Source: an optimization exercise on an open RTL-to-GDS flow (aim: small area, a short achievable clock period and few clock cycles per item). Production flows keep margins and buffers that such runs may drop. Where RTL was checked, it was by simulation tests only, not by an equivalence proof against the original. Not every run is shown, and edits may drop behaviour that the tests do not exercise. Only the layout flow was run in runs 3 to 9; the RTL was not checked for function there. No activity file was given, so power comes from the tool's default toggle rates.

### config.mk
export PLATFORM = sky130hd
export DESIGN_NAME = SHA
export DESIGN_NICKNAME = SHA
export VERILOG_FILES = /design/flow/design.v
export SDC_FILE = /design/flow/constraint.sdc
export NUM_CORES = 8
export LEC_CHECK = 0
export CAP_MARGIN = 20
export CORE_MARGIN = 2
export CORE_UTILIZATION = 25
export PLACE_DENSITY = 0.45
export SLEW_MARGIN = 20
### constraint.sdc
create_clock -name core_clock -period 11.0 [get_ports {PCLK_IN}]
set_input_delay 2.2000 -clock core_clock [delete_from_list [all_inputs] [get_ports {PCLK_IN}]]
set_output_delay 2.2000 -clock core_clock [all_outputs]
set_load 0.01 [all_outputs]
### design.v
module SHA(
	input logic PCLK_IN,
	input logic [4:0] PADDR_IN,
	input logic PRESETn_IN,
	input logic PSEL_IN,
	input logic PENABLE_IN,
	input logic PWRITE_IN,
	input logic [31:0] PWDATA_IN,
	output logic PREADY_OUT,
	output logic [31:0] PRDATA_OUT);
	logic [31:0] M [16];    
	logic [15:0] zf;        
	logic [31:0] S [16];    
	logic [31:0] H [5];     
	logic [31:0] a, b, c, d, e;
	logic [6:0] p;          
	logic ok;               
	wire rst = !PRESETn_IN;
	wire rdy = PREADY_OUT;
	wire we = PSEL_IN & !PENABLE_IN & PWRITE_IN & rdy;
	wire st = PSEL_IN & PENABLE_IN & rdy;
	wire [3:0] k = PADDR_IN[4] ? 4'd15 : PADDR_IN[3:0];
	wire hazard = we & ({3'd0, k} <= p);
	wire restart = rdy & (!ok | hazard | (!st & p[4]));
	wire last = !rdy & (p == 7'd80);
	function automatic logic [31:0] mnext(input logic [3:0] j);
		if (we && k == j) mnext = PWDATA_IN;
		else mnext = zf[j] ? 32'd0 : M[j];
	endfunction
	wire [6:0] p1 = p + 7'd1;
	wire [31:0] wrec = S[13] ^ S[8] ^ S[2] ^ S[0];
	wire [31:0] wnew = restart ? mnext(4'd0) :
	                   (p1 < 7'd16) ? mnext(p1[3:0]) : {wrec[30:0], wrec[31]};
	logic [31:0] f, K;
	always_comb begin
		if (p < 7'd20)      begin f = (b & c) | (~b & d);          K = 32'h5a827999; end
		else if (p < 7'd40) begin f = b ^ c ^ d;                   K = 32'h6ed9eba1; end
		else if (p < 7'd60) begin f = (b & c) | (b & d) | (c & d); K = 32'h8f1bbcdc; end
		else                begin f = b ^ c ^ d;                   K = 32'hca62c1d6; end
	end
	wire [31:0] T = {a[26:0], a[31:27]} + f + e + K + S[15];
	wire ring = !rdy & (p >= 7'd76) & (p <= 7'd80);
	wire [31:0] X = (p <= 7'd78) ? {a[1:0], a[31:2]} : a;
	wire [31:0] hsum = H[4] + X;
	always_ff @(posedge PCLK_IN) begin
		for (int j = 0; j < 16; j++)
			if (we && k == j) M[j] <= PWDATA_IN;
		if (rst) zf <= 16'hffff;
		else for (int j = 0; j < 16; j++)
			if (we && k == j) zf[j] <= 1'b0;
		for (int j = 0; j < 15; j++) S[j] <= S[j+1];
		S[15] <= wnew;
		if (restart) begin
			a <= H[0]; b <= H[1]; c <= H[2]; d <= H[3]; e <= H[4];
		end else begin
			a <= T; b <= a; c <= {b[1:0], b[31:2]}; d <= c; e <= d;
		end
		if (rst) begin
			PREADY_OUT <= 1'b1;
			p <= 7'd0;
			ok <= 1'b0;
		end else begin
			if (restart || last) p <= 7'd0;
			else p <= p1;
			if (last) ok <= 1'b0;
			else if (restart) ok <= 1'b1;
			if (rdy) PREADY_OUT <= !st;
			else PREADY_OUT <= last;
		end
		if (rst) begin
			H[0] <= 32'h67452301;
			H[1] <= 32'hefcdab89;
			H[2] <= 32'h98badcfe;
			H[3] <= 32'h10325476;
			H[4] <= 32'hc3d2e1f0;
		end else if (ring) begin
			H[0] <= hsum; H[1] <= H[0]; H[2] <= H[1]; H[3] <= H[2]; H[4] <= H[3];
		end
		case (PADDR_IN)
			5'd16: PRDATA_OUT <= H[0];
			5'd17: PRDATA_OUT <= H[1];
			5'd18: PRDATA_OUT <= H[2];
			5'd19: PRDATA_OUT <= H[3];
			5'd20: PRDATA_OUT <= H[4];
			default: PRDATA_OUT <= 32'd0;
		endcase
	end
endmodule
### run.sh
#!/bin/bash
# synth_recipe.tcl (not shown) runs the flow's synth.tcl, then flattens the netlist and writes it again
# the make line also repeats each setting of config.mk as NAME=value (left out here)
make -C /OpenROAD-flow-scripts/flow DESIGN_CONFIG=/design/flow/config.mk WORK_HOME=/design/flow/orfs CLKGATE_MAP_FILE= SYNTH_SCRIPT=/design/flow/synth_recipe.tcl finish
Fig. 1: run 1, metal 3
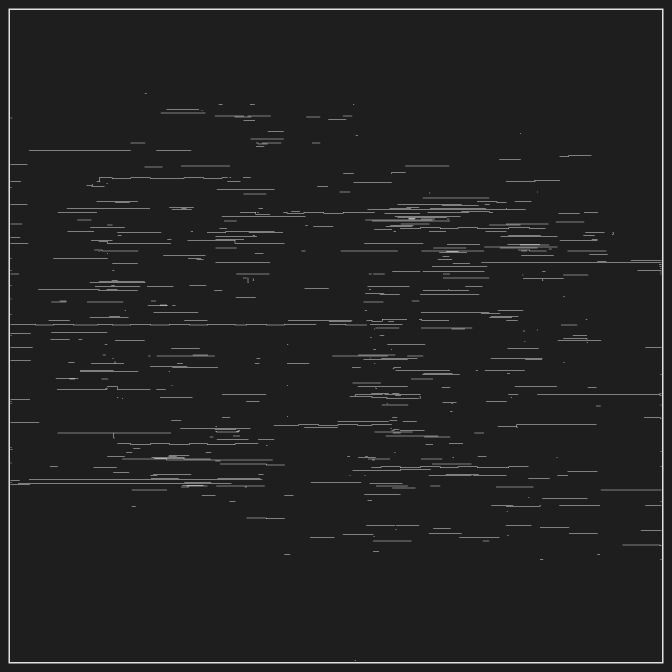
main direction: horizontal
nets with wire on the layer: 239
total wire length: 159 mm
total vias in the final route: 32835

Fig. 2: run 1, clock wires, drivers and flops
The bar under the picture is 100 um long.
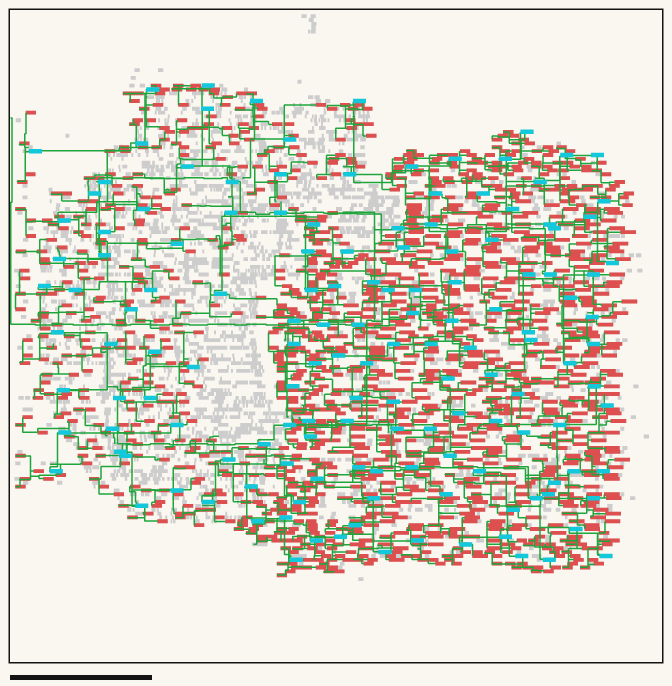
[green] clock wires | length: 17900 um
[red] flip-flops | count: 1401
[cyan] cells driving clock nets | count: 146
routed clock nets: 147
Clock group: 5.13 mW
setup skew after layout: 0.0365 ns
clock latency on the worst-skew pair: 0.80 ns
Clk pwr share: 32.8%

==> results.py, run 1 <==
metrics = {
    "outcome": {
        "status": "complete, no violations",
    },
    "hold_path": {
        "min_from": "S[4][0]",
        "hold_depth": 0,
    },
    "die": {
        "taps": 2704,
        "start_util_pct": 25.1,
    },
    "pwr": {
        "p_seq_mw": 6.04,
        "p_sw_share_pct": 33.2,
        "pwr-share-comb_pct": 28.7,
        "seq_power_share_pct": 38.5,
        "cellPowerDensity_mw_per_mm2": 257,
        "comb_power_mw": 4.50,
        "intPower_mw": 10.5,
        "p_leak_nw": 23.1,
    },
    "yosys": {
        "yosysTopAreaCell": "dfxtp_1",
        "yosysMostFrequentCell": "dfxtp_1",
        "synth_area_mm2": 0.0520,
        "synth_mux_area_share_pct": 0.992,
        "synthAdderAreaFrac_pct": 6.45,
        "synth_compound_area_share_pct": 13.0,
        "ys_warn_count": 4,
        "synth_xor_xnor_area_share_pct": 2.88,
        "synth_top_family_by_area": "compound AO/OA/AOI/OAI gates",
        "async_flop_share_pct": 0,
        "ys.flop_type": "dfxtp_1",
        "synth_nets": 4504,
    },
    "timing": {
        "maxSlewHeadroom_pct": 33.6,
        "fmax_mhz": 147,
        "timing.final.ws_setup_ns": 4.20,
        "fin_crit_ns": 6.80,
        "slew_violations": 0,
    },
    "worst_setup_path": {
        "critPathLaunchType": "flip-flop",
        "critPathKind": "flip-flop to flip-flop",
        "cp-end-kind": "flip-flop",
        "r2r_cells": 23,
        "cp.required_ns": 11.64,
        "r2r_start": "p[3]",
        "arrival_ns": 7.44,
    },
    "route": {
        "ant_nets": 0,
    },
    "place": {
        "port_buffers": 74,
        "pre_cts_ws_ns": 4.30,
    },
    "final_layout": {
        "area_delta_synth_final_pct": 17.4,
        "multi_input_gates": 2397,
        "clock_buffers": 217,
        "largest_class": "registers",
        "reg.largest.list": "M: 512 flops, S: 512 flops, H: 160 flops",
        "nets": 4567,
        "final-nonclk-buf-share_pct": 1.92,
    },
    "cts": {
        "numCtsBuffers": 146,
        "cts_tree": "done",
    },
    "global_routing": {
        "antenna_found_initial": 13,
        "grt_max_degree": 100,
        "grt_usage_pct": 14.9,
    },
}
Testbench counts for the RTL of run 1, summed over its fixed seeds: cycles 33,698, blocks 397.
Fig. 3: run 1, sequential cells colored by netlist name
The bar under the picture is 100 um long.
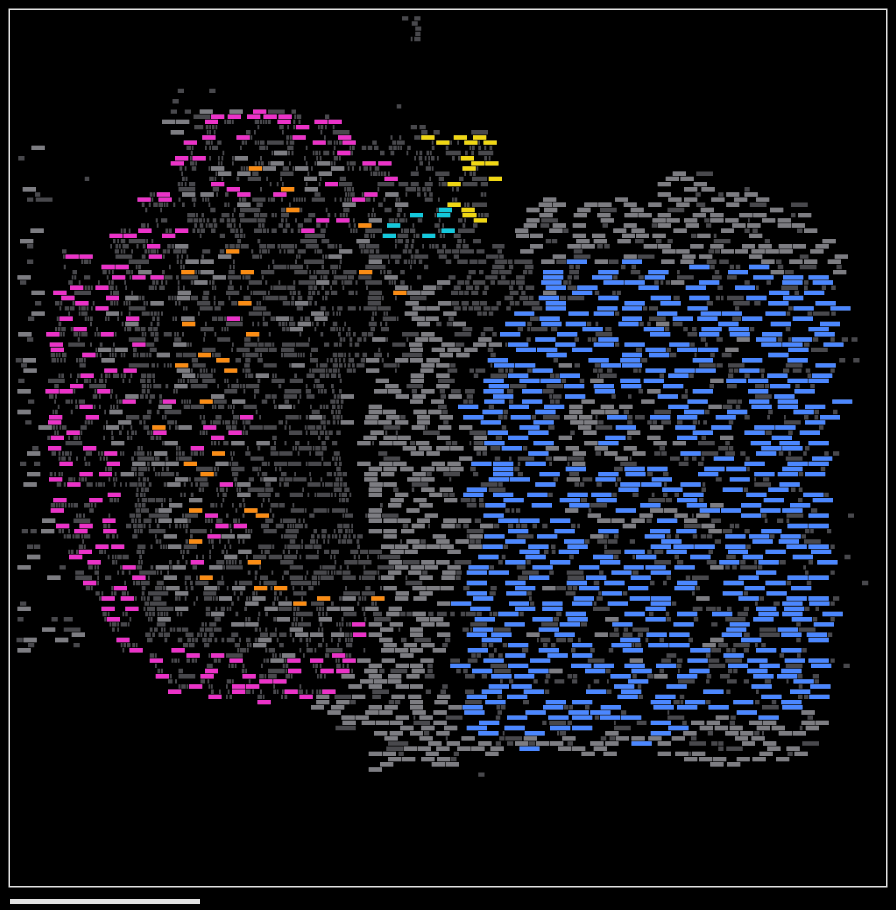
| color | name in the netlist | flops |
|---|---|---|
| blue | M | 512 |
| yellow | zf | 16 |
| orange | e | 32 |
| cyan | p | 7 |
| magenta | H | 160 |
Reg area: 0.0332 mm^2
final core occ: 29.5%
Seq/total area: 54.4%

-- run 1: cells in the final DEF, fill, tap and decap left out, types with 20 or more instances in the layout --
master | Yosys | layout
a211o_1 | 35 | 35
a211oi_1 | 38 | 38
a21boi_0 | 64 | 64
a21o_1 | 36 | 36
a21oi_1 | 79 | 79
a221oi_2 | 30 | 30
a222oi_1 | 64 | 64
a22oi_1 | 216 | 216
a311oi_2 | 30 | 30
buf_4 | 6 | 59
clkbuf_1 | 150 | 35
clkbuf_16 | 0 | 150
clkbuf_8 | 0 | 30
clkdlybuf4s50_1 | 0 | 73
clkinv_2 | 0 | 21
dfxtp_1 | 889 | 888
edfxtp_1 | 512 | 512
fa_1 | 115 | 115
ha_1 | 84 | 84
inv_1 | 245 | 245
mux2i_1 | 20 | 20
nand2_1 | 724 | 723
nand3_1 | 128 | 128
nand4_1 | 37 | 37
nor2_1 | 101 | 83
nor3b_1 | 35 | 35
o21ai_0 | 154 | 154
o221ai_1 | 21 | 21
xnor2_1 | 82 | 82
xor2_1 | 89 | 89
==> run 1 -> run 2 <==
--- a/config.mk
+++ b/config.mk
@@ -6,7 +6,9 @@
 export NUM_CORES = 8
 export LEC_CHECK = 0
+export ABC_CLOCK_PERIOD_IN_PS = 2500
 export CAP_MARGIN = 20
 export CORE_MARGIN = 2
-export CORE_UTILIZATION = 25
-export PLACE_DENSITY = 0.45
+export CORE_UTILIZATION = 50
+export PLACE_DENSITY = 0.6
+export SETUP_SLACK_MARGIN = 5
 export SLEW_MARGIN = 20
Fig. 4: run 2, clock wires, drivers and flops
The bar under the picture is 100 um long.
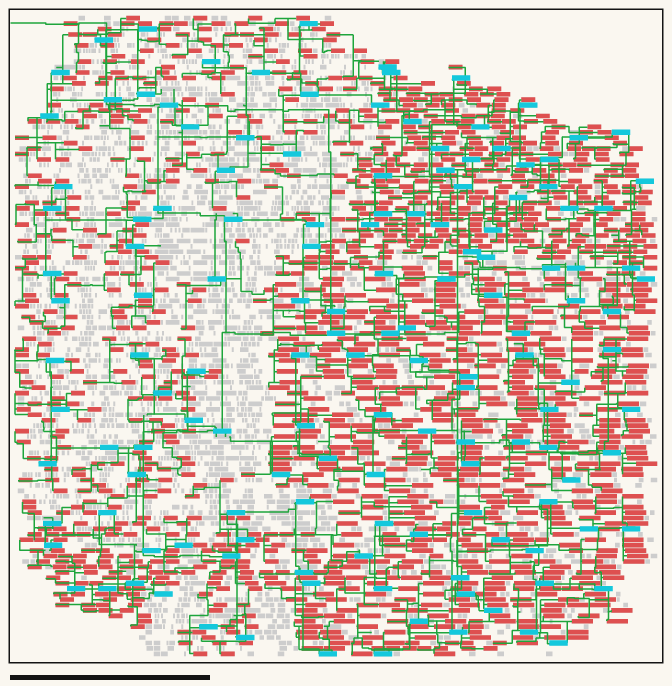
[red] flip-flops | count: 1401
[green] clock wires | length: 15500 um
[cyan] cells driving clock nets | count: 142
flops lie: widely spread
routed clock nets: 143

Fig. 5: run 2, CTS result over the die
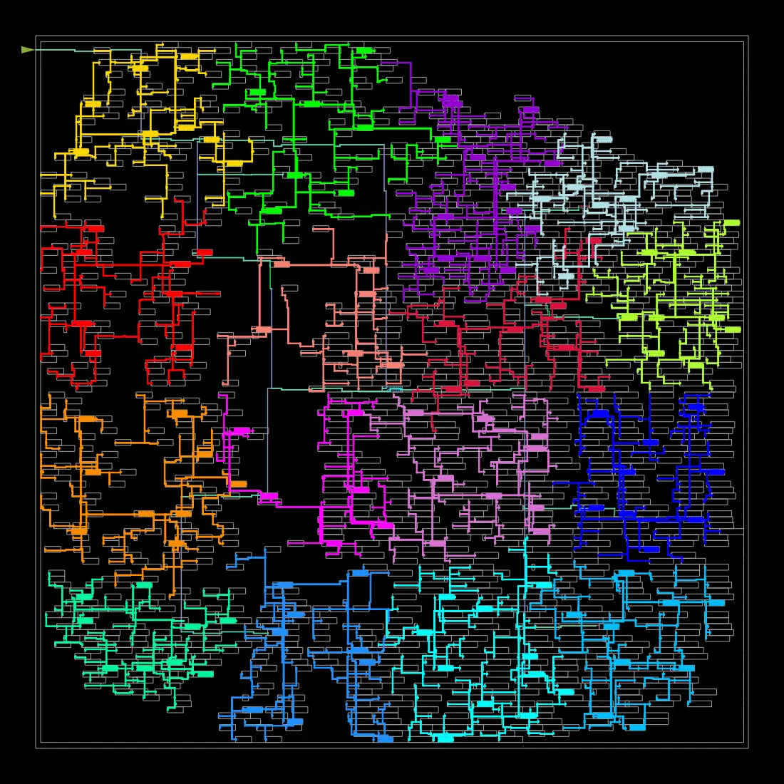
CTS Buf Count: 142
H-tree depth: 4
num sequential: 1401
clk sinks: 1401

==> run 2 against run 1 <==
Still clean. Clock power decreased by 4.9%. Register-to-register slack improved by 1.2 ns. Cell count decreased by 19%. Flip-flop and latch count unchanged. Sequential share of layout area increased by 1.7 points. Die area decreased by 50%. Non-clock buffer count unchanged. Clock-buffer cell count decreased by 14. Via count increased by 1.5%. First-iteration DRC count increased by 19%. Critical path depth decreased by 1. Largest power group unchanged.
==> results.py, run 2 <==
metrics = {
    "outcome": {
        "status": "complete, no violations",
    },
    "global_routing": {
        "antenna_found_initial": 14,
        "grt_usage_pct": 26.3,
        "grt_max_degree": 221,
    },
    "pwr": {
        "pwr-share-clk_pct": 31.7,
        "cellPowerDensity_mw_per_mm2": 260,
        "intPower_mw": 10.3,
        "p_clk_mw": 4.88,
        "pwr-share-comb_pct": 29.2,
        "p_leak_nw": 23.0,
        "comb_power_mw": 4.49,
    },
    "yosys": {
        "yosysTopAreaCell": "dfxtp_1",
        "synth_mux_area_share_pct": 0.992,
        "synth_top_family_by_area": "compound AO/OA/AOI/OAI gates",
        "async_flop_share_pct": 0,
        "synth_xor_xnor_area_share_pct": 2.88,
        "synthAdderAreaFrac_pct": 6.45,
        "synth_compound_area_share_pct": 13.0,
        "ys.flop_type": "dfxtp_1",
        "yosysMostFrequentCell": "dfxtp_1",
        "synth_area_mm2": 0.0520,
        "synth_nets": 4504,
    },
    "worst_setup_path": {
        "r2r_cells": 22,
        "arrival_ns": 6.22,
        "critPathLaunchType": "flip-flop",
        "cp.required_ns": 11.61,
        "critPathKind": "flip-flop to flip-flop",
        "r2r_start": "p[3]",
        "cp-end-kind": "flip-flop",
    },
    "final_layout": {
        "final_common_cell": "dfxtp_1",
        "area_delta_synth_final_pct": 13.9,
        "layout_common_cells": "dfxtp_1 (885), nand2_1 (722), edfxtp_1 (512)",
        "nets": 4563,
    },
    "die": {
        "die_h_um": 326,
    },
    "timing": {
        "finalClockSkew_ns": 0.0401,
        "whs_ns": 0.298,
        "maxSlewHeadroom_pct": 18.3,
        "timing.final.ws_setup_ns": 5.40,
        "fin_crit_ns": 5.60,
        "finalHoldViolCount": 0,
        "fmax_mhz": 178,
    },
    "route": {
        "finalWirelength_mm": 141,
        "ant_nets": 0,
        "num_vias": 33332,
    },
    "cts": {
        "clkLatencyLatePin_ns": 0.77,
    },
    "place": {
        "port_buffers": 74,
        "pre_cts_ws_ns": 4.52,
    },
    "hold_path": {
        "min_from": "S[6][23]",
        "hold_depth": 0,
    },
}
Fig. 6: run 2, metal 3
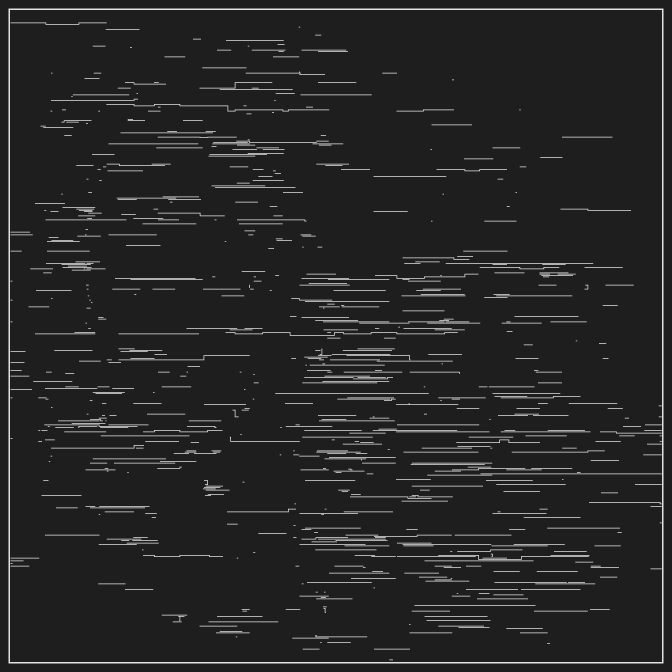
nets with wire on the layer: 314
share of all routed wire: 6.8%
wire length on this layer: 9560 um
main direction: horizontal

Fig. 7: run 2, sequential cells colored by netlist name
The bar under the picture is 100 um long.
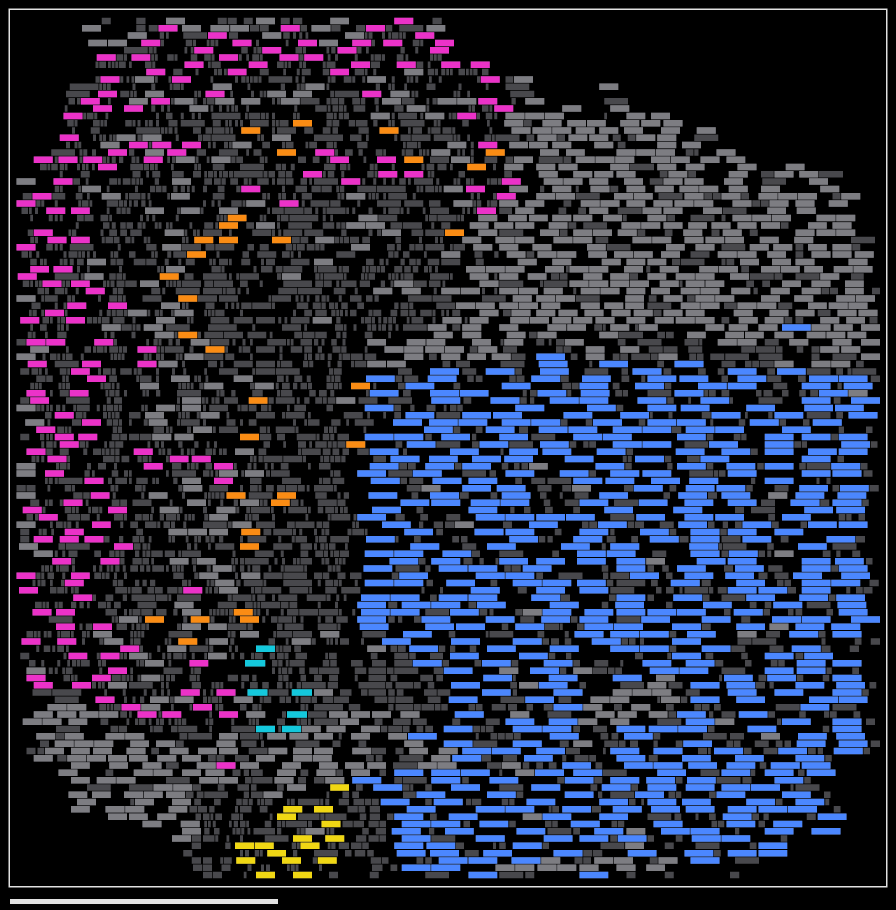
| color | name in the netlist | flops |
|---|---|---|
| orange | e | 32 |
| magenta | H | 160 |
| cyan | p | 7 |
| yellow | zf | 16 |
| blue | M | 512 |
not colored: 674
Seq/total area: 56.1%
Reg area: 0.0332 mm^2
final core occ: 57.3%
P_seq: 6.01 mW

run 2: changes by cell type in the layout (fill, tap and decap cells not counted), moves of 4 or more:
cell       previous run  this run
clkbuf_8             30        21
buf_4                59        55
clkinv_8              5         0
inv_16                1         9
clkinv_1              3         8
clkbuf_16           150       145
run 2: area by class of cell:
| class | count | area share (%) |
|---|---|---|
| tap | 1380 | 2.92 |
| inverter | 248 | 1.58 |
| multi-input combinational | 2397 | 29.2 |
| sequential | 1401 | 56.1 |
| clock inverter | 60 | 1.27 |
| clock buffer | 203 | 6.85 |
| antenna | 6 | 0.0254 |
| timing repair buffer | 132 | 2.06 |
run 2: worst max path at each step:
stage	startpoint	end	cells after the start	slack, ns
final	p[3]	a[31]	22	5.40
after global routing	p[3]	a[31]	22	5.00
after CTS	p[2]	a[31]	22	5.01
after detailed placement	p[3]	a[26]	22	4.52
after global placement	PADDR_IN[4]	S[15][31]	15	4.70
after floorplan	p[3]	a[29]	24	5.97
run 2: routing by layer:
metal  vias to the layer above  wire, um
met5                         -        27
met4                         4      4010
met3                       243      9560
met2                      1275     64200
met1                     16578     63000
li1                      15232         -
==> run 2 -> run 3 <==
--- a/design.v
+++ b/design.v
@@ -13,9 +13,10 @@
 	logic [31:0] S [16];    
 	logic [31:0] H [5];     
-	logic [31:0] a, b, c, d, e;
+	logic [31:0] a, b, c, d, eK;
 	logic [6:0] p;          
+	logic [1:0] ph;         
 	logic ok;               
+	logic rdy;              
 	wire rst = !PRESETn_IN;
-	wire rdy = PREADY_OUT;
 	wire we = PSEL_IN & !PENABLE_IN & PWRITE_IN & rdy;
 	wire st = PSEL_IN & PENABLE_IN & rdy;
@@ -32,14 +33,26 @@
 	wire [31:0] wnew = restart ? mnext(4'd0) :
 	                   (p1 < 7'd16) ? mnext(p1[3:0]) : {wrec[30:0], wrec[31]};
-	logic [31:0] f, K;
+	logic fch, fmaj;        
+	wire [31:0] f = fch ? ((b & c) | (~b & d)) :
+	                fmaj ? ((b & c) | (b & d) | (c & d)) : (b ^ c ^ d);
+	wire [31:0] a5 = {a[26:0], a[31:27]};
+	wire [31:0] w = S[15];
+	wire [31:0] s1 = eK ^ w ^ a5;
+	wire [31:0] c1 = (eK & w) | (eK & a5) | (w & a5);
+	wire [31:0] c1s = {c1[30:0], 1'b0};
+	wire [31:0] s2 = s1 ^ c1s ^ f;
+	wire [31:0] c2 = (s1 & c1s) | (s1 & f) | (c1s & f);
+	wire [31:0] T = s2 + {c2[30:0], 1'b0};
+	logic [31:0] Kn;
 	always_comb begin
-		if (p < 7'd20)      begin f = (b & c) | (~b & d);          K = 32'h5a827999; end
-		else if (p < 7'd40) begin f = b ^ c ^ d;                   K = 32'h6ed9eba1; end
-		else if (p < 7'd60) begin f = (b & c) | (b & d) | (c & d); K = 32'h8f1bbcdc; end
-		else                begin f = b ^ c ^ d;                   K = 32'hca62c1d6; end
+		case (ph)
+			2'd0: Kn = (p == 7'd19) ? 32'h6ed9eba1 : 32'h5a827999;
+			2'd1: Kn = (p == 7'd39) ? 32'h8f1bbcdc : 32'h6ed9eba1;
+			default: Kn = (p == 7'd59) ? 32'hca62c1d6 : (ph == 2'd2) ? 32'h8f1bbcdc : 32'hca62c1d6;
+		endcase
 	end
-	wire [31:0] T = {a[26:0], a[31:27]} + f + e + K + S[15];
-	wire ring = !rdy & (p >= 7'd76) & (p <= 7'd80);
-	wire [31:0] X = (p <= 7'd78) ? {a[1:0], a[31:2]} : a;
+	wire [31:0] dK = d + Kn;
+	wire ring = !rdy & (p >= 7'd76);
+	wire [31:0] X = rdy ? 32'h5a827999 : (p <= 7'd78) ? {a[1:0], a[31:2]} : a;
 	wire [31:0] hsum = H[4] + X;
 	always_ff @(posedge PCLK_IN) begin
@@ -52,19 +65,38 @@
 		S[15] <= wnew;
 		if (restart) begin
-			a <= H[0]; b <= H[1]; c <= H[2]; d <= H[3]; e <= H[4];
+			a <= H[0]; b <= H[1]; c <= H[2]; d <= H[3]; eK <= hsum;
 		end else begin
-			a <= T; b <= a; c <= {b[1:0], b[31:2]}; d <= c; e <= d;
+			a <= T; b <= a; c <= {b[1:0], b[31:2]}; d <= c; eK <= dK;
 		end
 		if (rst) begin
 			PREADY_OUT <= 1'b1;
+			rdy <= 1'b1;
 			p <= 7'd0;
+			ph <= 2'd0;
+			fch <= 1'b1;
+			fmaj <= 1'b0;
 			ok <= 1'b0;
 		end else begin
-			if (restart || last) p <= 7'd0;
-			else p <= p1;
+			if (restart || last) begin
+				p <= 7'd0;
+				ph <= 2'd0;
+				fch <= 1'b1;
+				fmaj <= 1'b0;
+			end else begin
+				if (p == 7'd19) fch <= 1'b0;
+				if (p == 7'd39) fmaj <= 1'b1;
+				if (p == 7'd59) fmaj <= 1'b0;
+				p <= p1;
+				if (p == 7'd19 || p == 7'd39 || p == 7'd59) ph <= ph + 2'd1;
+			end
 			if (last) ok <= 1'b0;
 			else if (restart) ok <= 1'b1;
-			if (rdy) PREADY_OUT <= !st;
-			else PREADY_OUT <= last;
+			if (rdy) begin
+				PREADY_OUT <= !(PSEL_IN & PENABLE_IN);
+				rdy <= !st;
+			end else begin
+				PREADY_OUT <= last;
+				rdy <= last;
+			end
 		end
 		if (rst) begin
Fig. 8: run 3, metal 3
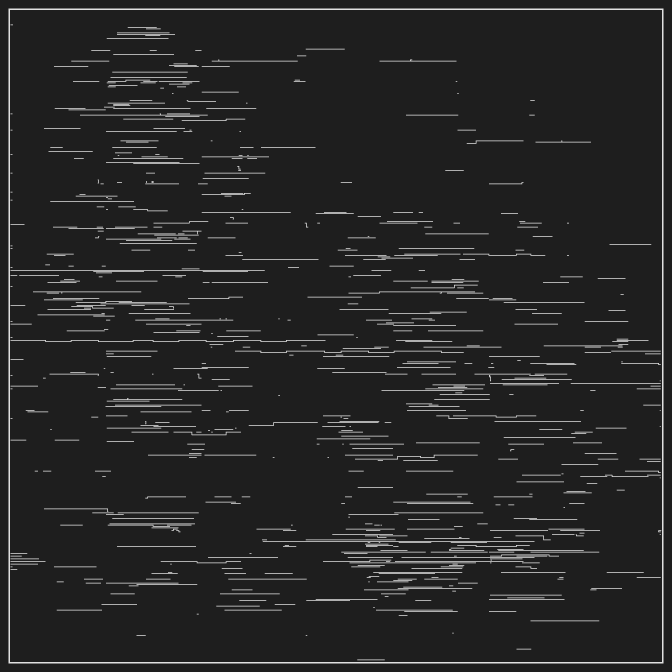
main direction: horizontal
share of all routed wire: 6.9%

Fig. 9: run 3, port wiring
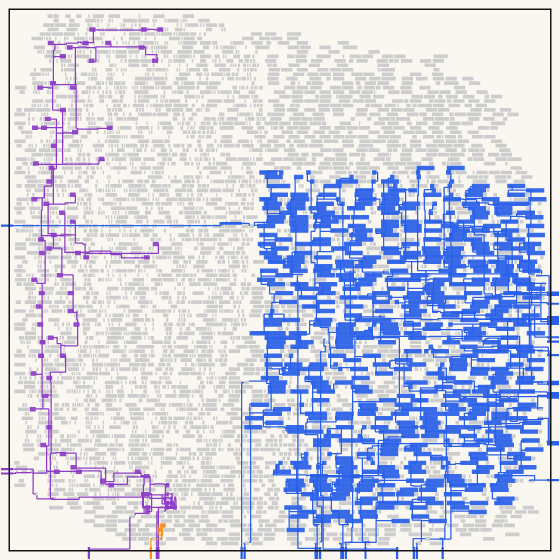
| color | port | direction | edge | end cells | wire |
|---|---|---|---|---|---|
| orange | PENABLE_IN | input | south | 3 | 22.6 um |
| purple | PADDR_IN | input | 3 south, 2 west | 78 | 1710 um |
| blue | PWDATA_IN | input | 18 east, 13 south, 1 west | 576 | 7780 um |
I/O pin total: 75
I/O Buffers: 74

==> run 3 against run 2 <==
Still clean. Hold slack better by 0.018 ns. Clock-buffer cell count up 5. Clock power up 1%. Synthesized area up 1.5%. First-iteration DRC count up 4.7%. Global-route usage up 0.28 points. Combinational power down 19%. Via count up 4.1%. Clock skew down 0.017 ns. Critical path type is now input pin to flip-flop. Largest cell class unchanged. Highest routed layer unchanged.
==> results.py, run 3 <==
metrics = {
    "final_layout": {
        "layout_common_cells": "dfxtp_1 (891), nand2_1 (748), edfxtp_1 (512)",
        "utilization_pct": 57.1,
        "final_common_cell": "dfxtp_1",
    },
    "outcome": {
        "status": "complete, no violations",
    },
    "yosys": {
        "synth_compound_area_share_pct": 11.1,
        "async_flop_share_pct": 0,
        "yosysTopAreaCell": "dfxtp_1",
        "synth_nets": 4795,
        "synth_area_mm2": 0.0527,
        "synth_xor_xnor_area_share_pct": 3.16,
        "synth_top_family_by_area": "compound AO/OA/AOI/OAI gates",
        "synthAdderAreaFrac_pct": 6.14,
    },
    "worst_setup_path": {
        "startpoint": "PADDR_IN[1]",
        "arrival_ns": 6.06,
        "r2r_start": "p[0]",
        "r2r_cells": 19,
        "cp.required_ns": 11.60,
        "critPathLaunchType": "input pin",
    },
    "route": {
        "finalWirelength_mm": 144,
        "routed-wl-met3_mm": 9.84,
        "ant_nets": 0,
        "wl_met1_mm": 65.4,
    },
    "hold_path": {
        "min_from": "S[12][7]",
    },
    "timing": {
        "fin_crit_ns": 5.46,
        "finalHoldViolCount": 0,
        "timing.final.ws_setup_ns": 5.54,
        "fmax_mhz": 183,
    },
    "global_routing": {
        "grt_max_degree": 183,
    },
    "die": {
        "die_h_um": 329,
    },
    "pwr": {
        "p_leak_nw": 23.1,
    },
    "place": {
        "pre_cts_ws_ns": 4.83,
    },
}
Fig. 10: run 3, clock wires, drivers and flops
The bar under the picture is 100 um long.
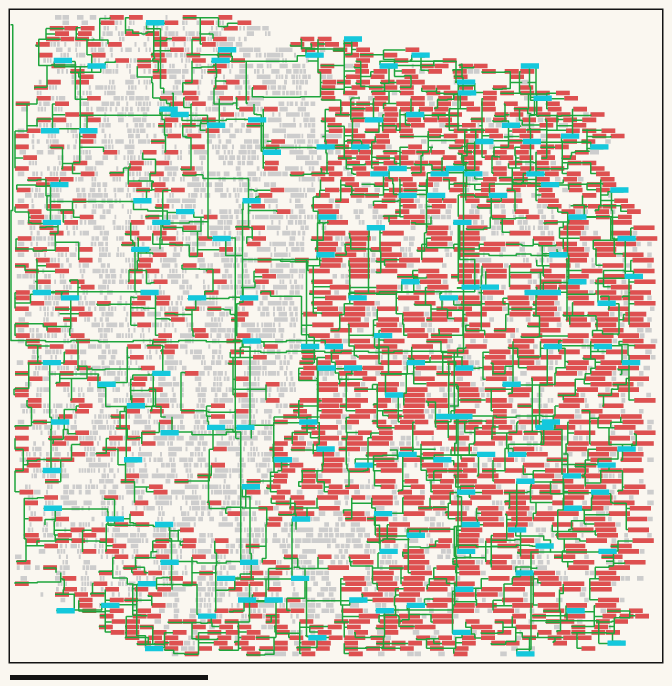
[cyan] cells driving clock nets | count: 146
[red] flip-flops | count: 1405
[green] clock wires | length: 15600 um
routed clock nets: 147
flops lie: widely spread
clock latency on the worst-skew pair: 0.77 ns
Clk pwr share: 33.7%

Fig. 11: run 3, sequential cells colored by netlist name
The bar under the picture is 100 um long.
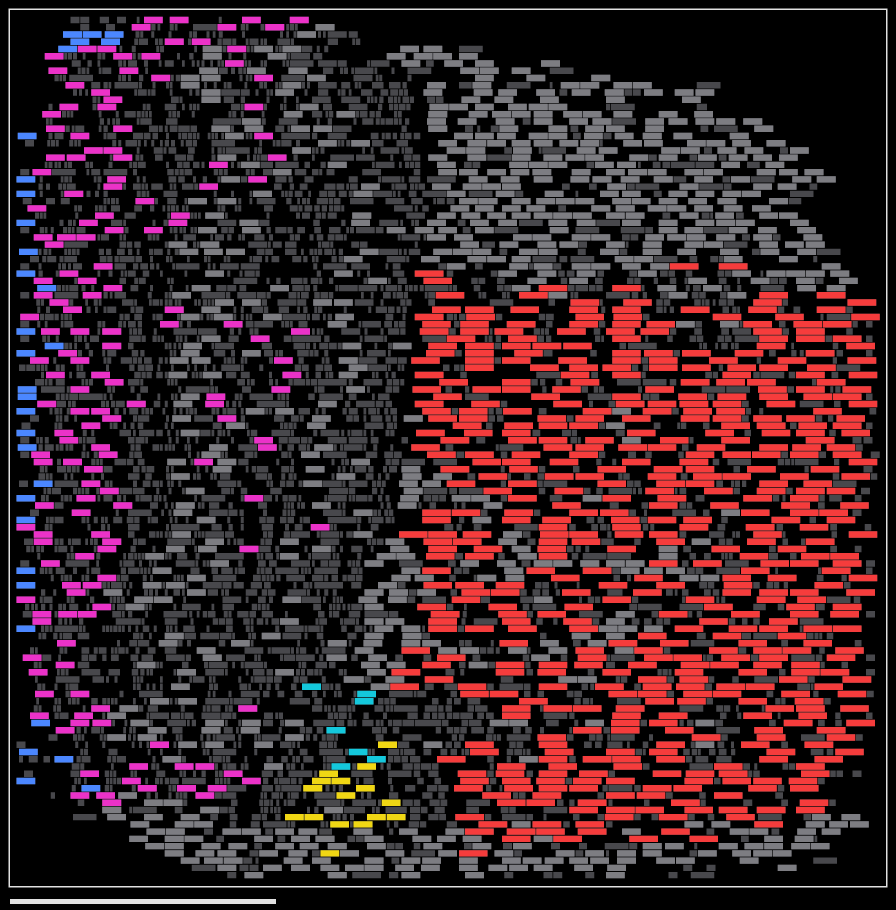
| color | name in the netlist | flops |
|---|---|---|
| red | M | 512 |
| magenta | H | 160 |
| yellow | zf | 16 |
| cyan | p | 7 |
| blue | PRDATA_OUT | 32 |

run 3: cell types whose count changed in the layout (fill, tap and decap cells not counted), sizes merged, moves of 37 or more:
cell	change
mux2i	+82
a211oi	+40
inv	-87
o21ai	-37
a222oi	-56
nor2	+126
a21boi	-74
a21oi	+219
run 3: final timing paths:
| kind | slack (ns) | to |
|---|---|---|
| worst max register to register | 5.65 | eK[31] |
| worst min-delay path | 0.32 | S[11][7] |
| worst min register to register | 0.32 | S[11][7] |
| worst max-delay path | 5.54 | eK[12] |
run 3: final cells by class:
| cell class | instances | area [um^2] |
|---|---|---|
| multi-input cells | 2749 | 18200 |
| inverters | 162 | 608 |
| diodes | 3 | 7.51 |
| clock buffers | 208 | 4150 |
| flip-flops and latches | 1405 | 33300 |
| clock inverters | 60 | 749 |
| fillers | 8749 | 45100 |
| well taps | 1391 | 1740 |
| repair buffers | 131 | 1170 |
run 3: worst max-delay path, delay by kind of cell:
family / cells / cell delay (ns)
AO/OA/AOI/OAI: 4 / 0.57
buffers and inverters: 4 / 1.89
adder cells (fa/ha/maj): 1 / 0.30
AND/OR/NAND/NOR: 5 / 1.04
==> run 3 -> run 4 <==
==> flow/run.sh (new file) <==
#!/bin/bash
# The standard layout, with repair_timing aiming for a larger setup slack.
set -euo pipefail
bash standard.sh SETUP_SLACK_MARGIN=7.5 finish > standard.log 2>&1
==> standard.sh (new file) <==
#!/bin/bash
# synth_recipe.tcl (not shown) runs the flow's synth.tcl, then flattens the netlist and writes it again
# the make line also repeats each setting of config.mk as NAME=value (left out here)
make -C /OpenROAD-flow-scripts/flow DESIGN_CONFIG=/design/flow/config.mk WORK_HOME=/design/flow/orfs CLKGATE_MAP_FILE= SYNTH_SCRIPT=/design/flow/synth_recipe.tcl "${@:-finish}"
--- a/config.mk
+++ b/config.mk
@@ -6,9 +6,7 @@
 export NUM_CORES = 8
 export LEC_CHECK = 0
-export ABC_CLOCK_PERIOD_IN_PS = 2500
 export CAP_MARGIN = 20
 export CORE_MARGIN = 2
 export CORE_UTILIZATION = 50
 export PLACE_DENSITY = 0.6
-export SETUP_SLACK_MARGIN = 5
 export SLEW_MARGIN = 20
removed: run.sh
Fig. 12: run 4, CTS result over the die
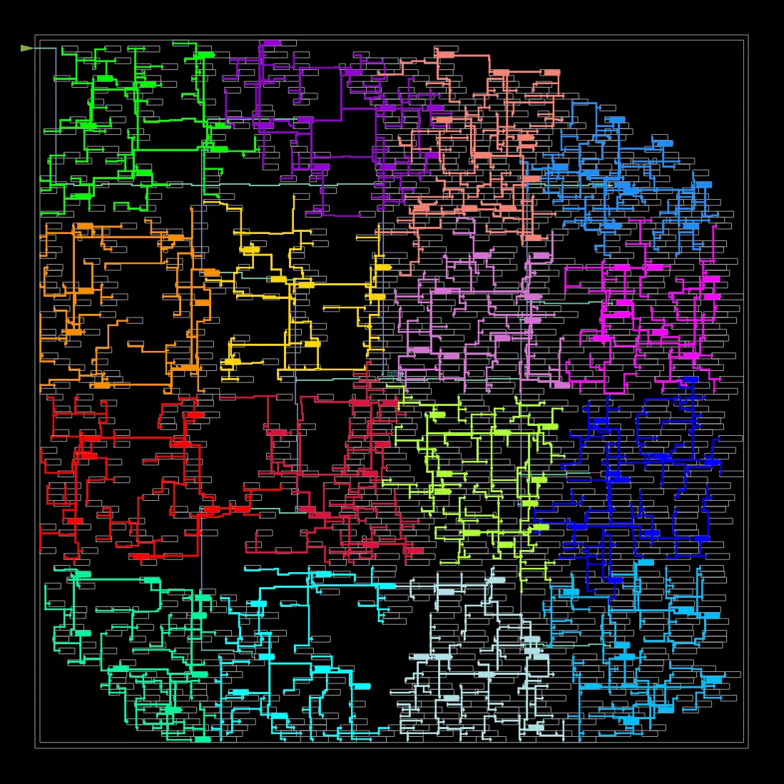
CTS Buf Count: 145
num sequential: 1405
clk sinks: 1405

Fig. 13: run 4, sequential cells colored by netlist name
The bar under the picture is 100 um long.
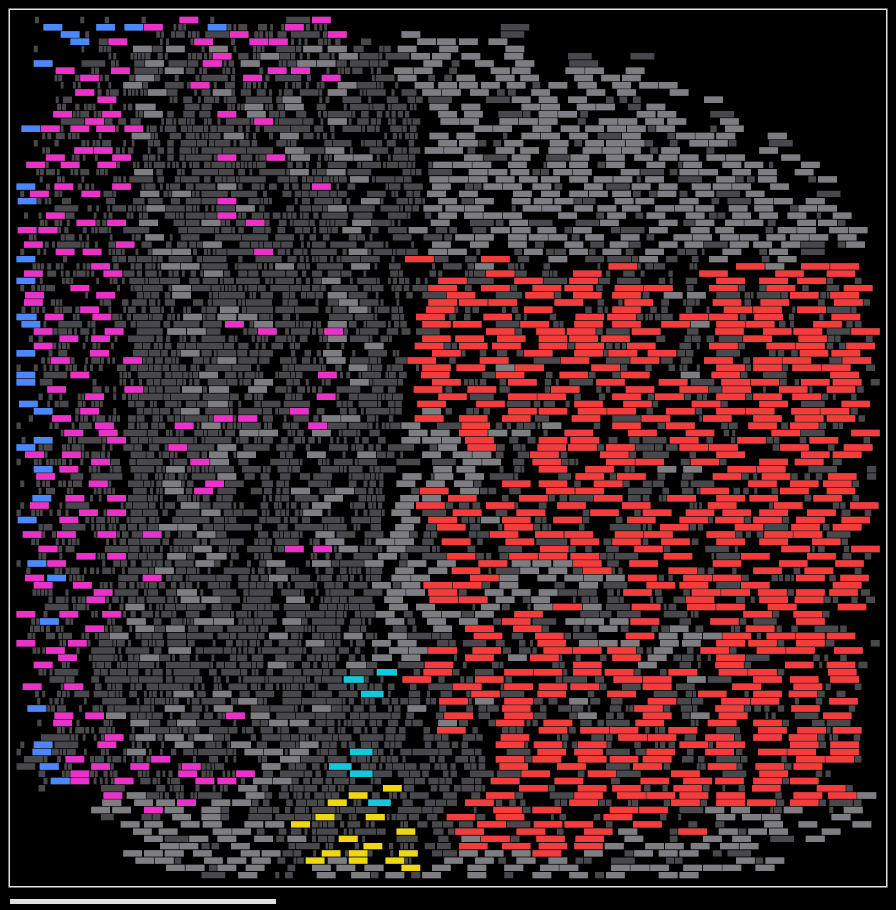
| color | name in the netlist | flops |
|---|---|---|
| blue | PRDATA_OUT | 32 |
| cyan | p | 7 |
| yellow | zf | 16 |
| magenta | H | 160 |
| red | M | 512 |

==> run 4 against run 3 <==
First-iteration DRC count grew 6.0%. Setup slack gained 1.1 ns. Sequential share of layout area shrank 5.2 points. Die area is the same. Clock-buffer cell count shrank 4. Register-to-register slack gained 0.97 ns. Cell count grew 4.1%. Clock skew is essentially flat. Total power grew 8.9%. Cell area grew 11%. Critical endpoint is now a[15]. Largest power group unchanged. Highest routed layer unchanged.
==> results.py, run 4 <==
metrics = {
    "place": {
        "port_buffers": 74,
        "dp_cells": 5839,
        "gp_congestion": 0.894,
        "pre_cts_ws_ns": 4.87,
    },
    "final_layout": {
        "nFillCells": 8077,
        "final_common_cell": "dfxtp_1",
        "layout_common_cells": "dfxtp_1 (868), nand2_1 (597), edfxtp_1 (512)",
        "utilization_pct": 63.1,
    },
    "yosys": {
        "yosysTopAreaCellShare_pct": 33.9,
        "synth_nets": 4795,
        "synth_edf_count": 512,
        "synth_compound_area_share_pct": 11.1,
        "yosysTopAreaCell": "dfxtp_1",
        "synth_xor_xnor_area_share_pct": 3.16,
        "async_flop_share_pct": 0,
        "synth_area_mm2": 0.0527,
        "synth_top_family_by_area": "compound AO/OA/AOI/OAI gates",
    },
    "worst_setup_path": {
        "ff2ff_setup_slack_ns": 6.62,
        "cp_top_family": "adder cells",
        "path_buf_inv": 2,
        "r2r_start": "c[1]",
        "startpoint": "c[1]",
        "rr_endpoint": "a[15]",
        "critPathLaunchType": "flip-flop",
        "arrival_ns": 5.08,
    },
    "timing": {
        "timing.final.ws_setup_ns": 6.62,
        "fmax_mhz": 228,
        "fin_crit_ns": 4.38,
        "finalHoldViolCount": 0,
    },
    "route": {
        "ant_nets": 0,
        "viasPerCell": 5.89,
        "finalWirelength_mm": 166,
    },
    "hold_path": {
        "min_from": "S[12][22]",
    },
    "outcome": {
        "status": "complete, no violations",
    },
    "global_routing": {
        "grt_max_degree": 84,
        "grt-ovfl-total": 0,
    },
    "cts": {
        "clkLatencyLatePin_ns": 0.77,
        "clk_path_buf_depth": 3,
    },
    "pwr": {
        "p_leak_nw": 25.7,
        "pwr-share-clk_pct": 31.3,
    },
    "die": {
        "die_h_um": 329,
        "ios": 75,
    },
}
Fig. 14: run 4, clock wires, drivers and flops
The bar under the picture is 100 um long.
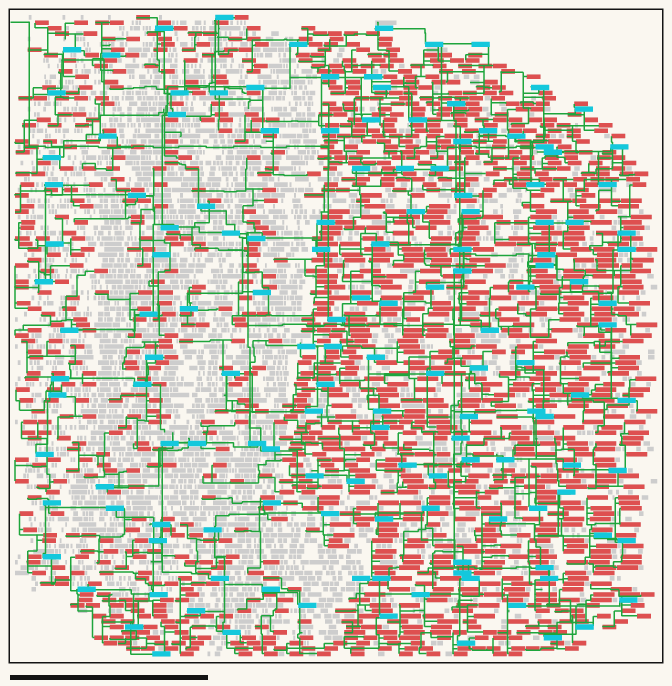
[red] flip-flops | count: 1405
[cyan] cells driving clock nets | count: 145
[green] clock wires | length: 16100 um
routed clock nets: 146
flops lie: widely spread
Clock group: 5.01 mW
setup skew after layout: 0.0238 ns

Fig. 15: run 4, port wiring
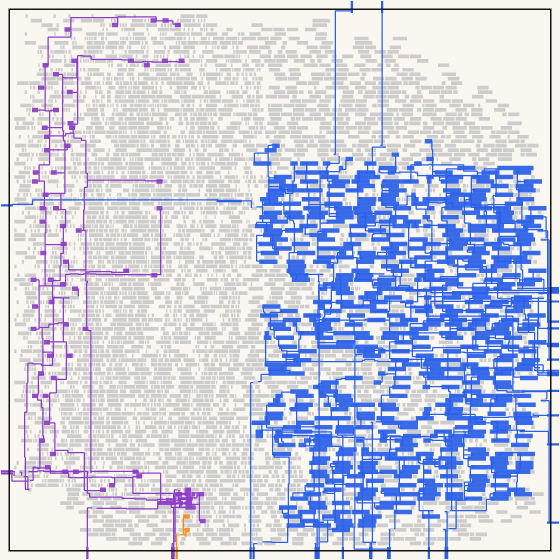
| color | port | direction | edge | end cells | wire |
|---|---|---|---|---|---|
| blue | PWDATA_IN | input | 16 east, 13 south, 2 north, 1 west | 576 | 7970 um |
| purple | PADDR_IN | input | 3 south, 2 west | 78 | 2250 um |
| orange | PENABLE_IN | input | south | 3 | 25.1 um |

==> run 4: cell counts after synthesis <==
Identical to the previous run, type by type.
==> run 4: cell type report <==
cell class	instances	area, um^2	share of cell area [%]
Antenna cell	2	5.00	0.00756
Clock inverter	60	637	0.962
Tap cell	1391	1740	2.63
Clock buffer	204	4260	6.44
Multi-Input combinational cell	2764	21100	31.8
Inverter	162	616	0.930
Timing Repair Buffer	374	4580	6.92
Sequential cell	1405	33300	50.3
==> run 4: stage by stage <==
step	power (mW)	hold WS, ns
after floorplan	8.80	0.310
after global placement	9.86	0.310
after detailed placement	9.90	0.312
after CTS	15.6	0.307
after global routing	16.7	0.319
final	16.0	0.317
==> run 4: layer usage <==
| layer | track usage, % | wire, um |
|---|---|---|
| met1 | 40.8 | 69100 |
| met2 | 47.3 | 76200 |
| met3 | 5.65 | 12600 |
| met4 | 13.4 | 8330 |
| met5 | 0 | 54 |
==> run 4: logic make-up after synthesis <==
| kind of cell | after synthesis |
|---|---|
| flip-flops | 1405 |
| AND/OR/NAND/NOR | 1331 |
| AO/OA/AOI/OAI | 892 |
| buffers and inverters | 398 |
| adder cells (fa/ha/maj) | 201 |
| XOR/XNOR | 190 |
| multiplexers | 135 |
==> run 4 -> run 5 <==
==> design.v (replaced) <==
module SHA(
	input logic PCLK_IN,
	input logic [4:0] PADDR_IN,
	input logic PRESETn_IN,
	input logic PSEL_IN,
	input logic PENABLE_IN,
	input logic PWRITE_IN,
	input logic [31:0] PWDATA_IN,
	output logic PREADY_OUT,
	output logic [31:0] PRDATA_OUT);
	localparam logic [31:0] K0 = 32'h5a827999, K1 = 32'h6ed9eba1,
	                        K2 = 32'h8f1bbcdc, K3 = 32'hca62c1d6;
	logic [31:0] M [16];    
	logic [15:0] zf;        
	logic [31:0] S [16];    
	logic [31:0] H [5];     
	logic [31:0] a, b, c, d, eKW;
	logic [6:0] p;          
	logic [15:0] oh;        
	logic [15:0] th;        
	logic sch;              
	logic [1:0] kn;         
	logic fch, fmaj;        
	logic ok;               
	logic rdy;              
	wire rst = !PRESETn_IN;
	wire we = PSEL_IN & !PENABLE_IN & PWRITE_IN & rdy;
	wire st = PSEL_IN & PENABLE_IN & rdy;
	wire [3:0] k = PADDR_IN[4] ? 4'd15 : PADDR_IN[3:0];
	wire hazard = we & th[k];
	wire w0 = we & (k == 4'd0);
	wire need = !ok | hazard | (p[4] & !st);
	wire ld = rdy & need & !w0;       
	wire inv = rdy & need & w0;       
	wire last = !rdy & (p == 7'd80);
	wire [31:0] f = fch ? ((b & c) | (~b & d)) :
	                fmaj ? ((b & c) | (b & d) | (c & d)) : (b ^ c ^ d);
	wire [31:0] a5 = {a[26:0], a[31:27]};
	wire [31:0] T = a5 + f + eKW;
	logic [31:0] msel;
	always_comb begin
		msel = 32'd0;
		for (int j = 0; j < 16; j++)
			if (oh[j] && !zf[j]) msel = msel | M[j];
	end
	wire [31:0] wrec = S[13] ^ S[8] ^ S[2] ^ S[0];
	wire [31:0] wn = sch ? {wrec[30:0], wrec[31]} : msel;
	wire [31:0] kv = (kn == 2'd0) ? K0 : (kn == 2'd1) ? K1 : (kn == 2'd2) ? K2 : K3;
	wire [31:0] eKWn = d + kv + wn;
	wire [31:0] m0 = zf[0] ? 32'd0 : M[0];
	wire [31:0] X = rdy ? K0 : (p <= 7'd78) ? {a[1:0], a[31:2]} : a;
	wire [31:0] Y = rdy ? m0 : 32'd0;
	wire [31:0] hsum = H[4] + X + Y;
	wire ring = !rdy & (p >= 7'd76);
	always_ff @(posedge PCLK_IN) begin
		for (int j = 0; j < 16; j++)
			if (we && k == j) M[j] <= PWDATA_IN;
		if (rst) zf <= 16'hffff;
		else for (int j = 0; j < 16; j++)
			if (we && k == j) zf[j] <= 1'b0;
		for (int j = 0; j < 15; j++) S[j] <= S[j+1];
		if (ld) begin
			S[15] <= m0;
			a <= H[0]; b <= H[1]; c <= H[2]; d <= H[3]; eKW <= hsum;
		end else begin
			S[15] <= wn;
			a <= T; b <= a; c <= {b[1:0], b[31:2]}; d <= c; eKW <= eKWn;
		end
		if (rst || ld || last) begin
			p <= 7'd0;
			oh <= 16'h0002;
			th <= 16'h0003;
			sch <= 1'b0;
			kn <= 2'd0;
			fch <= 1'b1;
			fmaj <= 1'b0;
		end else begin
			p <= p + 7'd1;
			oh <= {oh[14:0], 1'b0};
			th <= {th[14:0], 1'b1};
			sch <= sch | oh[15];
			if (p == 7'd18) kn <= 2'd1;
			if (p == 7'd38) kn <= 2'd2;
			if (p == 7'd58) kn <= 2'd3;
			fch <= (kn == 2'd0);
			fmaj <= (kn == 2'd2);
		end
		if (rst) begin
			PREADY_OUT <= 1'b1;
			rdy <= 1'b1;
			ok <= 1'b0;
		end else begin
			if (last || inv) ok <= 1'b0;
			else if (ld) ok <= 1'b1;
			if (rdy) begin
				PREADY_OUT <= !(PSEL_IN & PENABLE_IN);
				rdy <= !(PSEL_IN & PENABLE_IN);
			end else begin
				PREADY_OUT <= last;
				rdy <= last;
			end
		end
		if (rst) begin
			H[0] <= 32'h67452301;
			H[1] <= 32'hefcdab89;
			H[2] <= 32'h98badcfe;
			H[3] <= 32'h10325476;
			H[4] <= 32'hc3d2e1f0;
		end else if (ring) begin
			H[0] <= hsum; H[1] <= H[0]; H[2] <= H[1]; H[3] <= H[2]; H[4] <= H[3];
		end
		case (PADDR_IN)
			5'd16: PRDATA_OUT <= H[0];
			5'd17: PRDATA_OUT <= H[1];
			5'd18: PRDATA_OUT <= H[2];
			5'd19: PRDATA_OUT <= H[3];
			5'd20: PRDATA_OUT <= H[4];
			default: PRDATA_OUT <= 32'd0;
		endcase
	end
endmodule
Fig. 16: run 5, metal 3
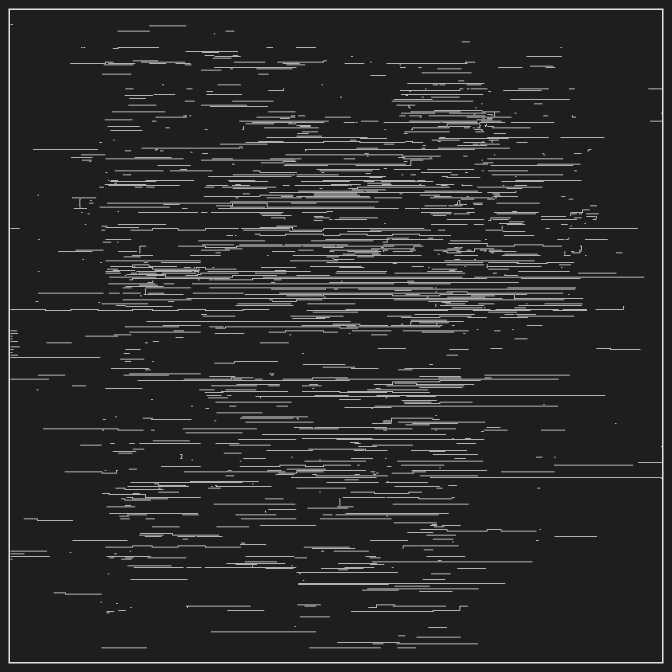
wire length on this layer: 17500 um
nets with wire on the layer: 513
share of all routed wire: 10%
main direction: horizontal
total vias in the final route: 37800
total wire length: 171 mm

Fig. 17: run 5, CTS result over the die
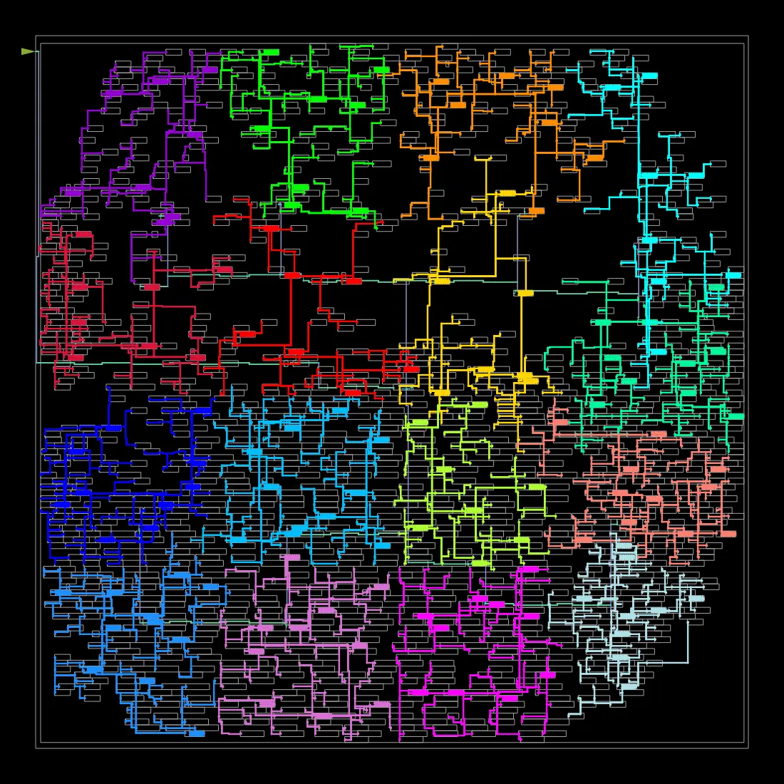
clk sinks: 1435
root buf cell: clkbuf_16

==> run 5 against run 4 <==
Via count is 0.95% higher. Critical path depth is 3 higher. Cell area is 3.4% higher. Hold slack worse by 0.0024 ns. Total power is 5.3% lower.
==> results.py, run 5 <==
metrics = {
    "place": {
        "port_buffers": 74,
        "dp_cells": 5827,
        "pre_cts_ws_ns": 4.57,
        "gp_congestion": 0.912,
    },
    "yosys": {
        "yosysTopAreaCellShare_pct": 34.8,
        "async_flop_share_pct": 0,
        "synth_area_mm2": 0.0531,
        "synth_edf_count": 512,
        "yosysTopAreaCell": "dfxtp_1",
        "synth_nets": 4787,
    },
    "global_routing": {
        "grt-ovfl-total": 0,
        "grt_max_degree": 174,
        "use_met1_pct": 42.7,
        "grt_most_used_layer": "met2",
    },
    "worst_setup_path": {
        "path_buf_inv": 6,
        "arrival_ns": 5.50,
        "critPathLaunchType": "flip-flop",
        "cp_top_family": "compound AO/OA/AOI/OAI gates",
    },
    "timing": {
        "timing.final.ws_setup_ns": 6.12,
        "fmax_mhz": 205,
        "whs_ns": 0.314,
        "fin_crit_ns": 4.88,
        "finalHoldViolCount": 0,
    },
    "route": {
        "routed-wl-met3_mm": 17.5,
        "wl_met1_mm": 69.7,
        "viasPerCell": 5.90,
        "ant_nets": 0,
        "met2_length_mm": 76.0,
        "top_layer_used": "met5",
    },
    "final_layout": {
        "utilization_pct": 64.9,
        "multi_input_area_mm2": 0.0211,
        "nFillCells": 7695,
        "final_common_cell": "dfxtp_1",
    },
    "cts": {
        "numCtsBuffers": 145,
        "clk_path_buf_depth": 3,
        "clkLatencyLatePin_ns": 0.77,
    },
    "outcome": {
        "status": "complete, no violations",
    },
    "pwr": {
        "power_mw": 15.2,
    },
    "die": {
        "die_h_um": 330,
        "ios": 75,
    },
}
Fig. 18: run 5, port wiring
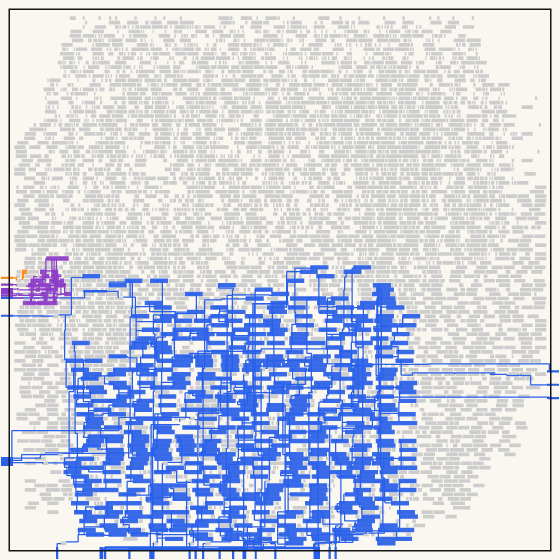
| color | port | direction | edge | end cells | wire |
|---|---|---|---|---|---|
| blue | PWDATA_IN | input | 23 south, 6 west, 3 east | 512 | 8580 um |
| orange | PENABLE_IN | input | west | 2 | 10.7 um |
| purple | PADDR_IN | input | west | 27 | 397 um |

Fig. 19: run 5, clock wires, drivers and flops
The bar under the picture is 100 um long.
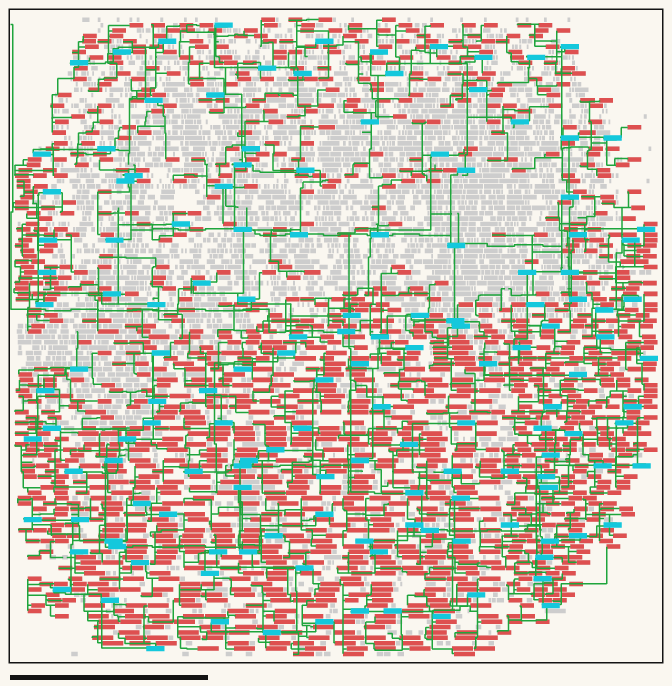
[red] flip-flops | count: 1435
[green] clock wires | length: 15900 um
[cyan] cells driving clock nets | count: 145
routed clock nets: 146
flops lie: widely spread

## run 5: cell count changes after synthesis, sizes merged, moves of 34 or more
cell / change
nand3: +48
mux2i: -61
a211oi: -58
inv: +34
nor2: -59
a21oi: -103
a21boi: +72
## run 5: cells by family after synthesis
kind of cell	synth area share [%]
flip-flops	63.7
AND/OR/NAND/NOR	10.5
AO/OA/AOI/OAI	11.8
buffers and inverters	2.94
adder cells (fa/ha/maj)	6.91
XOR/XNOR	2.93
multiplexers	1.28
## run 5: final timing paths
check               start  slack, ns  cells after the start       to
hold / removal    S[1][6]       0.31                      0  S[0][6]
hold reg to reg   S[1][6]       0.31                      0  S[0][6]
setup reg to reg     p[0]       6.12                     22  eKW[28]
setup / recovery     p[0]       6.12                     22  eKW[28]
## run 5: area by class of cell
class	instances	area share, %
inverters	197	1.09
diodes	5	0.0183
clock buffers	210	6.19
well taps	1391	2.54
multi-input cells	2674	30.8
repair buffers	437	8.86
clock inverters	57	0.885
flip-flops and latches	1435	49.6
## run 5: power by group
| part | internal, mW | switching, mW |
|---|---|---|
| registers | 5.70 | 0.208 |
| logic | 1.96 | 2.33 |
| clock network | 2.89 | 2.07 |
| total | 10.5 | 4.61 |
==> run 5 -> run 6 <==
==> run.sh (new file) <==
#!/bin/bash
# synth_recipe.tcl (not shown) runs the flow's synth.tcl, then flattens the netlist and writes it again
# the make line also repeats each setting of config.mk as NAME=value (left out here)
make -C /OpenROAD-flow-scripts/flow DESIGN_CONFIG=/design/flow/config.mk WORK_HOME=/design/flow/orfs CLKGATE_MAP_FILE= SYNTH_SCRIPT=/design/flow/synth_recipe.tcl finish
--- a/config.mk
+++ b/config.mk
@@ -6,7 +6,9 @@
 export NUM_CORES = 8
 export LEC_CHECK = 0
+export ABC_CLOCK_PERIOD_IN_PS = 2500
 export CAP_MARGIN = 20
 export CORE_MARGIN = 2
 export CORE_UTILIZATION = 50
 export PLACE_DENSITY = 0.6
+export SETUP_SLACK_MARGIN = 5
 export SLEW_MARGIN = 20
removed: flow/run.sh
removed: standard.sh
Fig. 20: run 6, clock wires, drivers and flops
The bar under the picture is 100 um long.
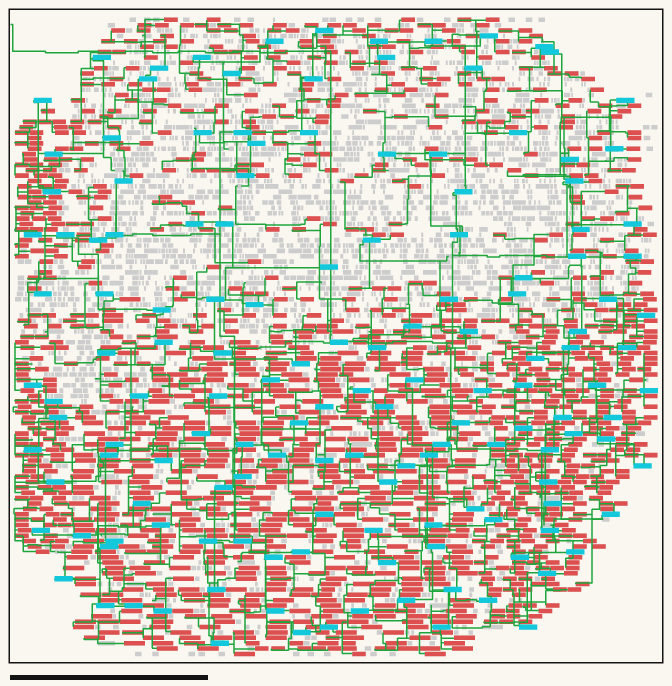
[red] flip-flops | count: 1435
[green] clock wires | length: 16100 um
[cyan] cells driving clock nets | count: 147
flops lie: widely spread
Clock group: 5.10 mW
Clk pwr share: 37.6%
setup skew after layout: 0.0222 ns

Fig. 21: run 6, sequential cells colored by netlist name
The bar under the picture is 100 um long.
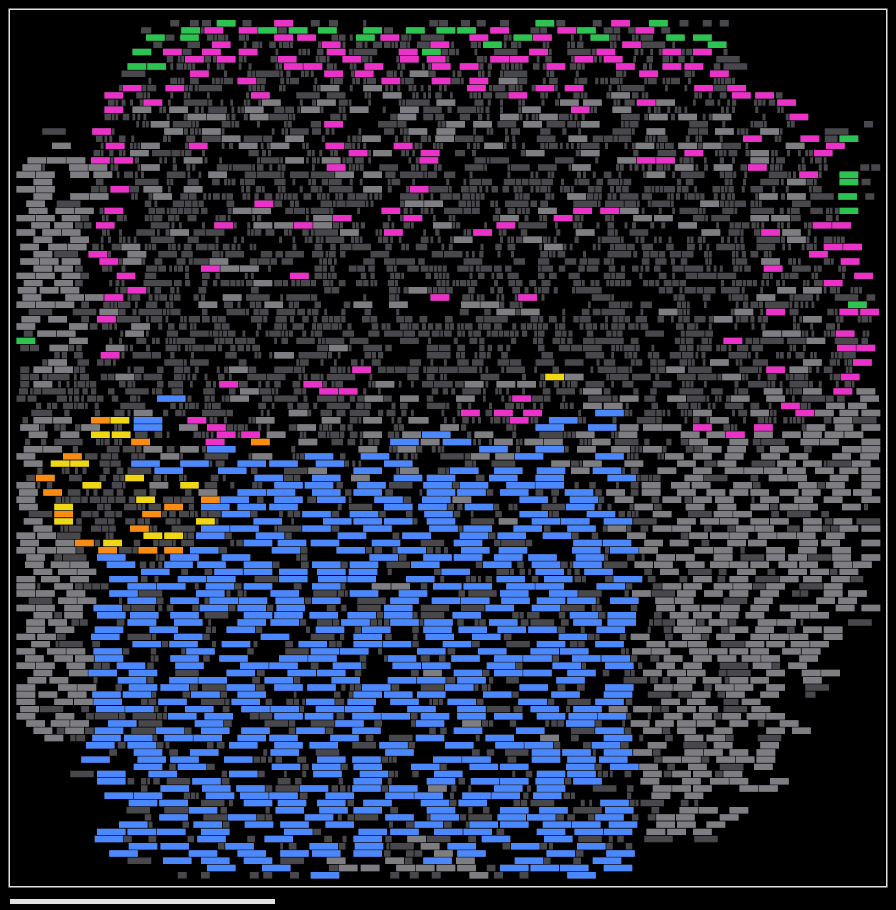
| color | name in the netlist | flops |
|---|---|---|
| orange | oh | 15 |
| blue | M | 512 |
| green | PRDATA_OUT | 32 |
| yellow | zf | 16 |
| magenta | H | 160 |
P_seq: 5.88 mW
final core occ: 57.5%
Reg area: 0.0339 mm^2
Seq/total area: 55.8%

==> run 6 against run 5 <==
Non-clock buffer count is 301 lower. Global-route usage down 4.0 points. Sequential power about the same. Synthesized area unchanged. Critical path type unchanged. Largest power group unchanged.
==> results.py, run 6 <==
metrics = {
    "yosys": {
        "synth_top_family_by_area": "compound AO/OA/AOI/OAI gates",
        "synth_xor_xnor_area_share_pct": 2.93,
        "synthSimpleGateAreaFrac_pct": 10.5,
        "async_flop_share_pct": 0,
        "synth_compound_area_share_pct": 11.8,
        "synthAdderAreaFrac_pct": 6.91,
        "yosysTopAreaCellShare_pct": 34.8,
        "yosysTopAreaCell": "dfxtp_1",
        "synth_mux_area_share_pct": 1.28,
    },
    "global_routing": {
        "grt-ovfl-total": 0,
        "grt_most_used_layer": "met2",
    },
    "worst_setup_path": {
        "startpoint": "fch",
        "cp_top_family": "compound AO/OA/AOI/OAI gates",
        "path_buf_inv": 3,
        "arrival_ns": 6.48,
    },
    "cts": {
        "numCtsBuffers": 147,
        "clk_path_buf_depth": 3,
        "clock_sinks": 1435,
    },
    "die": {
        "die_h_um": 330,
        "ios": 75,
    },
    "pwr": {
        "power_mw": 13.6,
    },
    "route": {
        "routed-wl-met3_mm": 11.3,
        "finalWirelength_mm": 144,
        "met2_length_mm": 65.8,
        "viasPerCell": 5.67,
    },
    "timing": {
        "fmax_mhz": 171,
        "timing.final.ws_setup_ns": 5.17,
        "finalHoldViolCount": 0,
        "fin_crit_ns": 5.83,
    },
    "hold_path": {
        "min_from": "S[11][26]",
    },
    "place": {
        "gp_congestion": 0.935,
        "port_buffers": 74,
    },
    "outcome": {
        "status": "complete, no violations",
    },
}
Fig. 22: run 6, metal 3
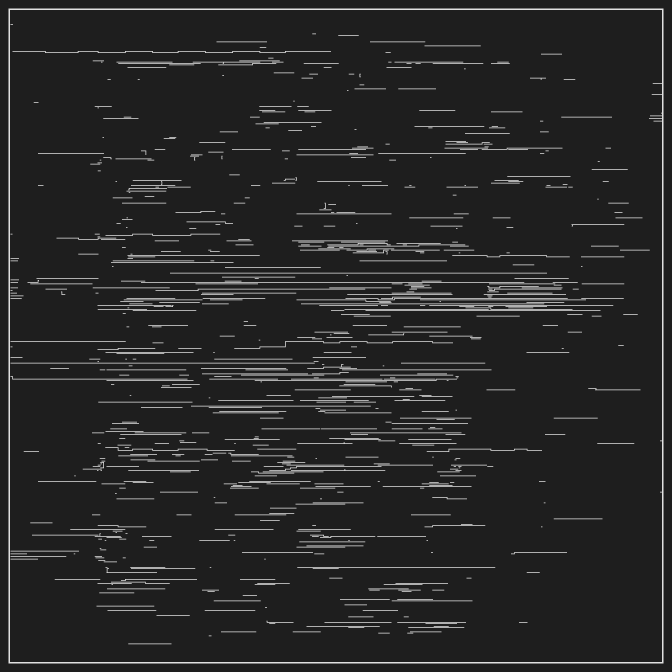
wire length on this layer: 11300 um
main direction: horizontal
nets with wire on the layer: 336
share of all routed wire: 7.8%
longest straight run: 194 um

Fig. 23: run 6, port wiring
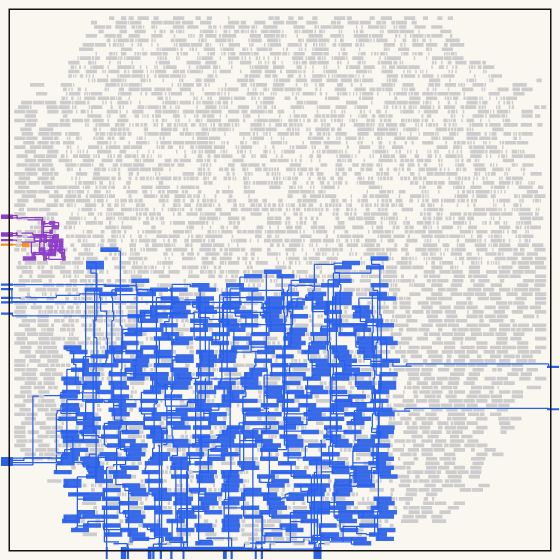
| color | port | direction | edge | end cells | wire |
|---|---|---|---|---|---|
| orange | PENABLE_IN | input | west | 2 | 6.60 um |
| blue | PWDATA_IN | input | 21 south, 9 west, 2 east | 512 | 8990 um |
| purple | PADDR_IN | input | west | 27 | 359 um |

-- run 6: cell types whose count changed in the layout (fill, tap and decap cells not counted), sizes merged, moves of 6 or more --
cell	previous run	this run
clkbuf	222	200
clkdlybuf4s50	32	73
buf	378	63
bufbuf	9	0
clkinv	39	45
-- run 6: cell type report --
type	instances	area [um^2]	share of cell area [%]
inverter	197	739	1.22
multi-input combinational	2673	18000	29.7
clock inverter	68	757	1.25
sequential	1435	33900	55.8
antenna	1	2.50	0.00413
timing repair buffer	136	1220	2.02
tap	1391	1740	2.87
clock buffer	200	4290	7.07
-- run 6: power breakdown --
group / internal [mW] / switching, mW / total [mW]
Combinational: 1.05 / 1.54 / 2.60
Clock: 2.97 / 2.13 / 5.10
Sequential: 5.69 / 0.191 / 5.88
-- run 6: worst paths after layout --
path                to  cells after the start
min reg2reg  S[10][26]                      0
max reg2reg      a[31]                     17
max              a[31]                     17
min          S[10][26]                      0
-- run 6: timing repair --
item / in CTS / in global routing
resized for setup: 0 / 2
setup endpoints to repair: 0 / 5
buffers inserted: 0 / 1
==> run 7: a larger rewrite; changed files in full <==
removed: run.sh
==> design.v <==
module SHA(
	input logic PCLK_IN,
	input logic [4:0] PADDR_IN,
	input logic PRESETn_IN,
	input logic PSEL_IN,
	input logic PENABLE_IN,
	input logic PWRITE_IN,
	input logic [31:0] PWDATA_IN,
	output logic PREADY_OUT,
	output logic [31:0] PRDATA_OUT);
	localparam logic [31:0] K0 = 32'h5a827999, K1 = 32'h6ed9eba1,
	                        K2 = 32'h8f1bbcdc, K3 = 32'hca62c1d6;
	logic [31:0] M [16];    
	logic [15:0] zf;        
	logic [31:0] S [16];    
	logic [31:0] H [5];     
	logic [31:0] a, b, c, d, eKW;
	logic [6:0] p;          
	logic [15:0] oh;        
	logic [15:0] th;        
	logic sch;              
	logic [1:0] kn;         
	logic fch, fmaj;        
	logic xrot;             
	logic yen;              
	logic ok;               
	logic rdy;              
	wire rst = !PRESETn_IN;
	wire we = PSEL_IN & !PENABLE_IN & PWRITE_IN & rdy;
	wire [3:0] k = PADDR_IN[4] ? 4'd15 : PADDR_IN[3:0];
	logic [15:0] wk;        
	always_comb for (int j = 0; j < 16; j++) wk[j] = we && k == j;
	wire ld = rdy & (!ok | p[4]);     
	wire hazard = we & (ld ? (k == 4'd0) : th[k]);
	wire last = !rdy & (p == 7'd80);
	wire [31:0] f = fch ? ((b & c) | (~b & d)) :
	                fmaj ? ((b & c) | (b & d) | (c & d)) : (b ^ c ^ d);
	wire [31:0] a5 = {a[26:0], a[31:27]};
	wire [31:0] T = a5 + f + eKW;
	wire [31:0] kv = (kn == 2'd0) ? K0 : (kn == 2'd1) ? K1 : (kn == 2'd2) ? K2 : K3;
	wire [31:0] eKWn = d + kv + S[15];
	logic [31:0] msel;
	logic wsel;
	always_comb begin
		msel = 32'd0;
		wsel = 1'b0;
		for (int j = 0; j < 16; j++)
			if (ld ? (j == 1) : oh[j]) begin
				if (!zf[j]) msel = msel | M[j];
				wsel = wsel | wk[j];
			end
	end
	wire [31:0] wrec = S[13] ^ S[8] ^ S[2] ^ S[0];
	wire [31:0] wn = wsel ? PWDATA_IN : (sch & !ld) ? {wrec[30:0], wrec[31]} : msel;
	wire [31:0] m0 = zf[0] ? 32'd0 : M[0];
	wire [31:0] X = rdy ? K0 : xrot ? {a[1:0], a[31:2]} : a;
	wire [31:0] Y = yen ? M[0] : 32'd0;
	wire [31:0] hsum = H[4] + X + Y;
	wire ring = !rdy & (p >= 7'd76);
	always_ff @(posedge PCLK_IN) begin
		for (int j = 0; j < 16; j++)
			if (wk[j]) M[j] <= PWDATA_IN;
		if (rst) zf <= 16'hffff;
		else zf <= zf & ~wk;
		for (int j = 0; j < 14; j++) S[j] <= S[j+1];
		S[14] <= ld ? m0 : S[15];
		S[15] <= wn;
		if (ld) begin
			a <= H[0]; b <= H[1]; c <= H[2]; d <= H[3]; eKW <= hsum;
		end else begin
			a <= T; b <= a; c <= {b[1:0], b[31:2]}; d <= c; eKW <= eKWn;
		end
		if (rst || ld || last) begin
			p <= 7'd0;
			oh <= 16'h0004;
			th <= 16'h0003;
			sch <= 1'b0;
			kn <= 2'd0;
			fch <= 1'b1;
			fmaj <= 1'b0;
		end else begin
			p <= p + 7'd1;
			oh <= {oh[14:0], 1'b0};
			th <= {th[14:0], 1'b1};
			sch <= sch | oh[15];
			if (p == 7'd18) kn <= 2'd1;
			if (p == 7'd38) kn <= 2'd2;
			if (p == 7'd58) kn <= 2'd3;
			fch <= (kn == 2'd0);
			fmaj <= (kn == 2'd2);
		end
		xrot <= (p <= 7'd77);
		yen <= rdy_n & !zf_n0;
		if (rst) begin
			PREADY_OUT <= 1'b1;
			rdy <= 1'b1;
			ok <= 1'b0;
		end else begin
			if (last || hazard) ok <= 1'b0;
			else if (ld) ok <= 1'b1;
			PREADY_OUT <= rdy_n;
			rdy <= rdy_n;
		end
		if (rst) begin
			H[0] <= 32'h67452301;
			H[1] <= 32'hefcdab89;
			H[2] <= 32'h98badcfe;
			H[3] <= 32'h10325476;
			H[4] <= 32'hc3d2e1f0;
		end else if (ring) begin
			H[0] <= hsum; H[1] <= H[0]; H[2] <= H[1]; H[3] <= H[2]; H[4] <= H[3];
		end
		case (PADDR_IN)
			5'd16: PRDATA_OUT <= H[0];
			5'd17: PRDATA_OUT <= H[1];
			5'd18: PRDATA_OUT <= H[2];
			5'd19: PRDATA_OUT <= H[3];
			5'd20: PRDATA_OUT <= H[4];
			default: PRDATA_OUT <= 32'd0;
		endcase
	end
	wire rdy_n = rst | (rdy ? !(PSEL_IN & PENABLE_IN) : last);
	wire zf_n0 = rst | (zf[0] & !wk[0]);
endmodule
==> flow/run.sh <==
#!/bin/bash
# The standard layout, with repair_timing aiming for a larger setup slack.
set -euo pipefail
bash standard.sh SETUP_SLACK_MARGIN=7.5 finish > standard.log 2>&1
==> standard.sh <==
#!/bin/bash
# synth_recipe.tcl (not shown) runs the flow's synth.tcl, then flattens the netlist and writes it again
# the make line also repeats each setting of config.mk as NAME=value (left out here)
make -C /OpenROAD-flow-scripts/flow DESIGN_CONFIG=/design/flow/config.mk WORK_HOME=/design/flow/orfs CLKGATE_MAP_FILE= SYNTH_SCRIPT=/design/flow/synth_recipe.tcl "${@:-finish}"
==> config.mk <==
export PLATFORM = sky130hd
export DESIGN_NAME = SHA
export DESIGN_NICKNAME = SHA
export VERILOG_FILES = /design/flow/design.v
export SDC_FILE = /design/flow/constraint.sdc
export NUM_CORES = 8
export LEC_CHECK = 0
export CAP_MARGIN = 20
export CORE_MARGIN = 2
export CORE_UTILIZATION = 50
export GPL_TIMING_DRIVEN = 1
export PLACE_DENSITY = 0.6
export SLEW_MARGIN = 20
export TNS_END_PERCENT = 5
Fig. 24: run 7, port wiring
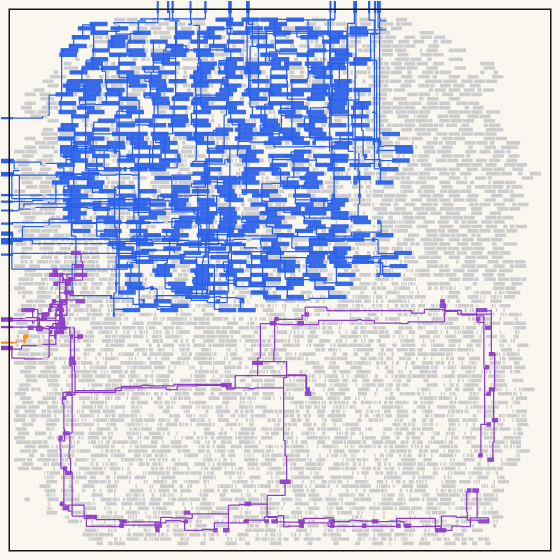
| color | port | direction | edge | end cells | wire |
|---|---|---|---|---|---|
| orange | PENABLE_IN | input | west | 2 | 9.70 um |
| purple | PADDR_IN | input | west | 107 | 2560 um |
| blue | PWDATA_IN | input | 17 north, 15 west | 544 | 8900 um |

Fig. 25: run 7, metal 3
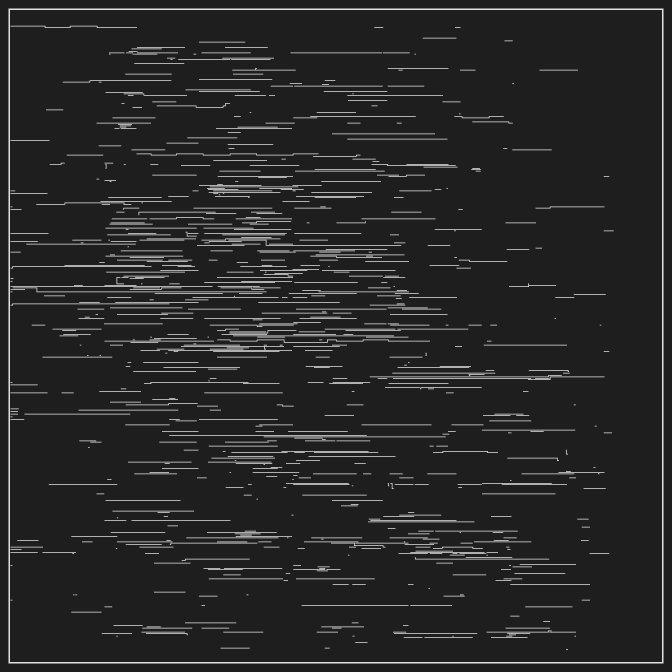
share of all routed wire: 8.0%
nets with wire on the layer: 336
longest straight run: 117 um
total wire length: 155 mm
total vias in the final route: 36190
met3 Use GR: 4.69%

==> run 7 against run 6 <==
Still clean. Non-clock buffer count is 78 higher. Setup slack better by 1.5 ns. Combinational power is 36% higher. Critical path depth is 1 lower. Via count is 4.6% higher. Clock power is 1% higher. Hold slack better by 0.0035 ns. Clock-buffer cell count is 13 higher. Critical endpoint is now a[30].
==> results.py, run 7 <==
metrics = {
    "final_layout": {
        "design.seq.count": 1436,
        "regArea_mm2": 0.0339,
        "largest_class": "registers",
        "buffers": 214,
        "clk_share_pct": 8.09,
        "utilization_pct": 59.3,
        "clock_buffers": 213,
        "multi_input_gates": 2702,
        "nNonClkInverters": 302,
        "num_antenna_cells": 1,
        "final-nonclk-buf-share_pct": 3.84,
        "multi_input_area_share_pct": 30.4,
        "nets": 5072,
        "multi_input_area_mm2": 0.0194,
        "seq_share_pct": 53.1,
    },
    "cts": {
        "postCtsSetupBuffers": 44,
        "cts_resized": 166,
        "numCtsBuffers": 147,
        "clk_path_buf_depth": 3,
        "clock_sinks": 1436,
    },
    "place": {
        "gp_congestion": 0.894,
        "port_buffers": 74,
        "dp_cells": 5970,
    },
    "pwr": {
        "power_mw": 14.7,
        "cellPowerDensity_mw_per_mm2": 230,
    },
    "die": {
        "taps": 1403,
        "ios": 75,
        "die_h_um": 334,
    },
    "job": {
        "cap_violations": 0,
    },
    "worst_setup_path": {
        "endpoint": "a[30]",
        "cp-end-kind": "flip-flop",
        "startpoint": "d[2]",
        "r2r_cells": 16,
        "rr_endpoint": "a[30]",
        "arrival_ns": 4.91,
    },
    "route": {
        "drc_errors": 0,
        "viasPerCell": 5.72,
        "met2_length_mm": 68.6,
        "ant_nets": 0,
        "routed-wl-met3_mm": 12.4,
    },
    "hold_path": {
        "hold_depth": 0,
        "holdPathEnd": "S[9][13]",
        "min_from": "S[10][13]",
    },
    "yosys": {
        "syn_area_per_cell_um2": 11.6,
        "yosysTopAreaCellShare_pct": 34.0,
        "yosysTopAreaCell": "dfxtp_1",
        "ys.flop_type": "dfxtp_1",
        "async_flop_share_pct": 0,
    },
    "timing": {
        "fin_crit_ns": 4.30,
        "timing.final.ws_setup_ns": 6.70,
        "finalHoldViolCount": 0,
        "fmax_mhz": 232,
    },
    "global_routing": {
        "grt_most_used_layer": "met2",
        "grt-ovfl-total": 0,
    },
    "outcome": {
        "status": "complete, no violations",
    },
}
Fig. 26: run 7, sequential cells colored by netlist name
The bar under the picture is 100 um long.
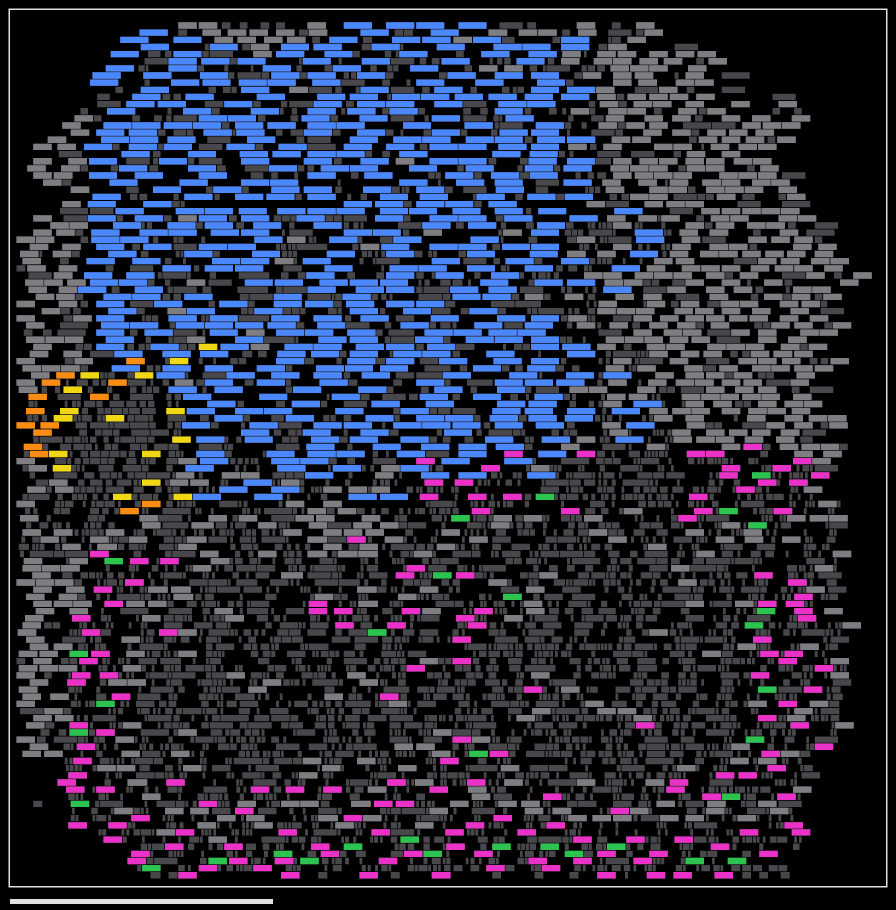
| color | name in the netlist | flops |
|---|---|---|
| yellow | zf | 16 |
| green | PRDATA_OUT | 32 |
| magenta | H | 160 |
| blue | M | 512 |
| orange | oh | 14 |

Fig. 27: run 7, clock wires, drivers and flops
The bar under the picture is 100 um long.
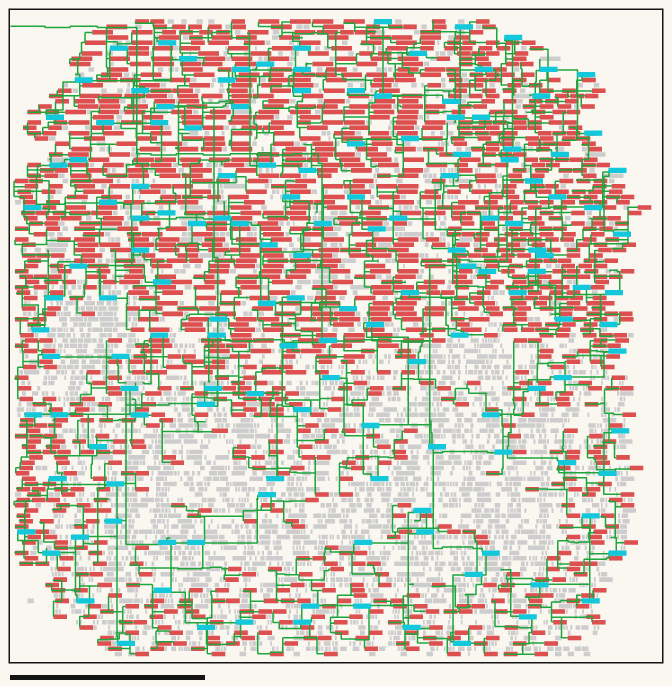
[red] flip-flops | count: 1436
[green] clock wires | length: 15900 um
[cyan] cells driving clock nets | count: 147
flops lie: widely spread
routed clock nets: 148
setup skew after layout: 0.0461 ns
clock latency on the worst-skew pair: 0.78 ns
Clk pwr share: 35.1%
Clock group: 5.16 mW

## run 7: changes by cell type in the layout (fill, tap and decap cells not counted), sizes merged, moves of 38 or more
cell   before  now
a21oi     197  132
nor2      170  127
inv       206  307
a22oi     195  152
nand3     152  114
o21ai     145  252
xnor2      71  115
buf        63  139
## run 7: report_power, final
part           internal (mW)  switching [mW]
registers               5.80           0.199
logic                   1.46            2.08
clock network           3.01            2.15
## run 7: worst max-delay path: stages, from the launching register on
cell	delay, ns
dfxtp_1	0.43
fa_1	0.44
mux2i_1	0.14
nor2_1	0.05
a21oi_1	0.19
fa_1	0.49
inv_1	0.08
ha_1	0.25
a211oi_2	0.31
o21ai_1	0.17
a31oi_4	0.25
o21ai_4	0.15
a221o_2	0.50
a221oi_4	0.36
o21bai_2	0.13
nand4b_1	0.11
o311ai_1	0.10
## run 7: logic make-up (layout without fill, tap and decap cells)
logic type	count (synthesis)	after routing	share of synthesized area, %
flops	1436	1436	62.3
simple gates	1224	1224	9.72
compound gates	970	971	12.4
buf+inv	537	785	3.79
fa+ha+maj	227	227	6.94
xor+xnor	185	185	2.98
mux	95	95	1.89
other cells	0	1	0
==> run 7 -> run 8 <==
==> flow/run.sh (replaced) <==
#!/bin/bash
# The standard layout, with repair_timing aiming for a larger setup slack.
set -euo pipefail
bash standard.sh SETUP_SLACK_MARGIN=8.0 finish > standard.log 2>&1
Fig. 28: run 8, sequential cells colored by netlist name
The bar under the picture is 100 um long.
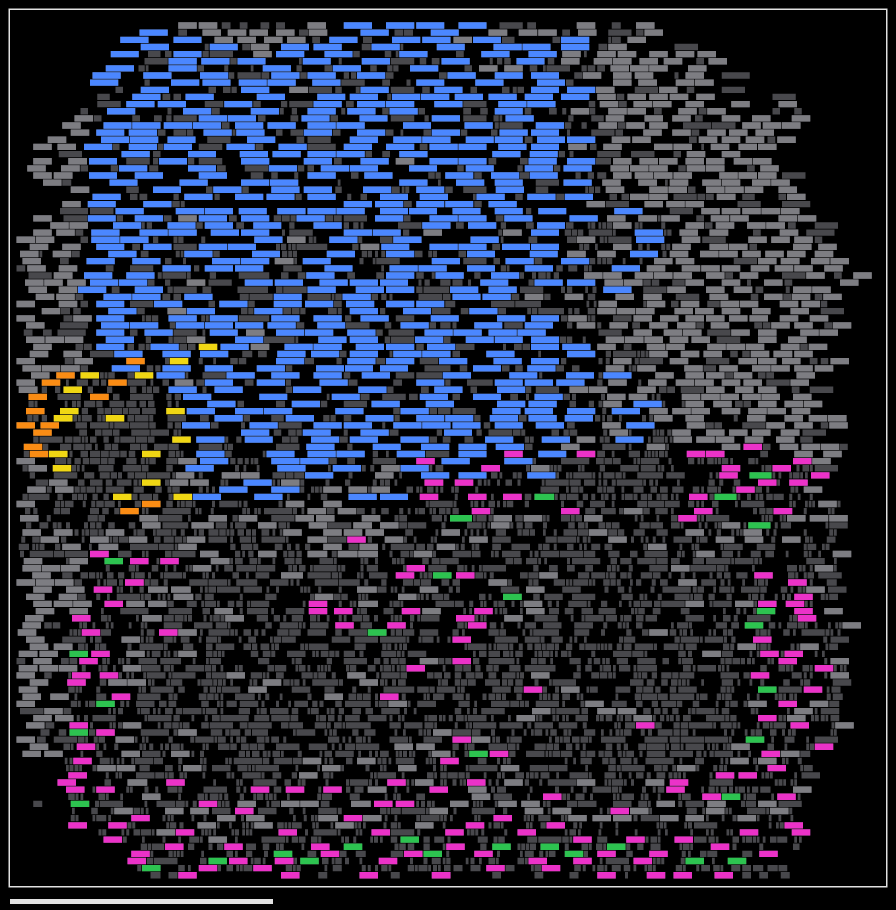
| color | name in the netlist | flops |
|---|---|---|
| orange | oh | 14 |
| green | PRDATA_OUT | 32 |
| yellow | zf | 16 |
| magenta | H | 160 |
| blue | M | 512 |
not colored: 702
Reg area: 0.0339 mm^2
Seq/total area: 52.8%
final core occ: 59.8%
P_seq: 6.00 mW

Fig. 29: run 8, CTS result over the die
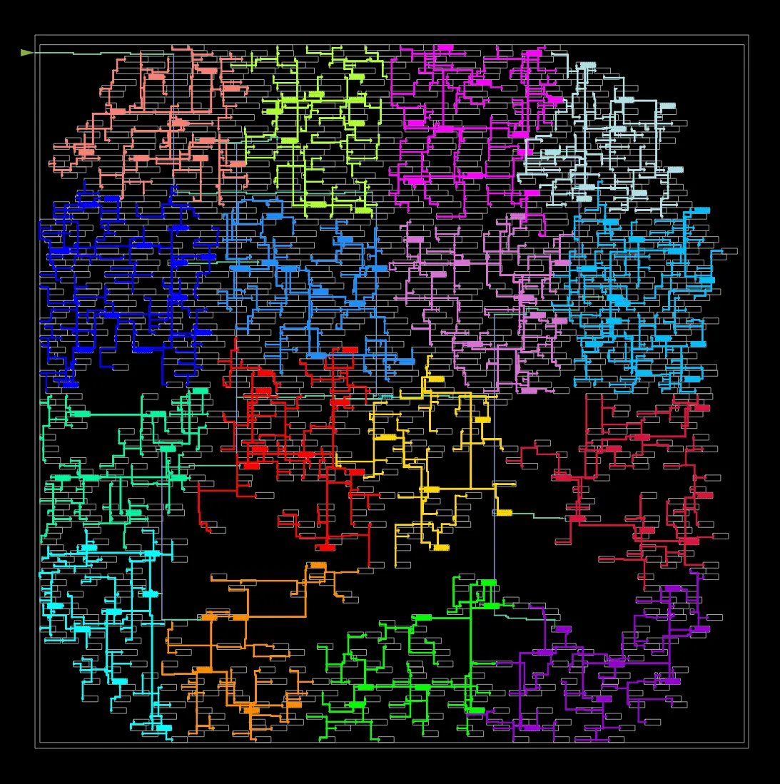
CTS Buf Count: 147
num sequential: 1436
clk sinks: 1436

==> run 8 against run 7 <==
Critical endpoint is now a[28]. Highest routed layer unchanged. Core utilization up 0.46 points. Total power up 0.83%. Flip-flop and latch count did not move.
==> results.py, run 8 <==
metrics = {
    "worst_setup_path": {
        "endpoint": "a[28]",
        "startpoint": "b[2]",
        "rr_endpoint": "a[28]",
        "cp-end-kind": "flip-flop",
        "r2r_cells": 16,
    },
    "outcome": {
        "status": "complete, no violations",
    },
    "die": {
        "ios": 75,
        "die_h_um": 334,
    },
    "timing": {
        "fin_crit_ns": 4.28,
        "finalClockSkew_ns": 0.0541,
    },
    "place": {
        "port_buffers": 74,
        "gp_congestion": 0.894,
    },
    "route": {
        "drc_errors": 0,
        "ant_nets": 0,
        "met2_length_mm": 68.4,
        "routed-wl-met3_mm": 13.2,
    },
    "pwr": {
        "top_power_group": "sequential cells",
        "intPower_mw": 10.3,
        "p_sw_share_pct": 30.2,
        "seq_power_share_pct": 40.5,
        "pwr-share-comb_pct": 24.6,
        "p_clk_mw": 5.17,
    },
    "yosys": {
        "yosysTopAreaCell": "dfxtp_1",
        "ys.flop_type": "dfxtp_1",
        "synth_compound_area_share_pct": 12.4,
        "synth_top_family_by_area": "compound AO/OA/AOI/OAI gates",
        "synthAdderAreaFrac_pct": 6.94,
    },
    "cts": {
        "clkLatencyLatePin_ns": 0.78,
    },
    "hold_path": {
        "holdPathEnd": "S[9][13]",
        "hold_depth": 0,
    },
    "global_routing": {
        "grt_most_used_layer": "met2",
    },
    "final_layout": {
        "multi_input_area_mm2": 0.0196,
    },
}
Fig. 30: run 8, port wiring
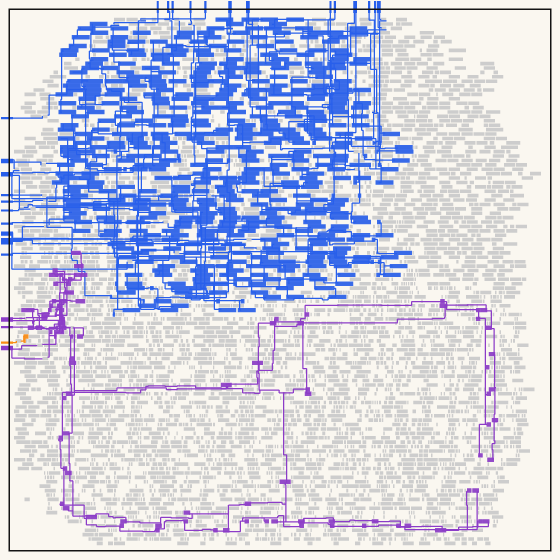
| color | port | direction | edge | end cells | wire |
|---|---|---|---|---|---|
| blue | PWDATA_IN | input | 17 north, 15 west | 544 | 8850 um |
| orange | PENABLE_IN | input | west | 2 | 9.70 um |
| purple | PADDR_IN | input | west | 107 | 2540 um |

Fig. 31: run 8, metal 3
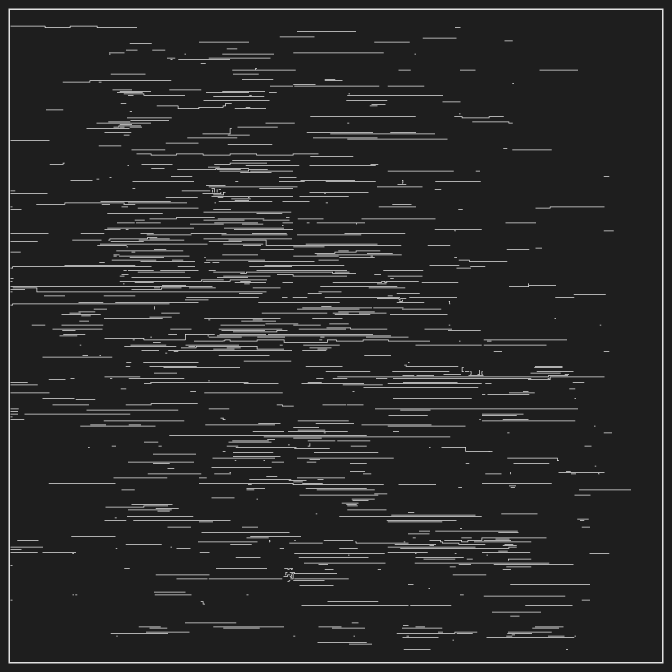
wire length on this layer: 13200 um
share of all routed wire: 8.5%
met3 Use GR: 4.76%
total vias in the final route: 36238
total wire length: 155 mm

run 8: what timing repair did:
action / CTS / global route
buffers inserted: 54 / 32
endpoints found under the hold margin: 0 / 0
gates cloned: 17 / 1
gates resized for setup: 221 / 120
setup endpoints to repair: 838 / 828
pin swaps: 53 / 76
run 8: layout make-up:
cell class	instances	share of cell area (%)
inverter	301	1.80
multi-input combinational	2702	30.5
antenna	1	0.00389
tap	1403	2.73
clock inverter	56	1.32
clock buffer	213	6.71
sequential	1436	52.8
timing repair buffer	232	4.16
run 8: critical path: stages, from the launching register on:
cell      delay (ns)
dfxtp_1         0.34
fa_1            0.54
mux2i_1         0.06
nor2_1          0.09
a21oi_1         0.07
fa_1            0.57
inv_1           0.06
ha_1            0.30
a211oi_2        0.27
o21ai_1         0.17
a31oi_4         0.27
o21ai_4         0.15
a221o_2         0.50
a221oi_4        0.37
buf_4           0.17
xnor2_1         0.11
a21oi_1         0.08
run 8: per-stage QoR:
step	setup WS [ns]	util (%)	std cells
final	6.72	59.8	6344
after global routing	6.55	59.8	6343
after CTS	6.74	59.1	6310
after detailed placement	5.09	52.6	5970
after global placement	5.22	52.6	5970
after floorplan	6.38	-	4674
==> run 8 -> run 9 <==
==> flow/run.sh (replaced) <==
#!/bin/bash
# The standard layout, with repair_timing aiming for a larger setup slack and
# a clock tree without dummy loads.
set -euo pipefail
bash standard.sh SETUP_SLACK_MARGIN=8.0 "CTS_ARGS=-sink_clustering_enable -repair_clock_nets -dont_use_dummy_load" finish > standard.log 2>&1
Fig. 32: run 9, CTS result over the die
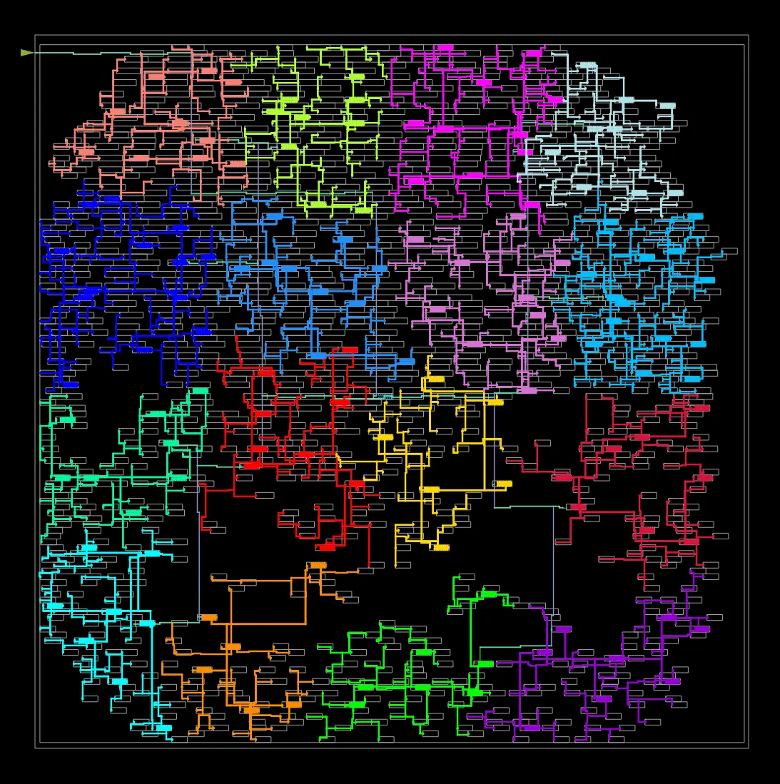

Fig. 33: run 9, clock wires, drivers and flops
The bar under the picture is 100 um long.
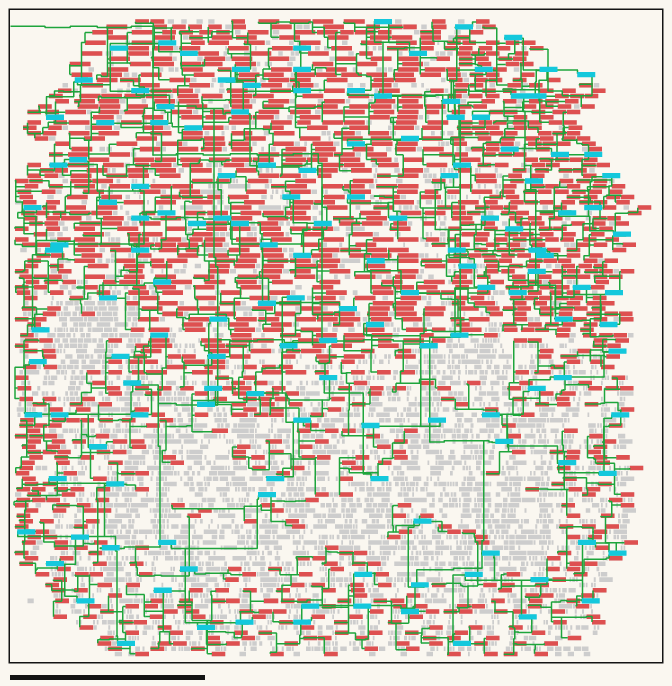
[cyan] cells driving clock nets | count: 147
[green] clock wires | length: 15500 um
[red] flip-flops | count: 1436
flops lie: widely spread

==> run 9 against run 8 <==
Non-clock buffer count is 2 higher. Clock power is 19% lower. Synthesized cell count stayed put. Critical path depth is 2 higher. Flip-flop and latch count stayed put.
==> results.py, run 9 <==
metrics = {
    "outcome": {
        "status": "complete, no violations",
    },
    "route": {
        "num_vias": 35849,
        "ant_nets": 0,
        "drt_iter0_drc": 3691,
        "drc_errors": 0,
        "finalWirelength_mm": 154,
    },
    "final_layout": {
        "final_common_cell": "dfxtp_1",
        "layout_common_cells": "dfxtp_1 (904), nand2_1 (775), edfxtp_1 (512)",
        "fin_cells": 6224,
    },
    "yosys": {
        "synth_seq_cells": 1436,
        "synth_compound_area_share_pct": 12.4,
        "yosysMostFrequentCell": "dfxtp_1",
        "synth_mux_area_share_pct": 1.89,
        "yosysTopAreaCell": "dfxtp_1",
        "synth_top_family_by_area": "compound AO/OA/AOI/OAI gates",
        "synth_xor_xnor_area_share_pct": 2.98,
        "synth_seq_area_share_pct": 62.3,
        "ys.flop_type": "dfxtp_1",
        "synthAdderAreaFrac_pct": 6.94,
        "async_flop_share_pct": 0,
    },
    "worst_setup_path": {
        "critPathLaunchType": "flip-flop",
        "cp_top_family": "compound AO/OA/AOI/OAI gates",
        "startpoint": "c[1]",
        "crit_path_top_delay_cell": "fa_1",
        "path_max_fanout": 5,
        "path_cells": "fa_1 > mux2i_1 > nor2_1 > a21oi_2 > fa_1 > inv_2 > ha_4 > inv_2 > fa_2 > and2b_1 > o2111ai_2 > a21boi_2 > a41oi_4 > o211ai_1 > and2_4 > a41oi_4 > a2111o_1 > o211ai_1",
        "path_buf_inv": 2,
        "cp_slowest_stage_delay_ns": 0.47,
        "cp.required_ns": 11.62,
        "cp-end-kind": "flip-flop",
    },
    "timing": {
        "slew_violations": 0,
        "finalClockSkew_ns": 0.0886,
        "rsz0062_at_grt": "yes",
        "period_share_pct": 38.4,
        "fin_crit_ns": 4.22,
        "finalHoldViolCount": 0,
    },
    "cts": {
        "clock_sinks": 1436,
        "cts_tree": "done",
        "postCtsSetupBuffers": 54,
        "root_buffer": "clkbuf_16",
        "numCtsBuffers": 147,
        "clkLatencyLatePin_ns": 0.78,
        "cts_resized": 213,
    },
    "place": {
        "dp_cells": 5970,
        "port_buffers": 74,
        "gp_congestion": 0.894,
    },
    "pwr": {
        "ir_drop_mv": 0.169,
        "p_leak_nw": 24.4,
    },
    "global_routing": {
        "grtUsageMet2_pct": 41.6,
        "grt-ovfl-total": 0,
        "use_met1_pct": 39.6,
        "grt_most_used_layer": "met2",
        "grt_pass1_vias": 34591,
        "grt_usage_pct": 27.4,
        "use_met3_pct": 5.10,
    },
    "die": {
        "fp.dieW_um": 334,
        "ios": 75,
        "die_h_um": 334,
    },
}
Fig. 34: run 9, metal 3
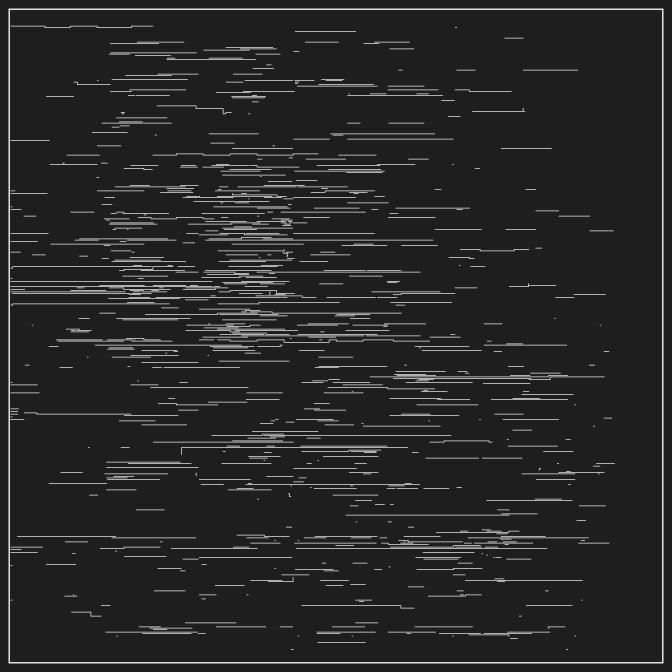
wire length on this layer: 12400 um
main direction: horizontal
share of all routed wire: 8.1%
nets with wire on the layer: 330

Fig. 35: run 9, sequential cells colored by netlist name
The bar under the picture is 100 um long.
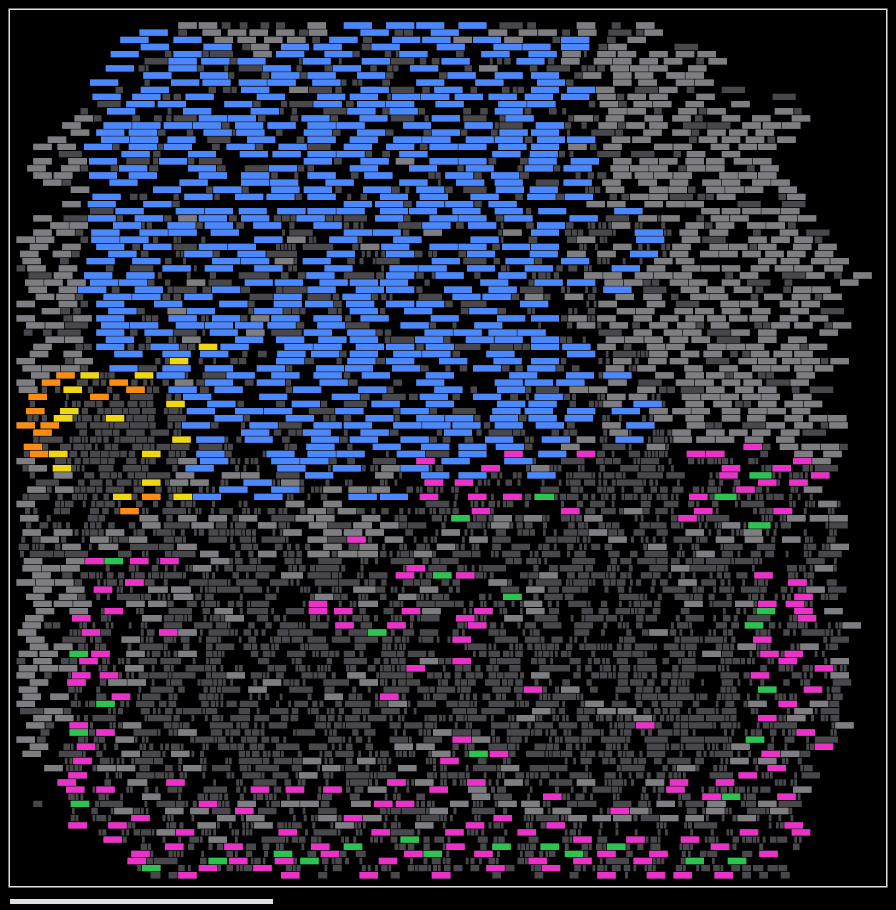
| color | name in the netlist | flops |
|---|---|---|
| orange | oh | 14 |
| green | PRDATA_OUT | 32 |
| yellow | zf | 16 |
| blue | M | 512 |
| magenta | H | 160 |
not colored: 702
Reg area: 0.0339 mm^2
final core occ: 58.3%

run 9: cell counts after synthesis:
No cell type changed its count.
run 9: final timing paths:
path	to	slack [ns]	cells past startpoint
max	a[29]	6.78	18
min	S[6][23]	0.28	0
max reg2reg	a[29]	6.78	18
min reg2reg	S[6][23]	0.28	0
run 9: per-stage QoR:
stage	worst slack [ns]	utilization, %
finish	6.78	58.3
global route	6.55	58.3
CTS	6.75	57.6
detailed placement	5.09	52.6
global placement	5.22	52.6
floorplan	6.38	-
run 9: cell type report:
type / count / area (um^2)
clock buffers: 147 / 3680
fillers: 8865 / 44800
flip-flops and latches: 1436 / 33900
repair buffers: 234 / 2540
multi-input cells: 2702 / 19700
diodes: 1 / 2.50
well taps: 1403 / 1760
inverters: 301 / 1160
run 9: layer usage:
| layer | vias up | part of all wire [%] |
|---|---|---|
| met5 | - | 0.052 |
| met4 | 12 | 3.1 |
| li1 | 16517 | - |
| met1 | 17701 | 44 |
| met3 | 248 | 8.0 |
| met2 | 1371 | 44 |
run 9: power by group:
part           internal [mW]  switching (mW)  leakage (nW)
Sequential              5.81           0.199          12.2
Clock                   2.33            1.83          1.81
Combinational           1.59            2.16          10.5
Total                   9.73            4.19          24.4
==> run 9 -> run 10 <==
--- a/design.v
+++ b/design.v
@@ -20,10 +20,12 @@
 	logic [15:0] th;        
 	logic sch;              
+	logic [3:0] tgt;        
 	logic [1:0] kn;         
-	logic fch, fmaj;        
+	logic [31:0] F1, F0;    
 	logic xrot;             
 	logic yen;              
 	logic ok;               
-	logic rdy;              
+	logic busy;             
+	wire rdy = !busy;
 	wire rst = !PRESETn_IN;
 	wire we = PSEL_IN & !PENABLE_IN & PWRITE_IN & rdy;
@@ -34,21 +36,22 @@
 	wire hazard = we & (ld ? (k == 4'd0) : th[k]);
 	wire last = !rdy & (p == 7'd80);
-	wire [31:0] f = fch ? ((b & c) | (~b & d)) :
-	                fmaj ? ((b & c) | (b & d) | (c & d)) : (b ^ c ^ d);
+	logic [31:0] f;
+	always_comb for (int i = 0; i < 32; i++) f[i] = b[i] ? F1[i] : F0[i];
 	wire [31:0] a5 = {a[26:0], a[31:27]};
 	wire [31:0] T = a5 + f + eKW;
+	wire [31:0] cn = {b[1:0], b[31:2]};
+	wire [31:0] cxd = cn ^ c;
+	wire [31:0] F1n = (kn == 2'd0) ? cn : (kn == 2'd2) ? (cn | c) : ~cxd;
+	wire [31:0] F0n = (kn == 2'd0) ? c : (kn == 2'd2) ? (cn & c) : cxd;
 	wire [31:0] kv = (kn == 2'd0) ? K0 : (kn == 2'd1) ? K1 : (kn == 2'd2) ? K2 : K3;
 	wire [31:0] eKWn = d + kv + S[15];
 	logic [31:0] msel;
-	logic wsel;
 	always_comb begin
 		msel = 32'd0;
-		wsel = 1'b0;
 		for (int j = 0; j < 16; j++)
-			if (ld ? (j == 1) : oh[j]) begin
-				if (!zf[j]) msel = msel | M[j];
-				wsel = wsel | wk[j];
-			end
+			if ((ld ? (j == 1) : oh[j]) && !zf[j]) msel = msel | M[j];
 	end
+	wire [3:0] tw = ld ? 4'd1 : tgt;   
+	wire wsel = we & (ld | !sch) & (k == tw);
 	wire [31:0] wrec = S[13] ^ S[8] ^ S[2] ^ S[0];
 	wire [31:0] wn = wsel ? PWDATA_IN : (sch & !ld) ? {wrec[30:0], wrec[31]} : msel;
@@ -68,18 +71,20 @@
 		if (ld) begin
 			a <= H[0]; b <= H[1]; c <= H[2]; d <= H[3]; eKW <= hsum;
+			F1 <= H[2]; F0 <= H[3];
 		end else begin
-			a <= T; b <= a; c <= {b[1:0], b[31:2]}; d <= c; eKW <= eKWn;
+			a <= T; b <= a; c <= cn; d <= c; eKW <= eKWn;
+			F1 <= F1n; F0 <= F0n;
 		end
 		if (rst || ld || last) begin
 			p <= 7'd0;
 			oh <= 16'h0004;
+			tgt <= 4'd2;
 			th <= 16'h0003;
 			sch <= 1'b0;
 			kn <= 2'd0;
-			fch <= 1'b1;
-			fmaj <= 1'b0;
 		end else begin
 			p <= p + 7'd1;
 			oh <= {oh[14:0], 1'b0};
+			tgt <= tgt + 4'd1;
 			th <= {th[14:0], 1'b1};
 			sch <= sch | oh[15];
@@ -87,6 +92,4 @@
 			if (p == 7'd38) kn <= 2'd2;
 			if (p == 7'd58) kn <= 2'd3;
-			fch <= (kn == 2'd0);
-			fmaj <= (kn == 2'd2);
 		end
 		xrot <= (p <= 7'd77);
@@ -94,5 +97,5 @@
 		if (rst) begin
 			PREADY_OUT <= 1'b1;
-			rdy <= 1'b1;
+			busy <= 1'b0;
 			ok <= 1'b0;
 		end else begin
@@ -100,5 +103,5 @@
 			else if (ld) ok <= 1'b1;
 			PREADY_OUT <= rdy_n;
-			rdy <= rdy_n;
+			busy <= !rdy_n;
 		end
 		if (rst) begin
==> flow/run.sh (replaced) <==
#!/bin/bash
# The standard layout, with repair_timing aiming for a larger setup slack.
set -euo pipefail
bash standard.sh SETUP_SLACK_MARGIN=8.0 finish > standard.log 2>&1
Fig. 36: run 10, clock wires, drivers and flops
The bar under the picture is 100 um long.
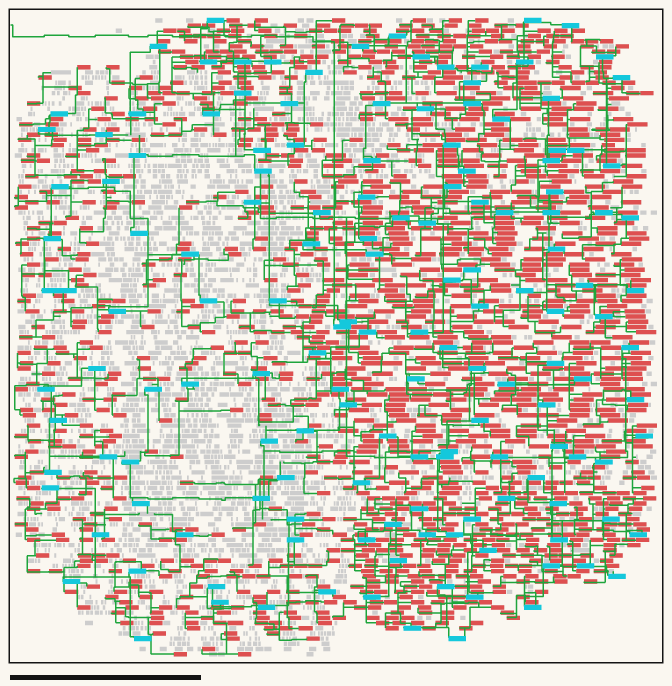
[red] flip-flops | count: 1503
[green] clock wires | length: 16800 um
[cyan] cells driving clock nets | count: 150
routed clock nets: 151
clock latency on the worst-skew pair: 0.77 ns
Clock group: 5.10 mW

Fig. 37: run 10, port wiring
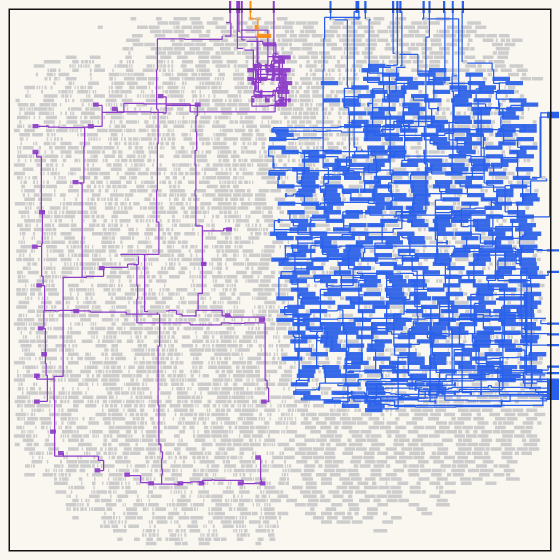
| color | port | direction | edge | end cells | wire |
|---|---|---|---|---|---|
| blue | PWDATA_IN | input | 20 east, 12 north | 544 | 9920 um |
| purple | PADDR_IN | input | north | 76 | 2430 um |
| orange | PENABLE_IN | input | north | 2 | 28.4 um |

==> run 10 against run 9 <==
Hold slack better by 0.0083 ns. Critical path depth is 3 lower. Register-to-register slack better by 0.31 ns. Via count is 4.2% higher. Synthesized cell count is 5.5% higher. Cell count is 7.1% higher.
==> results.py, run 10 <==
metrics = {
    "final_layout": {
        "final_common_cell": "dfxtp_1",
        "nFillCells": 9274,
        "fin_cells": 6668,
        "utilization_pct": 58.9,
        "layout_common_cells": "dfxtp_1 (953), nand2_1 (678), edfxtp_1 (512)",
    },
    "yosys": {
        "async_flop_share_pct": 0,
        "synth_xor_xnor_area_share_pct": 2.94,
        "ys.flop_type": "dfxtp_1",
        "yosysTopAreaCell": "dfxtp_1",
        "synth_mux_area_share_pct": 1.94,
        "synth_seq_area_share_pct": 61.9,
        "synth_seq_cells": 1503,
        "yosysMostFrequentCell": "dfxtp_1",
    },
    "pwr": {
        "pwr-share-comb_pct": 22.8,
        "seq_power_share_pct": 42.5,
        "power_switching_mw": 4.31,
        "intPower_mw": 10.4,
        "p_sw_share_pct": 29.3,
        "ir_drop_mv": 0.184,
    },
    "global_routing": {
        "grt_most_used_layer": "met2",
        "grt-ovfl-total": 0,
        "use_met3_pct": 4.91,
        "grt_usage_pct": 26.3,
        "grt_pass1_vias": 36020,
    },
    "place": {
        "gp_congestion": 0.882,
        "dp_cells": 6299,
        "pre_cts_ws_ns": 5.68,
        "port_buffers": 74,
    },
    "worst_setup_path": {
        "path_max_fanout": 3,
        "startpoint": "b[1]",
        "r2r_cells": 15,
        "cp.required_ns": 11.60,
        "cp-end-kind": "flip-flop",
        "worst-path-stages": 15,
        "crit_path_top_delay_cell": "fa_1",
        "ff2ff_setup_slack_ns": 7.09,
        "endpoint": "a[27]",
        "cp_slowest_stage_delay_ns": 0.48,
        "path_cells": "mux2_4 > fa_1 > ha_2 > inv_2 > fa_2 > nor2b_4 > o31ai_4 > a211oi_2 > o22a_2 > nand4_1 > a311oi_2 > buf_4 > a311oi_2 > xor2_1 > a21oi_1",
    },
    "timing": {
        "timing.final.ws_setup_ns": 7.09,
        "finalHoldViolCount": 0,
        "rsz0062_at_grt": "yes",
        "fin_crit_ns": 3.91,
        "slew_violations": 0,
    },
    "cts": {
        "postCtsSetupBuffers": 80,
        "root_buffer": "clkbuf_16",
        "cts_tree": "done",
    },
    "route": {
        "finalWirelength_mm": 155,
        "routed-wl-met3_mm": 11.0,
        "drc_errors": 0,
        "num_vias": 37364,
    },
    "hold_path": {
        "holdPathEnd": "S[10][20]",
        "hold_depth": 0,
    },
    "outcome": {
        "status": "complete, no violations",
    },
    "die": {
        "ios": 75,
        "die_h_um": 341,
    },
}
Testbench counts for the RTL of run 10, summed over its fixed seeds: cycles 34,095, blocks 397.
Fig. 38: run 10, CTS result over the die
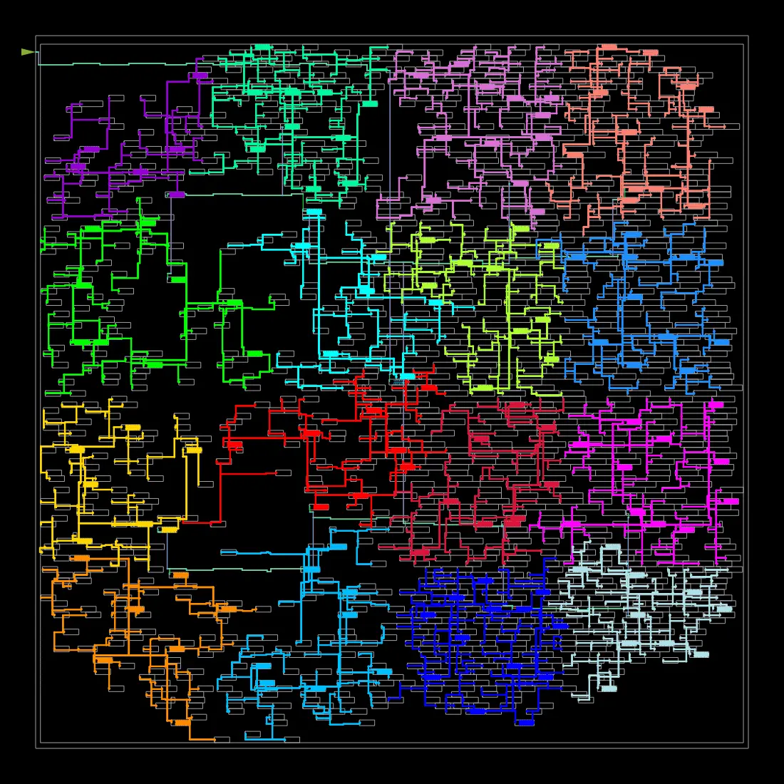
num sequential: 1503
clk sinks: 1503
CTS Buf Count: 150

Fig. 39: run 10, sequential cells colored by netlist name
The bar under the picture is 100 um long.
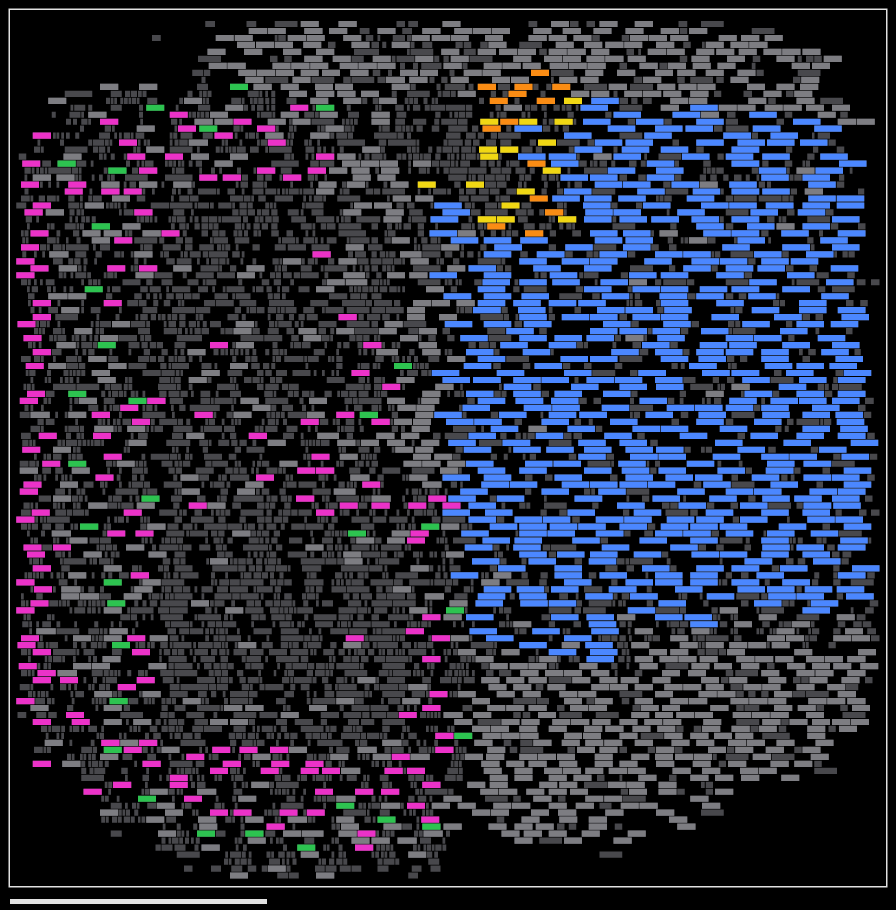
| color | name in the netlist | flops |
|---|---|---|
| blue | M | 512 |
| green | F0 | 32 |
| magenta | H | 160 |
| yellow | zf | 16 |
| orange | oh | 14 |
not colored: 769

## run 10: changes by cell type after synthesis, moves of 28 or more
cell	previous run	this run
a221o_1	3	35
nand3b_1	2	34
clkbuf_1	171	205
o221ai_1	0	33
dfxtp_1	924	991
a21oi_1	130	230
and2_1	12	45
nand2_1	787	687
and3_1	51	19
ha_1	103	167
fa_1	124	92
a22oi_1	151	96
nor2b_1	14	42
nor2_1	127	190
## run 10: layout make-up
class | instances | area, um^2 | area share (%)
Sequential cell | 1503 | 35300 | 53.2
Multi-Input combinational cell | 2879 | 20900 | 31.4
Clock buffer | 211 | 4310 | 6.49
Timing Repair Buffer | 227 | 2290 | 3.46
Tap cell | 1500 | 1880 | 2.83
Inverter | 288 | 1090 | 1.64
Clock inverter | 57 | 671 | 1.01
Antenna cell | 3 | 7.51 | 0.0113
## run 10: power by group through the flow
stage,combinational (mW),clock [mW],sequential [mW]
2_1_floorplan,2.12,0,6.23
3_3_place_gp,2.74,0,6.36
3_5_place_dp,2.77,0,6.36
4_1_cts,3.01,5.17,6.24
5_1_grt,3.64,5.40,6.27
6_report,3.34,5.10,6.24
==> run 10 -> run 11 <==
==> flow/run.sh (replaced) <==
#!/bin/bash
# The standard layout, with repair_timing aiming for a larger setup slack,
# a clock tree of larger sink clusters without dummy loads, and buf_2 port buffers.
set -euo pipefail
bash standard.sh SETUP_SLACK_MARGIN=8.0 \
  "CTS_ARGS=-sink_clustering_enable -repair_clock_nets -dont_use_dummy_load -sink_clustering_size 24 -sink_clustering_max_diameter 100" \
  "BUFFER_PORTS_ARGS=-buffer_cell sky130_fd_sc_hd__buf_2" \
  finish > standard.log 2>&1
Fig. 40: run 11, clock wires, drivers and flops
The bar under the picture is 100 um long.
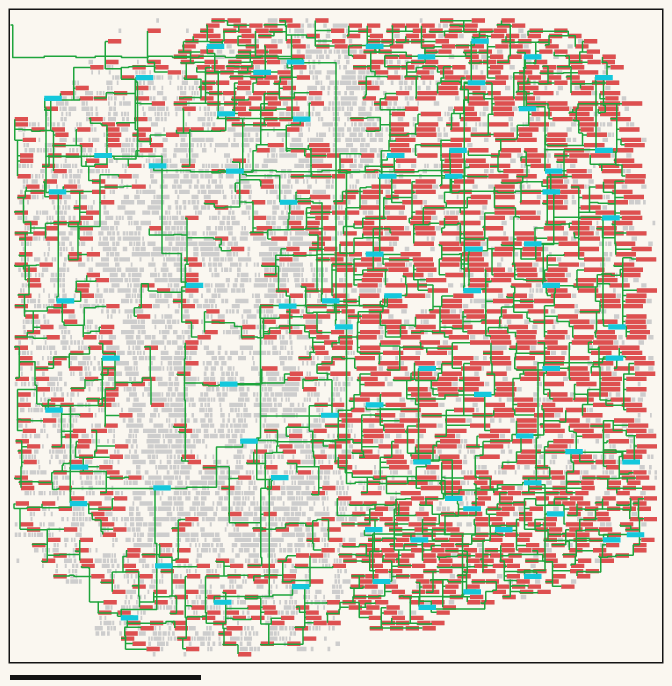
[red] flip-flops | count: 1503
[green] clock wires | length: 15200 um
[cyan] cells driving clock nets | count: 74
routed clock nets: 75
flops lie: widely spread
Clock group: 2.88 mW
Clk pwr share: 22.8%

Fig. 41: run 11, sequential cells colored by netlist name
The bar under the picture is 100 um long.
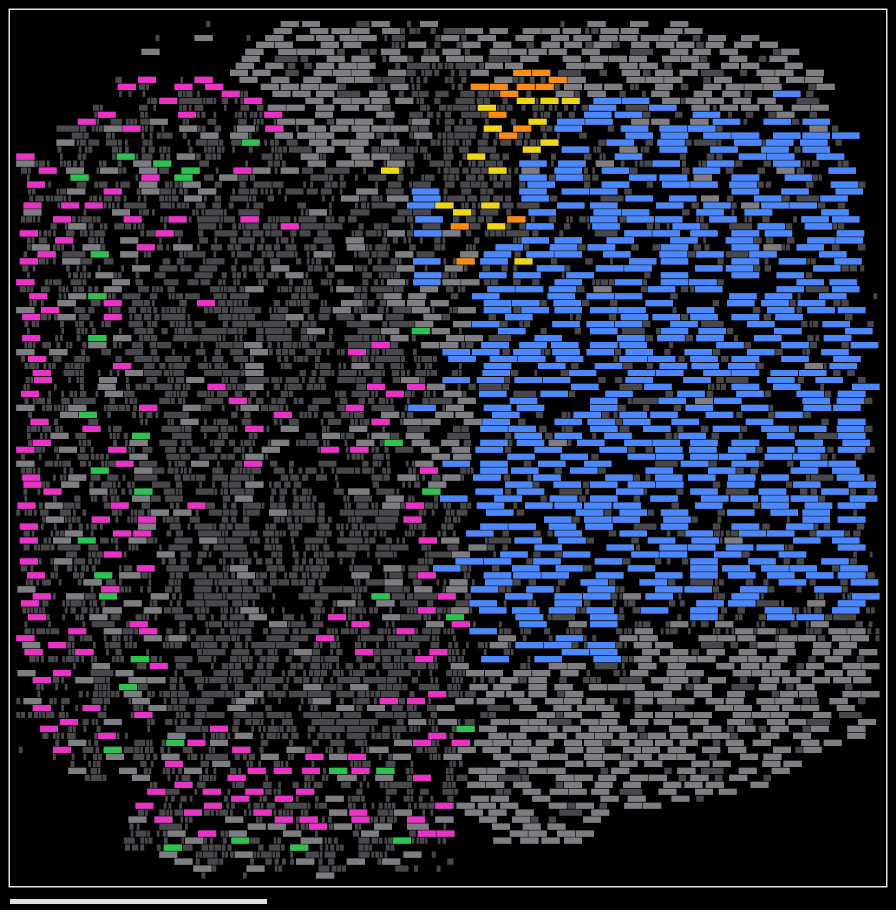
| color | name in the netlist | flops |
|---|---|---|
| magenta | H | 160 |
| green | F0 | 32 |
| orange | oh | 14 |
| blue | M | 512 |
| yellow | zf | 16 |
not colored: 769

==> run 11 against run 10 <==
Still clean on timing, DRC and antenna. Flip-flop and latch count is the same. Maximum frequency grew 2.6%. Critical path depth is the same. Core utilization shrank 2.7 points. Global-route usage shrank 0.20 points. Cell count shrank 2.6%. Clock-buffer cell count shrank 137. Sequential share of layout area grew 2.5 points. Clock power shrank 44%. Critical path type unchanged. Highest routed layer is now met5.
==> results.py, run 11 <==
metrics = {
    "worst_setup_path": {
        "r2r_cells": 15,
        "cp.required_ns": 11.53,
        "cp_slowest_stage_delay_ns": 0.49,
    },
    "pwr": {
        "comb_power_mw": 3.50,
    },
    "yosys": {
        "ys.flop_type": "dfxtp_1",
    },
    "outcome": {
        "status": "complete, no violations",
    },
}
Fig. 42: run 11, port wiring
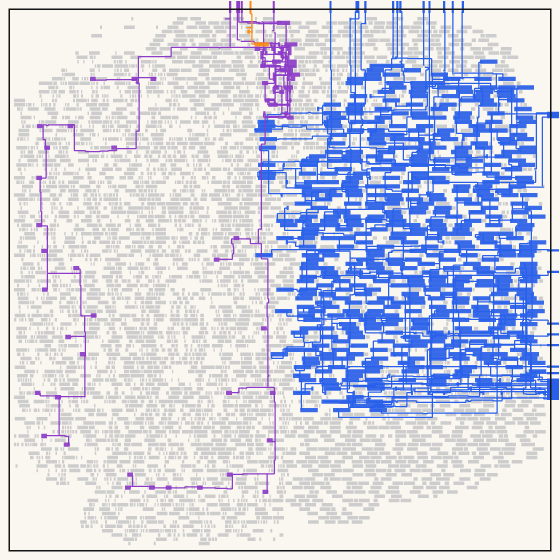
| color | port | direction | edge | end cells | wire |
|---|---|---|---|---|---|
| blue | PWDATA_IN | input | 20 east, 12 north | 544 | 9630 um |
| orange | PENABLE_IN | input | north | 2 | 34.0 um |
| purple | PADDR_IN | input | north | 76 | 1760 um |

Fig. 43: run 11, metal 3
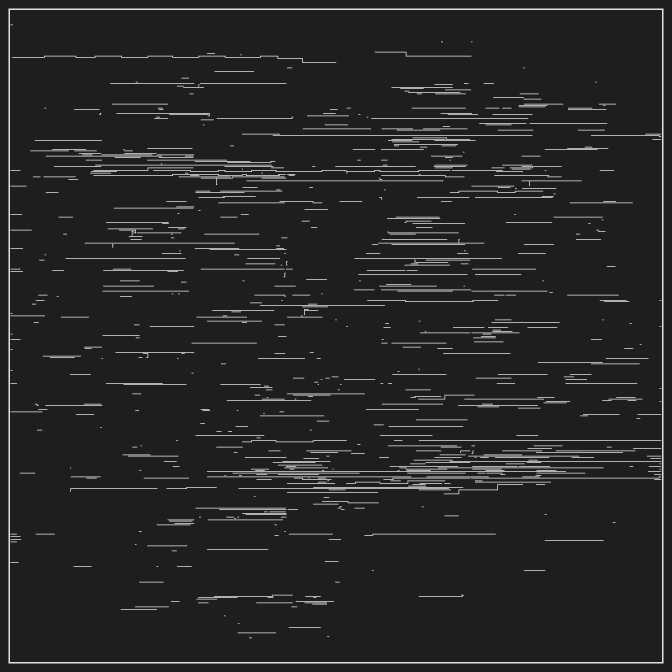
main direction: horizontal
nets with wire on the layer: 337
total vias in the final route: 37278
met3 Use GR: 3.77%
total wire length: 158 mm

## run 11: path summary, 6_finish.rpt
path / end / slack (ns)
setup / recovery: a[27] / 7.19
setup reg to reg: a[27] / 7.19
hold reg to reg: S[10][11] / 0.32
hold / removal: S[10][11] / 0.32
## run 11: cell type report
class | count | area, um^2 | area share (%)
Clock buffer | 74 | 1850 | 2.92
Multi-Input combinational cell | 2880 | 21000 | 33.2
Antenna cell | 1 | 2.50 | 0.00395
Timing Repair Buffer | 250 | 2220 | 3.50
Sequential cell | 1503 | 35300 | 55.7
Tap cell | 1500 | 1880 | 2.96
Inverter | 288 | 1090 | 1.72
## run 11: cell families after synthesis
family / count (synthesis)
AO/OA/AOI/OAI: 1080
buffers and inverters: 551
flip-flops: 1503
multiplexers: 102
AND/OR/NAND/NOR: 1246
adder cells (fa/ha/maj): 259
XOR/XNOR: 191

Re-timed with assumed drivers on the ports (clkbuf_16 on the clock, buf_2 on other inputs), run 11 has 7.191 ns of setup slack against 7.191 ns with ideal ports, and 6.686 ns once port delays also move by the mid clock arrival of 0.732 ns.
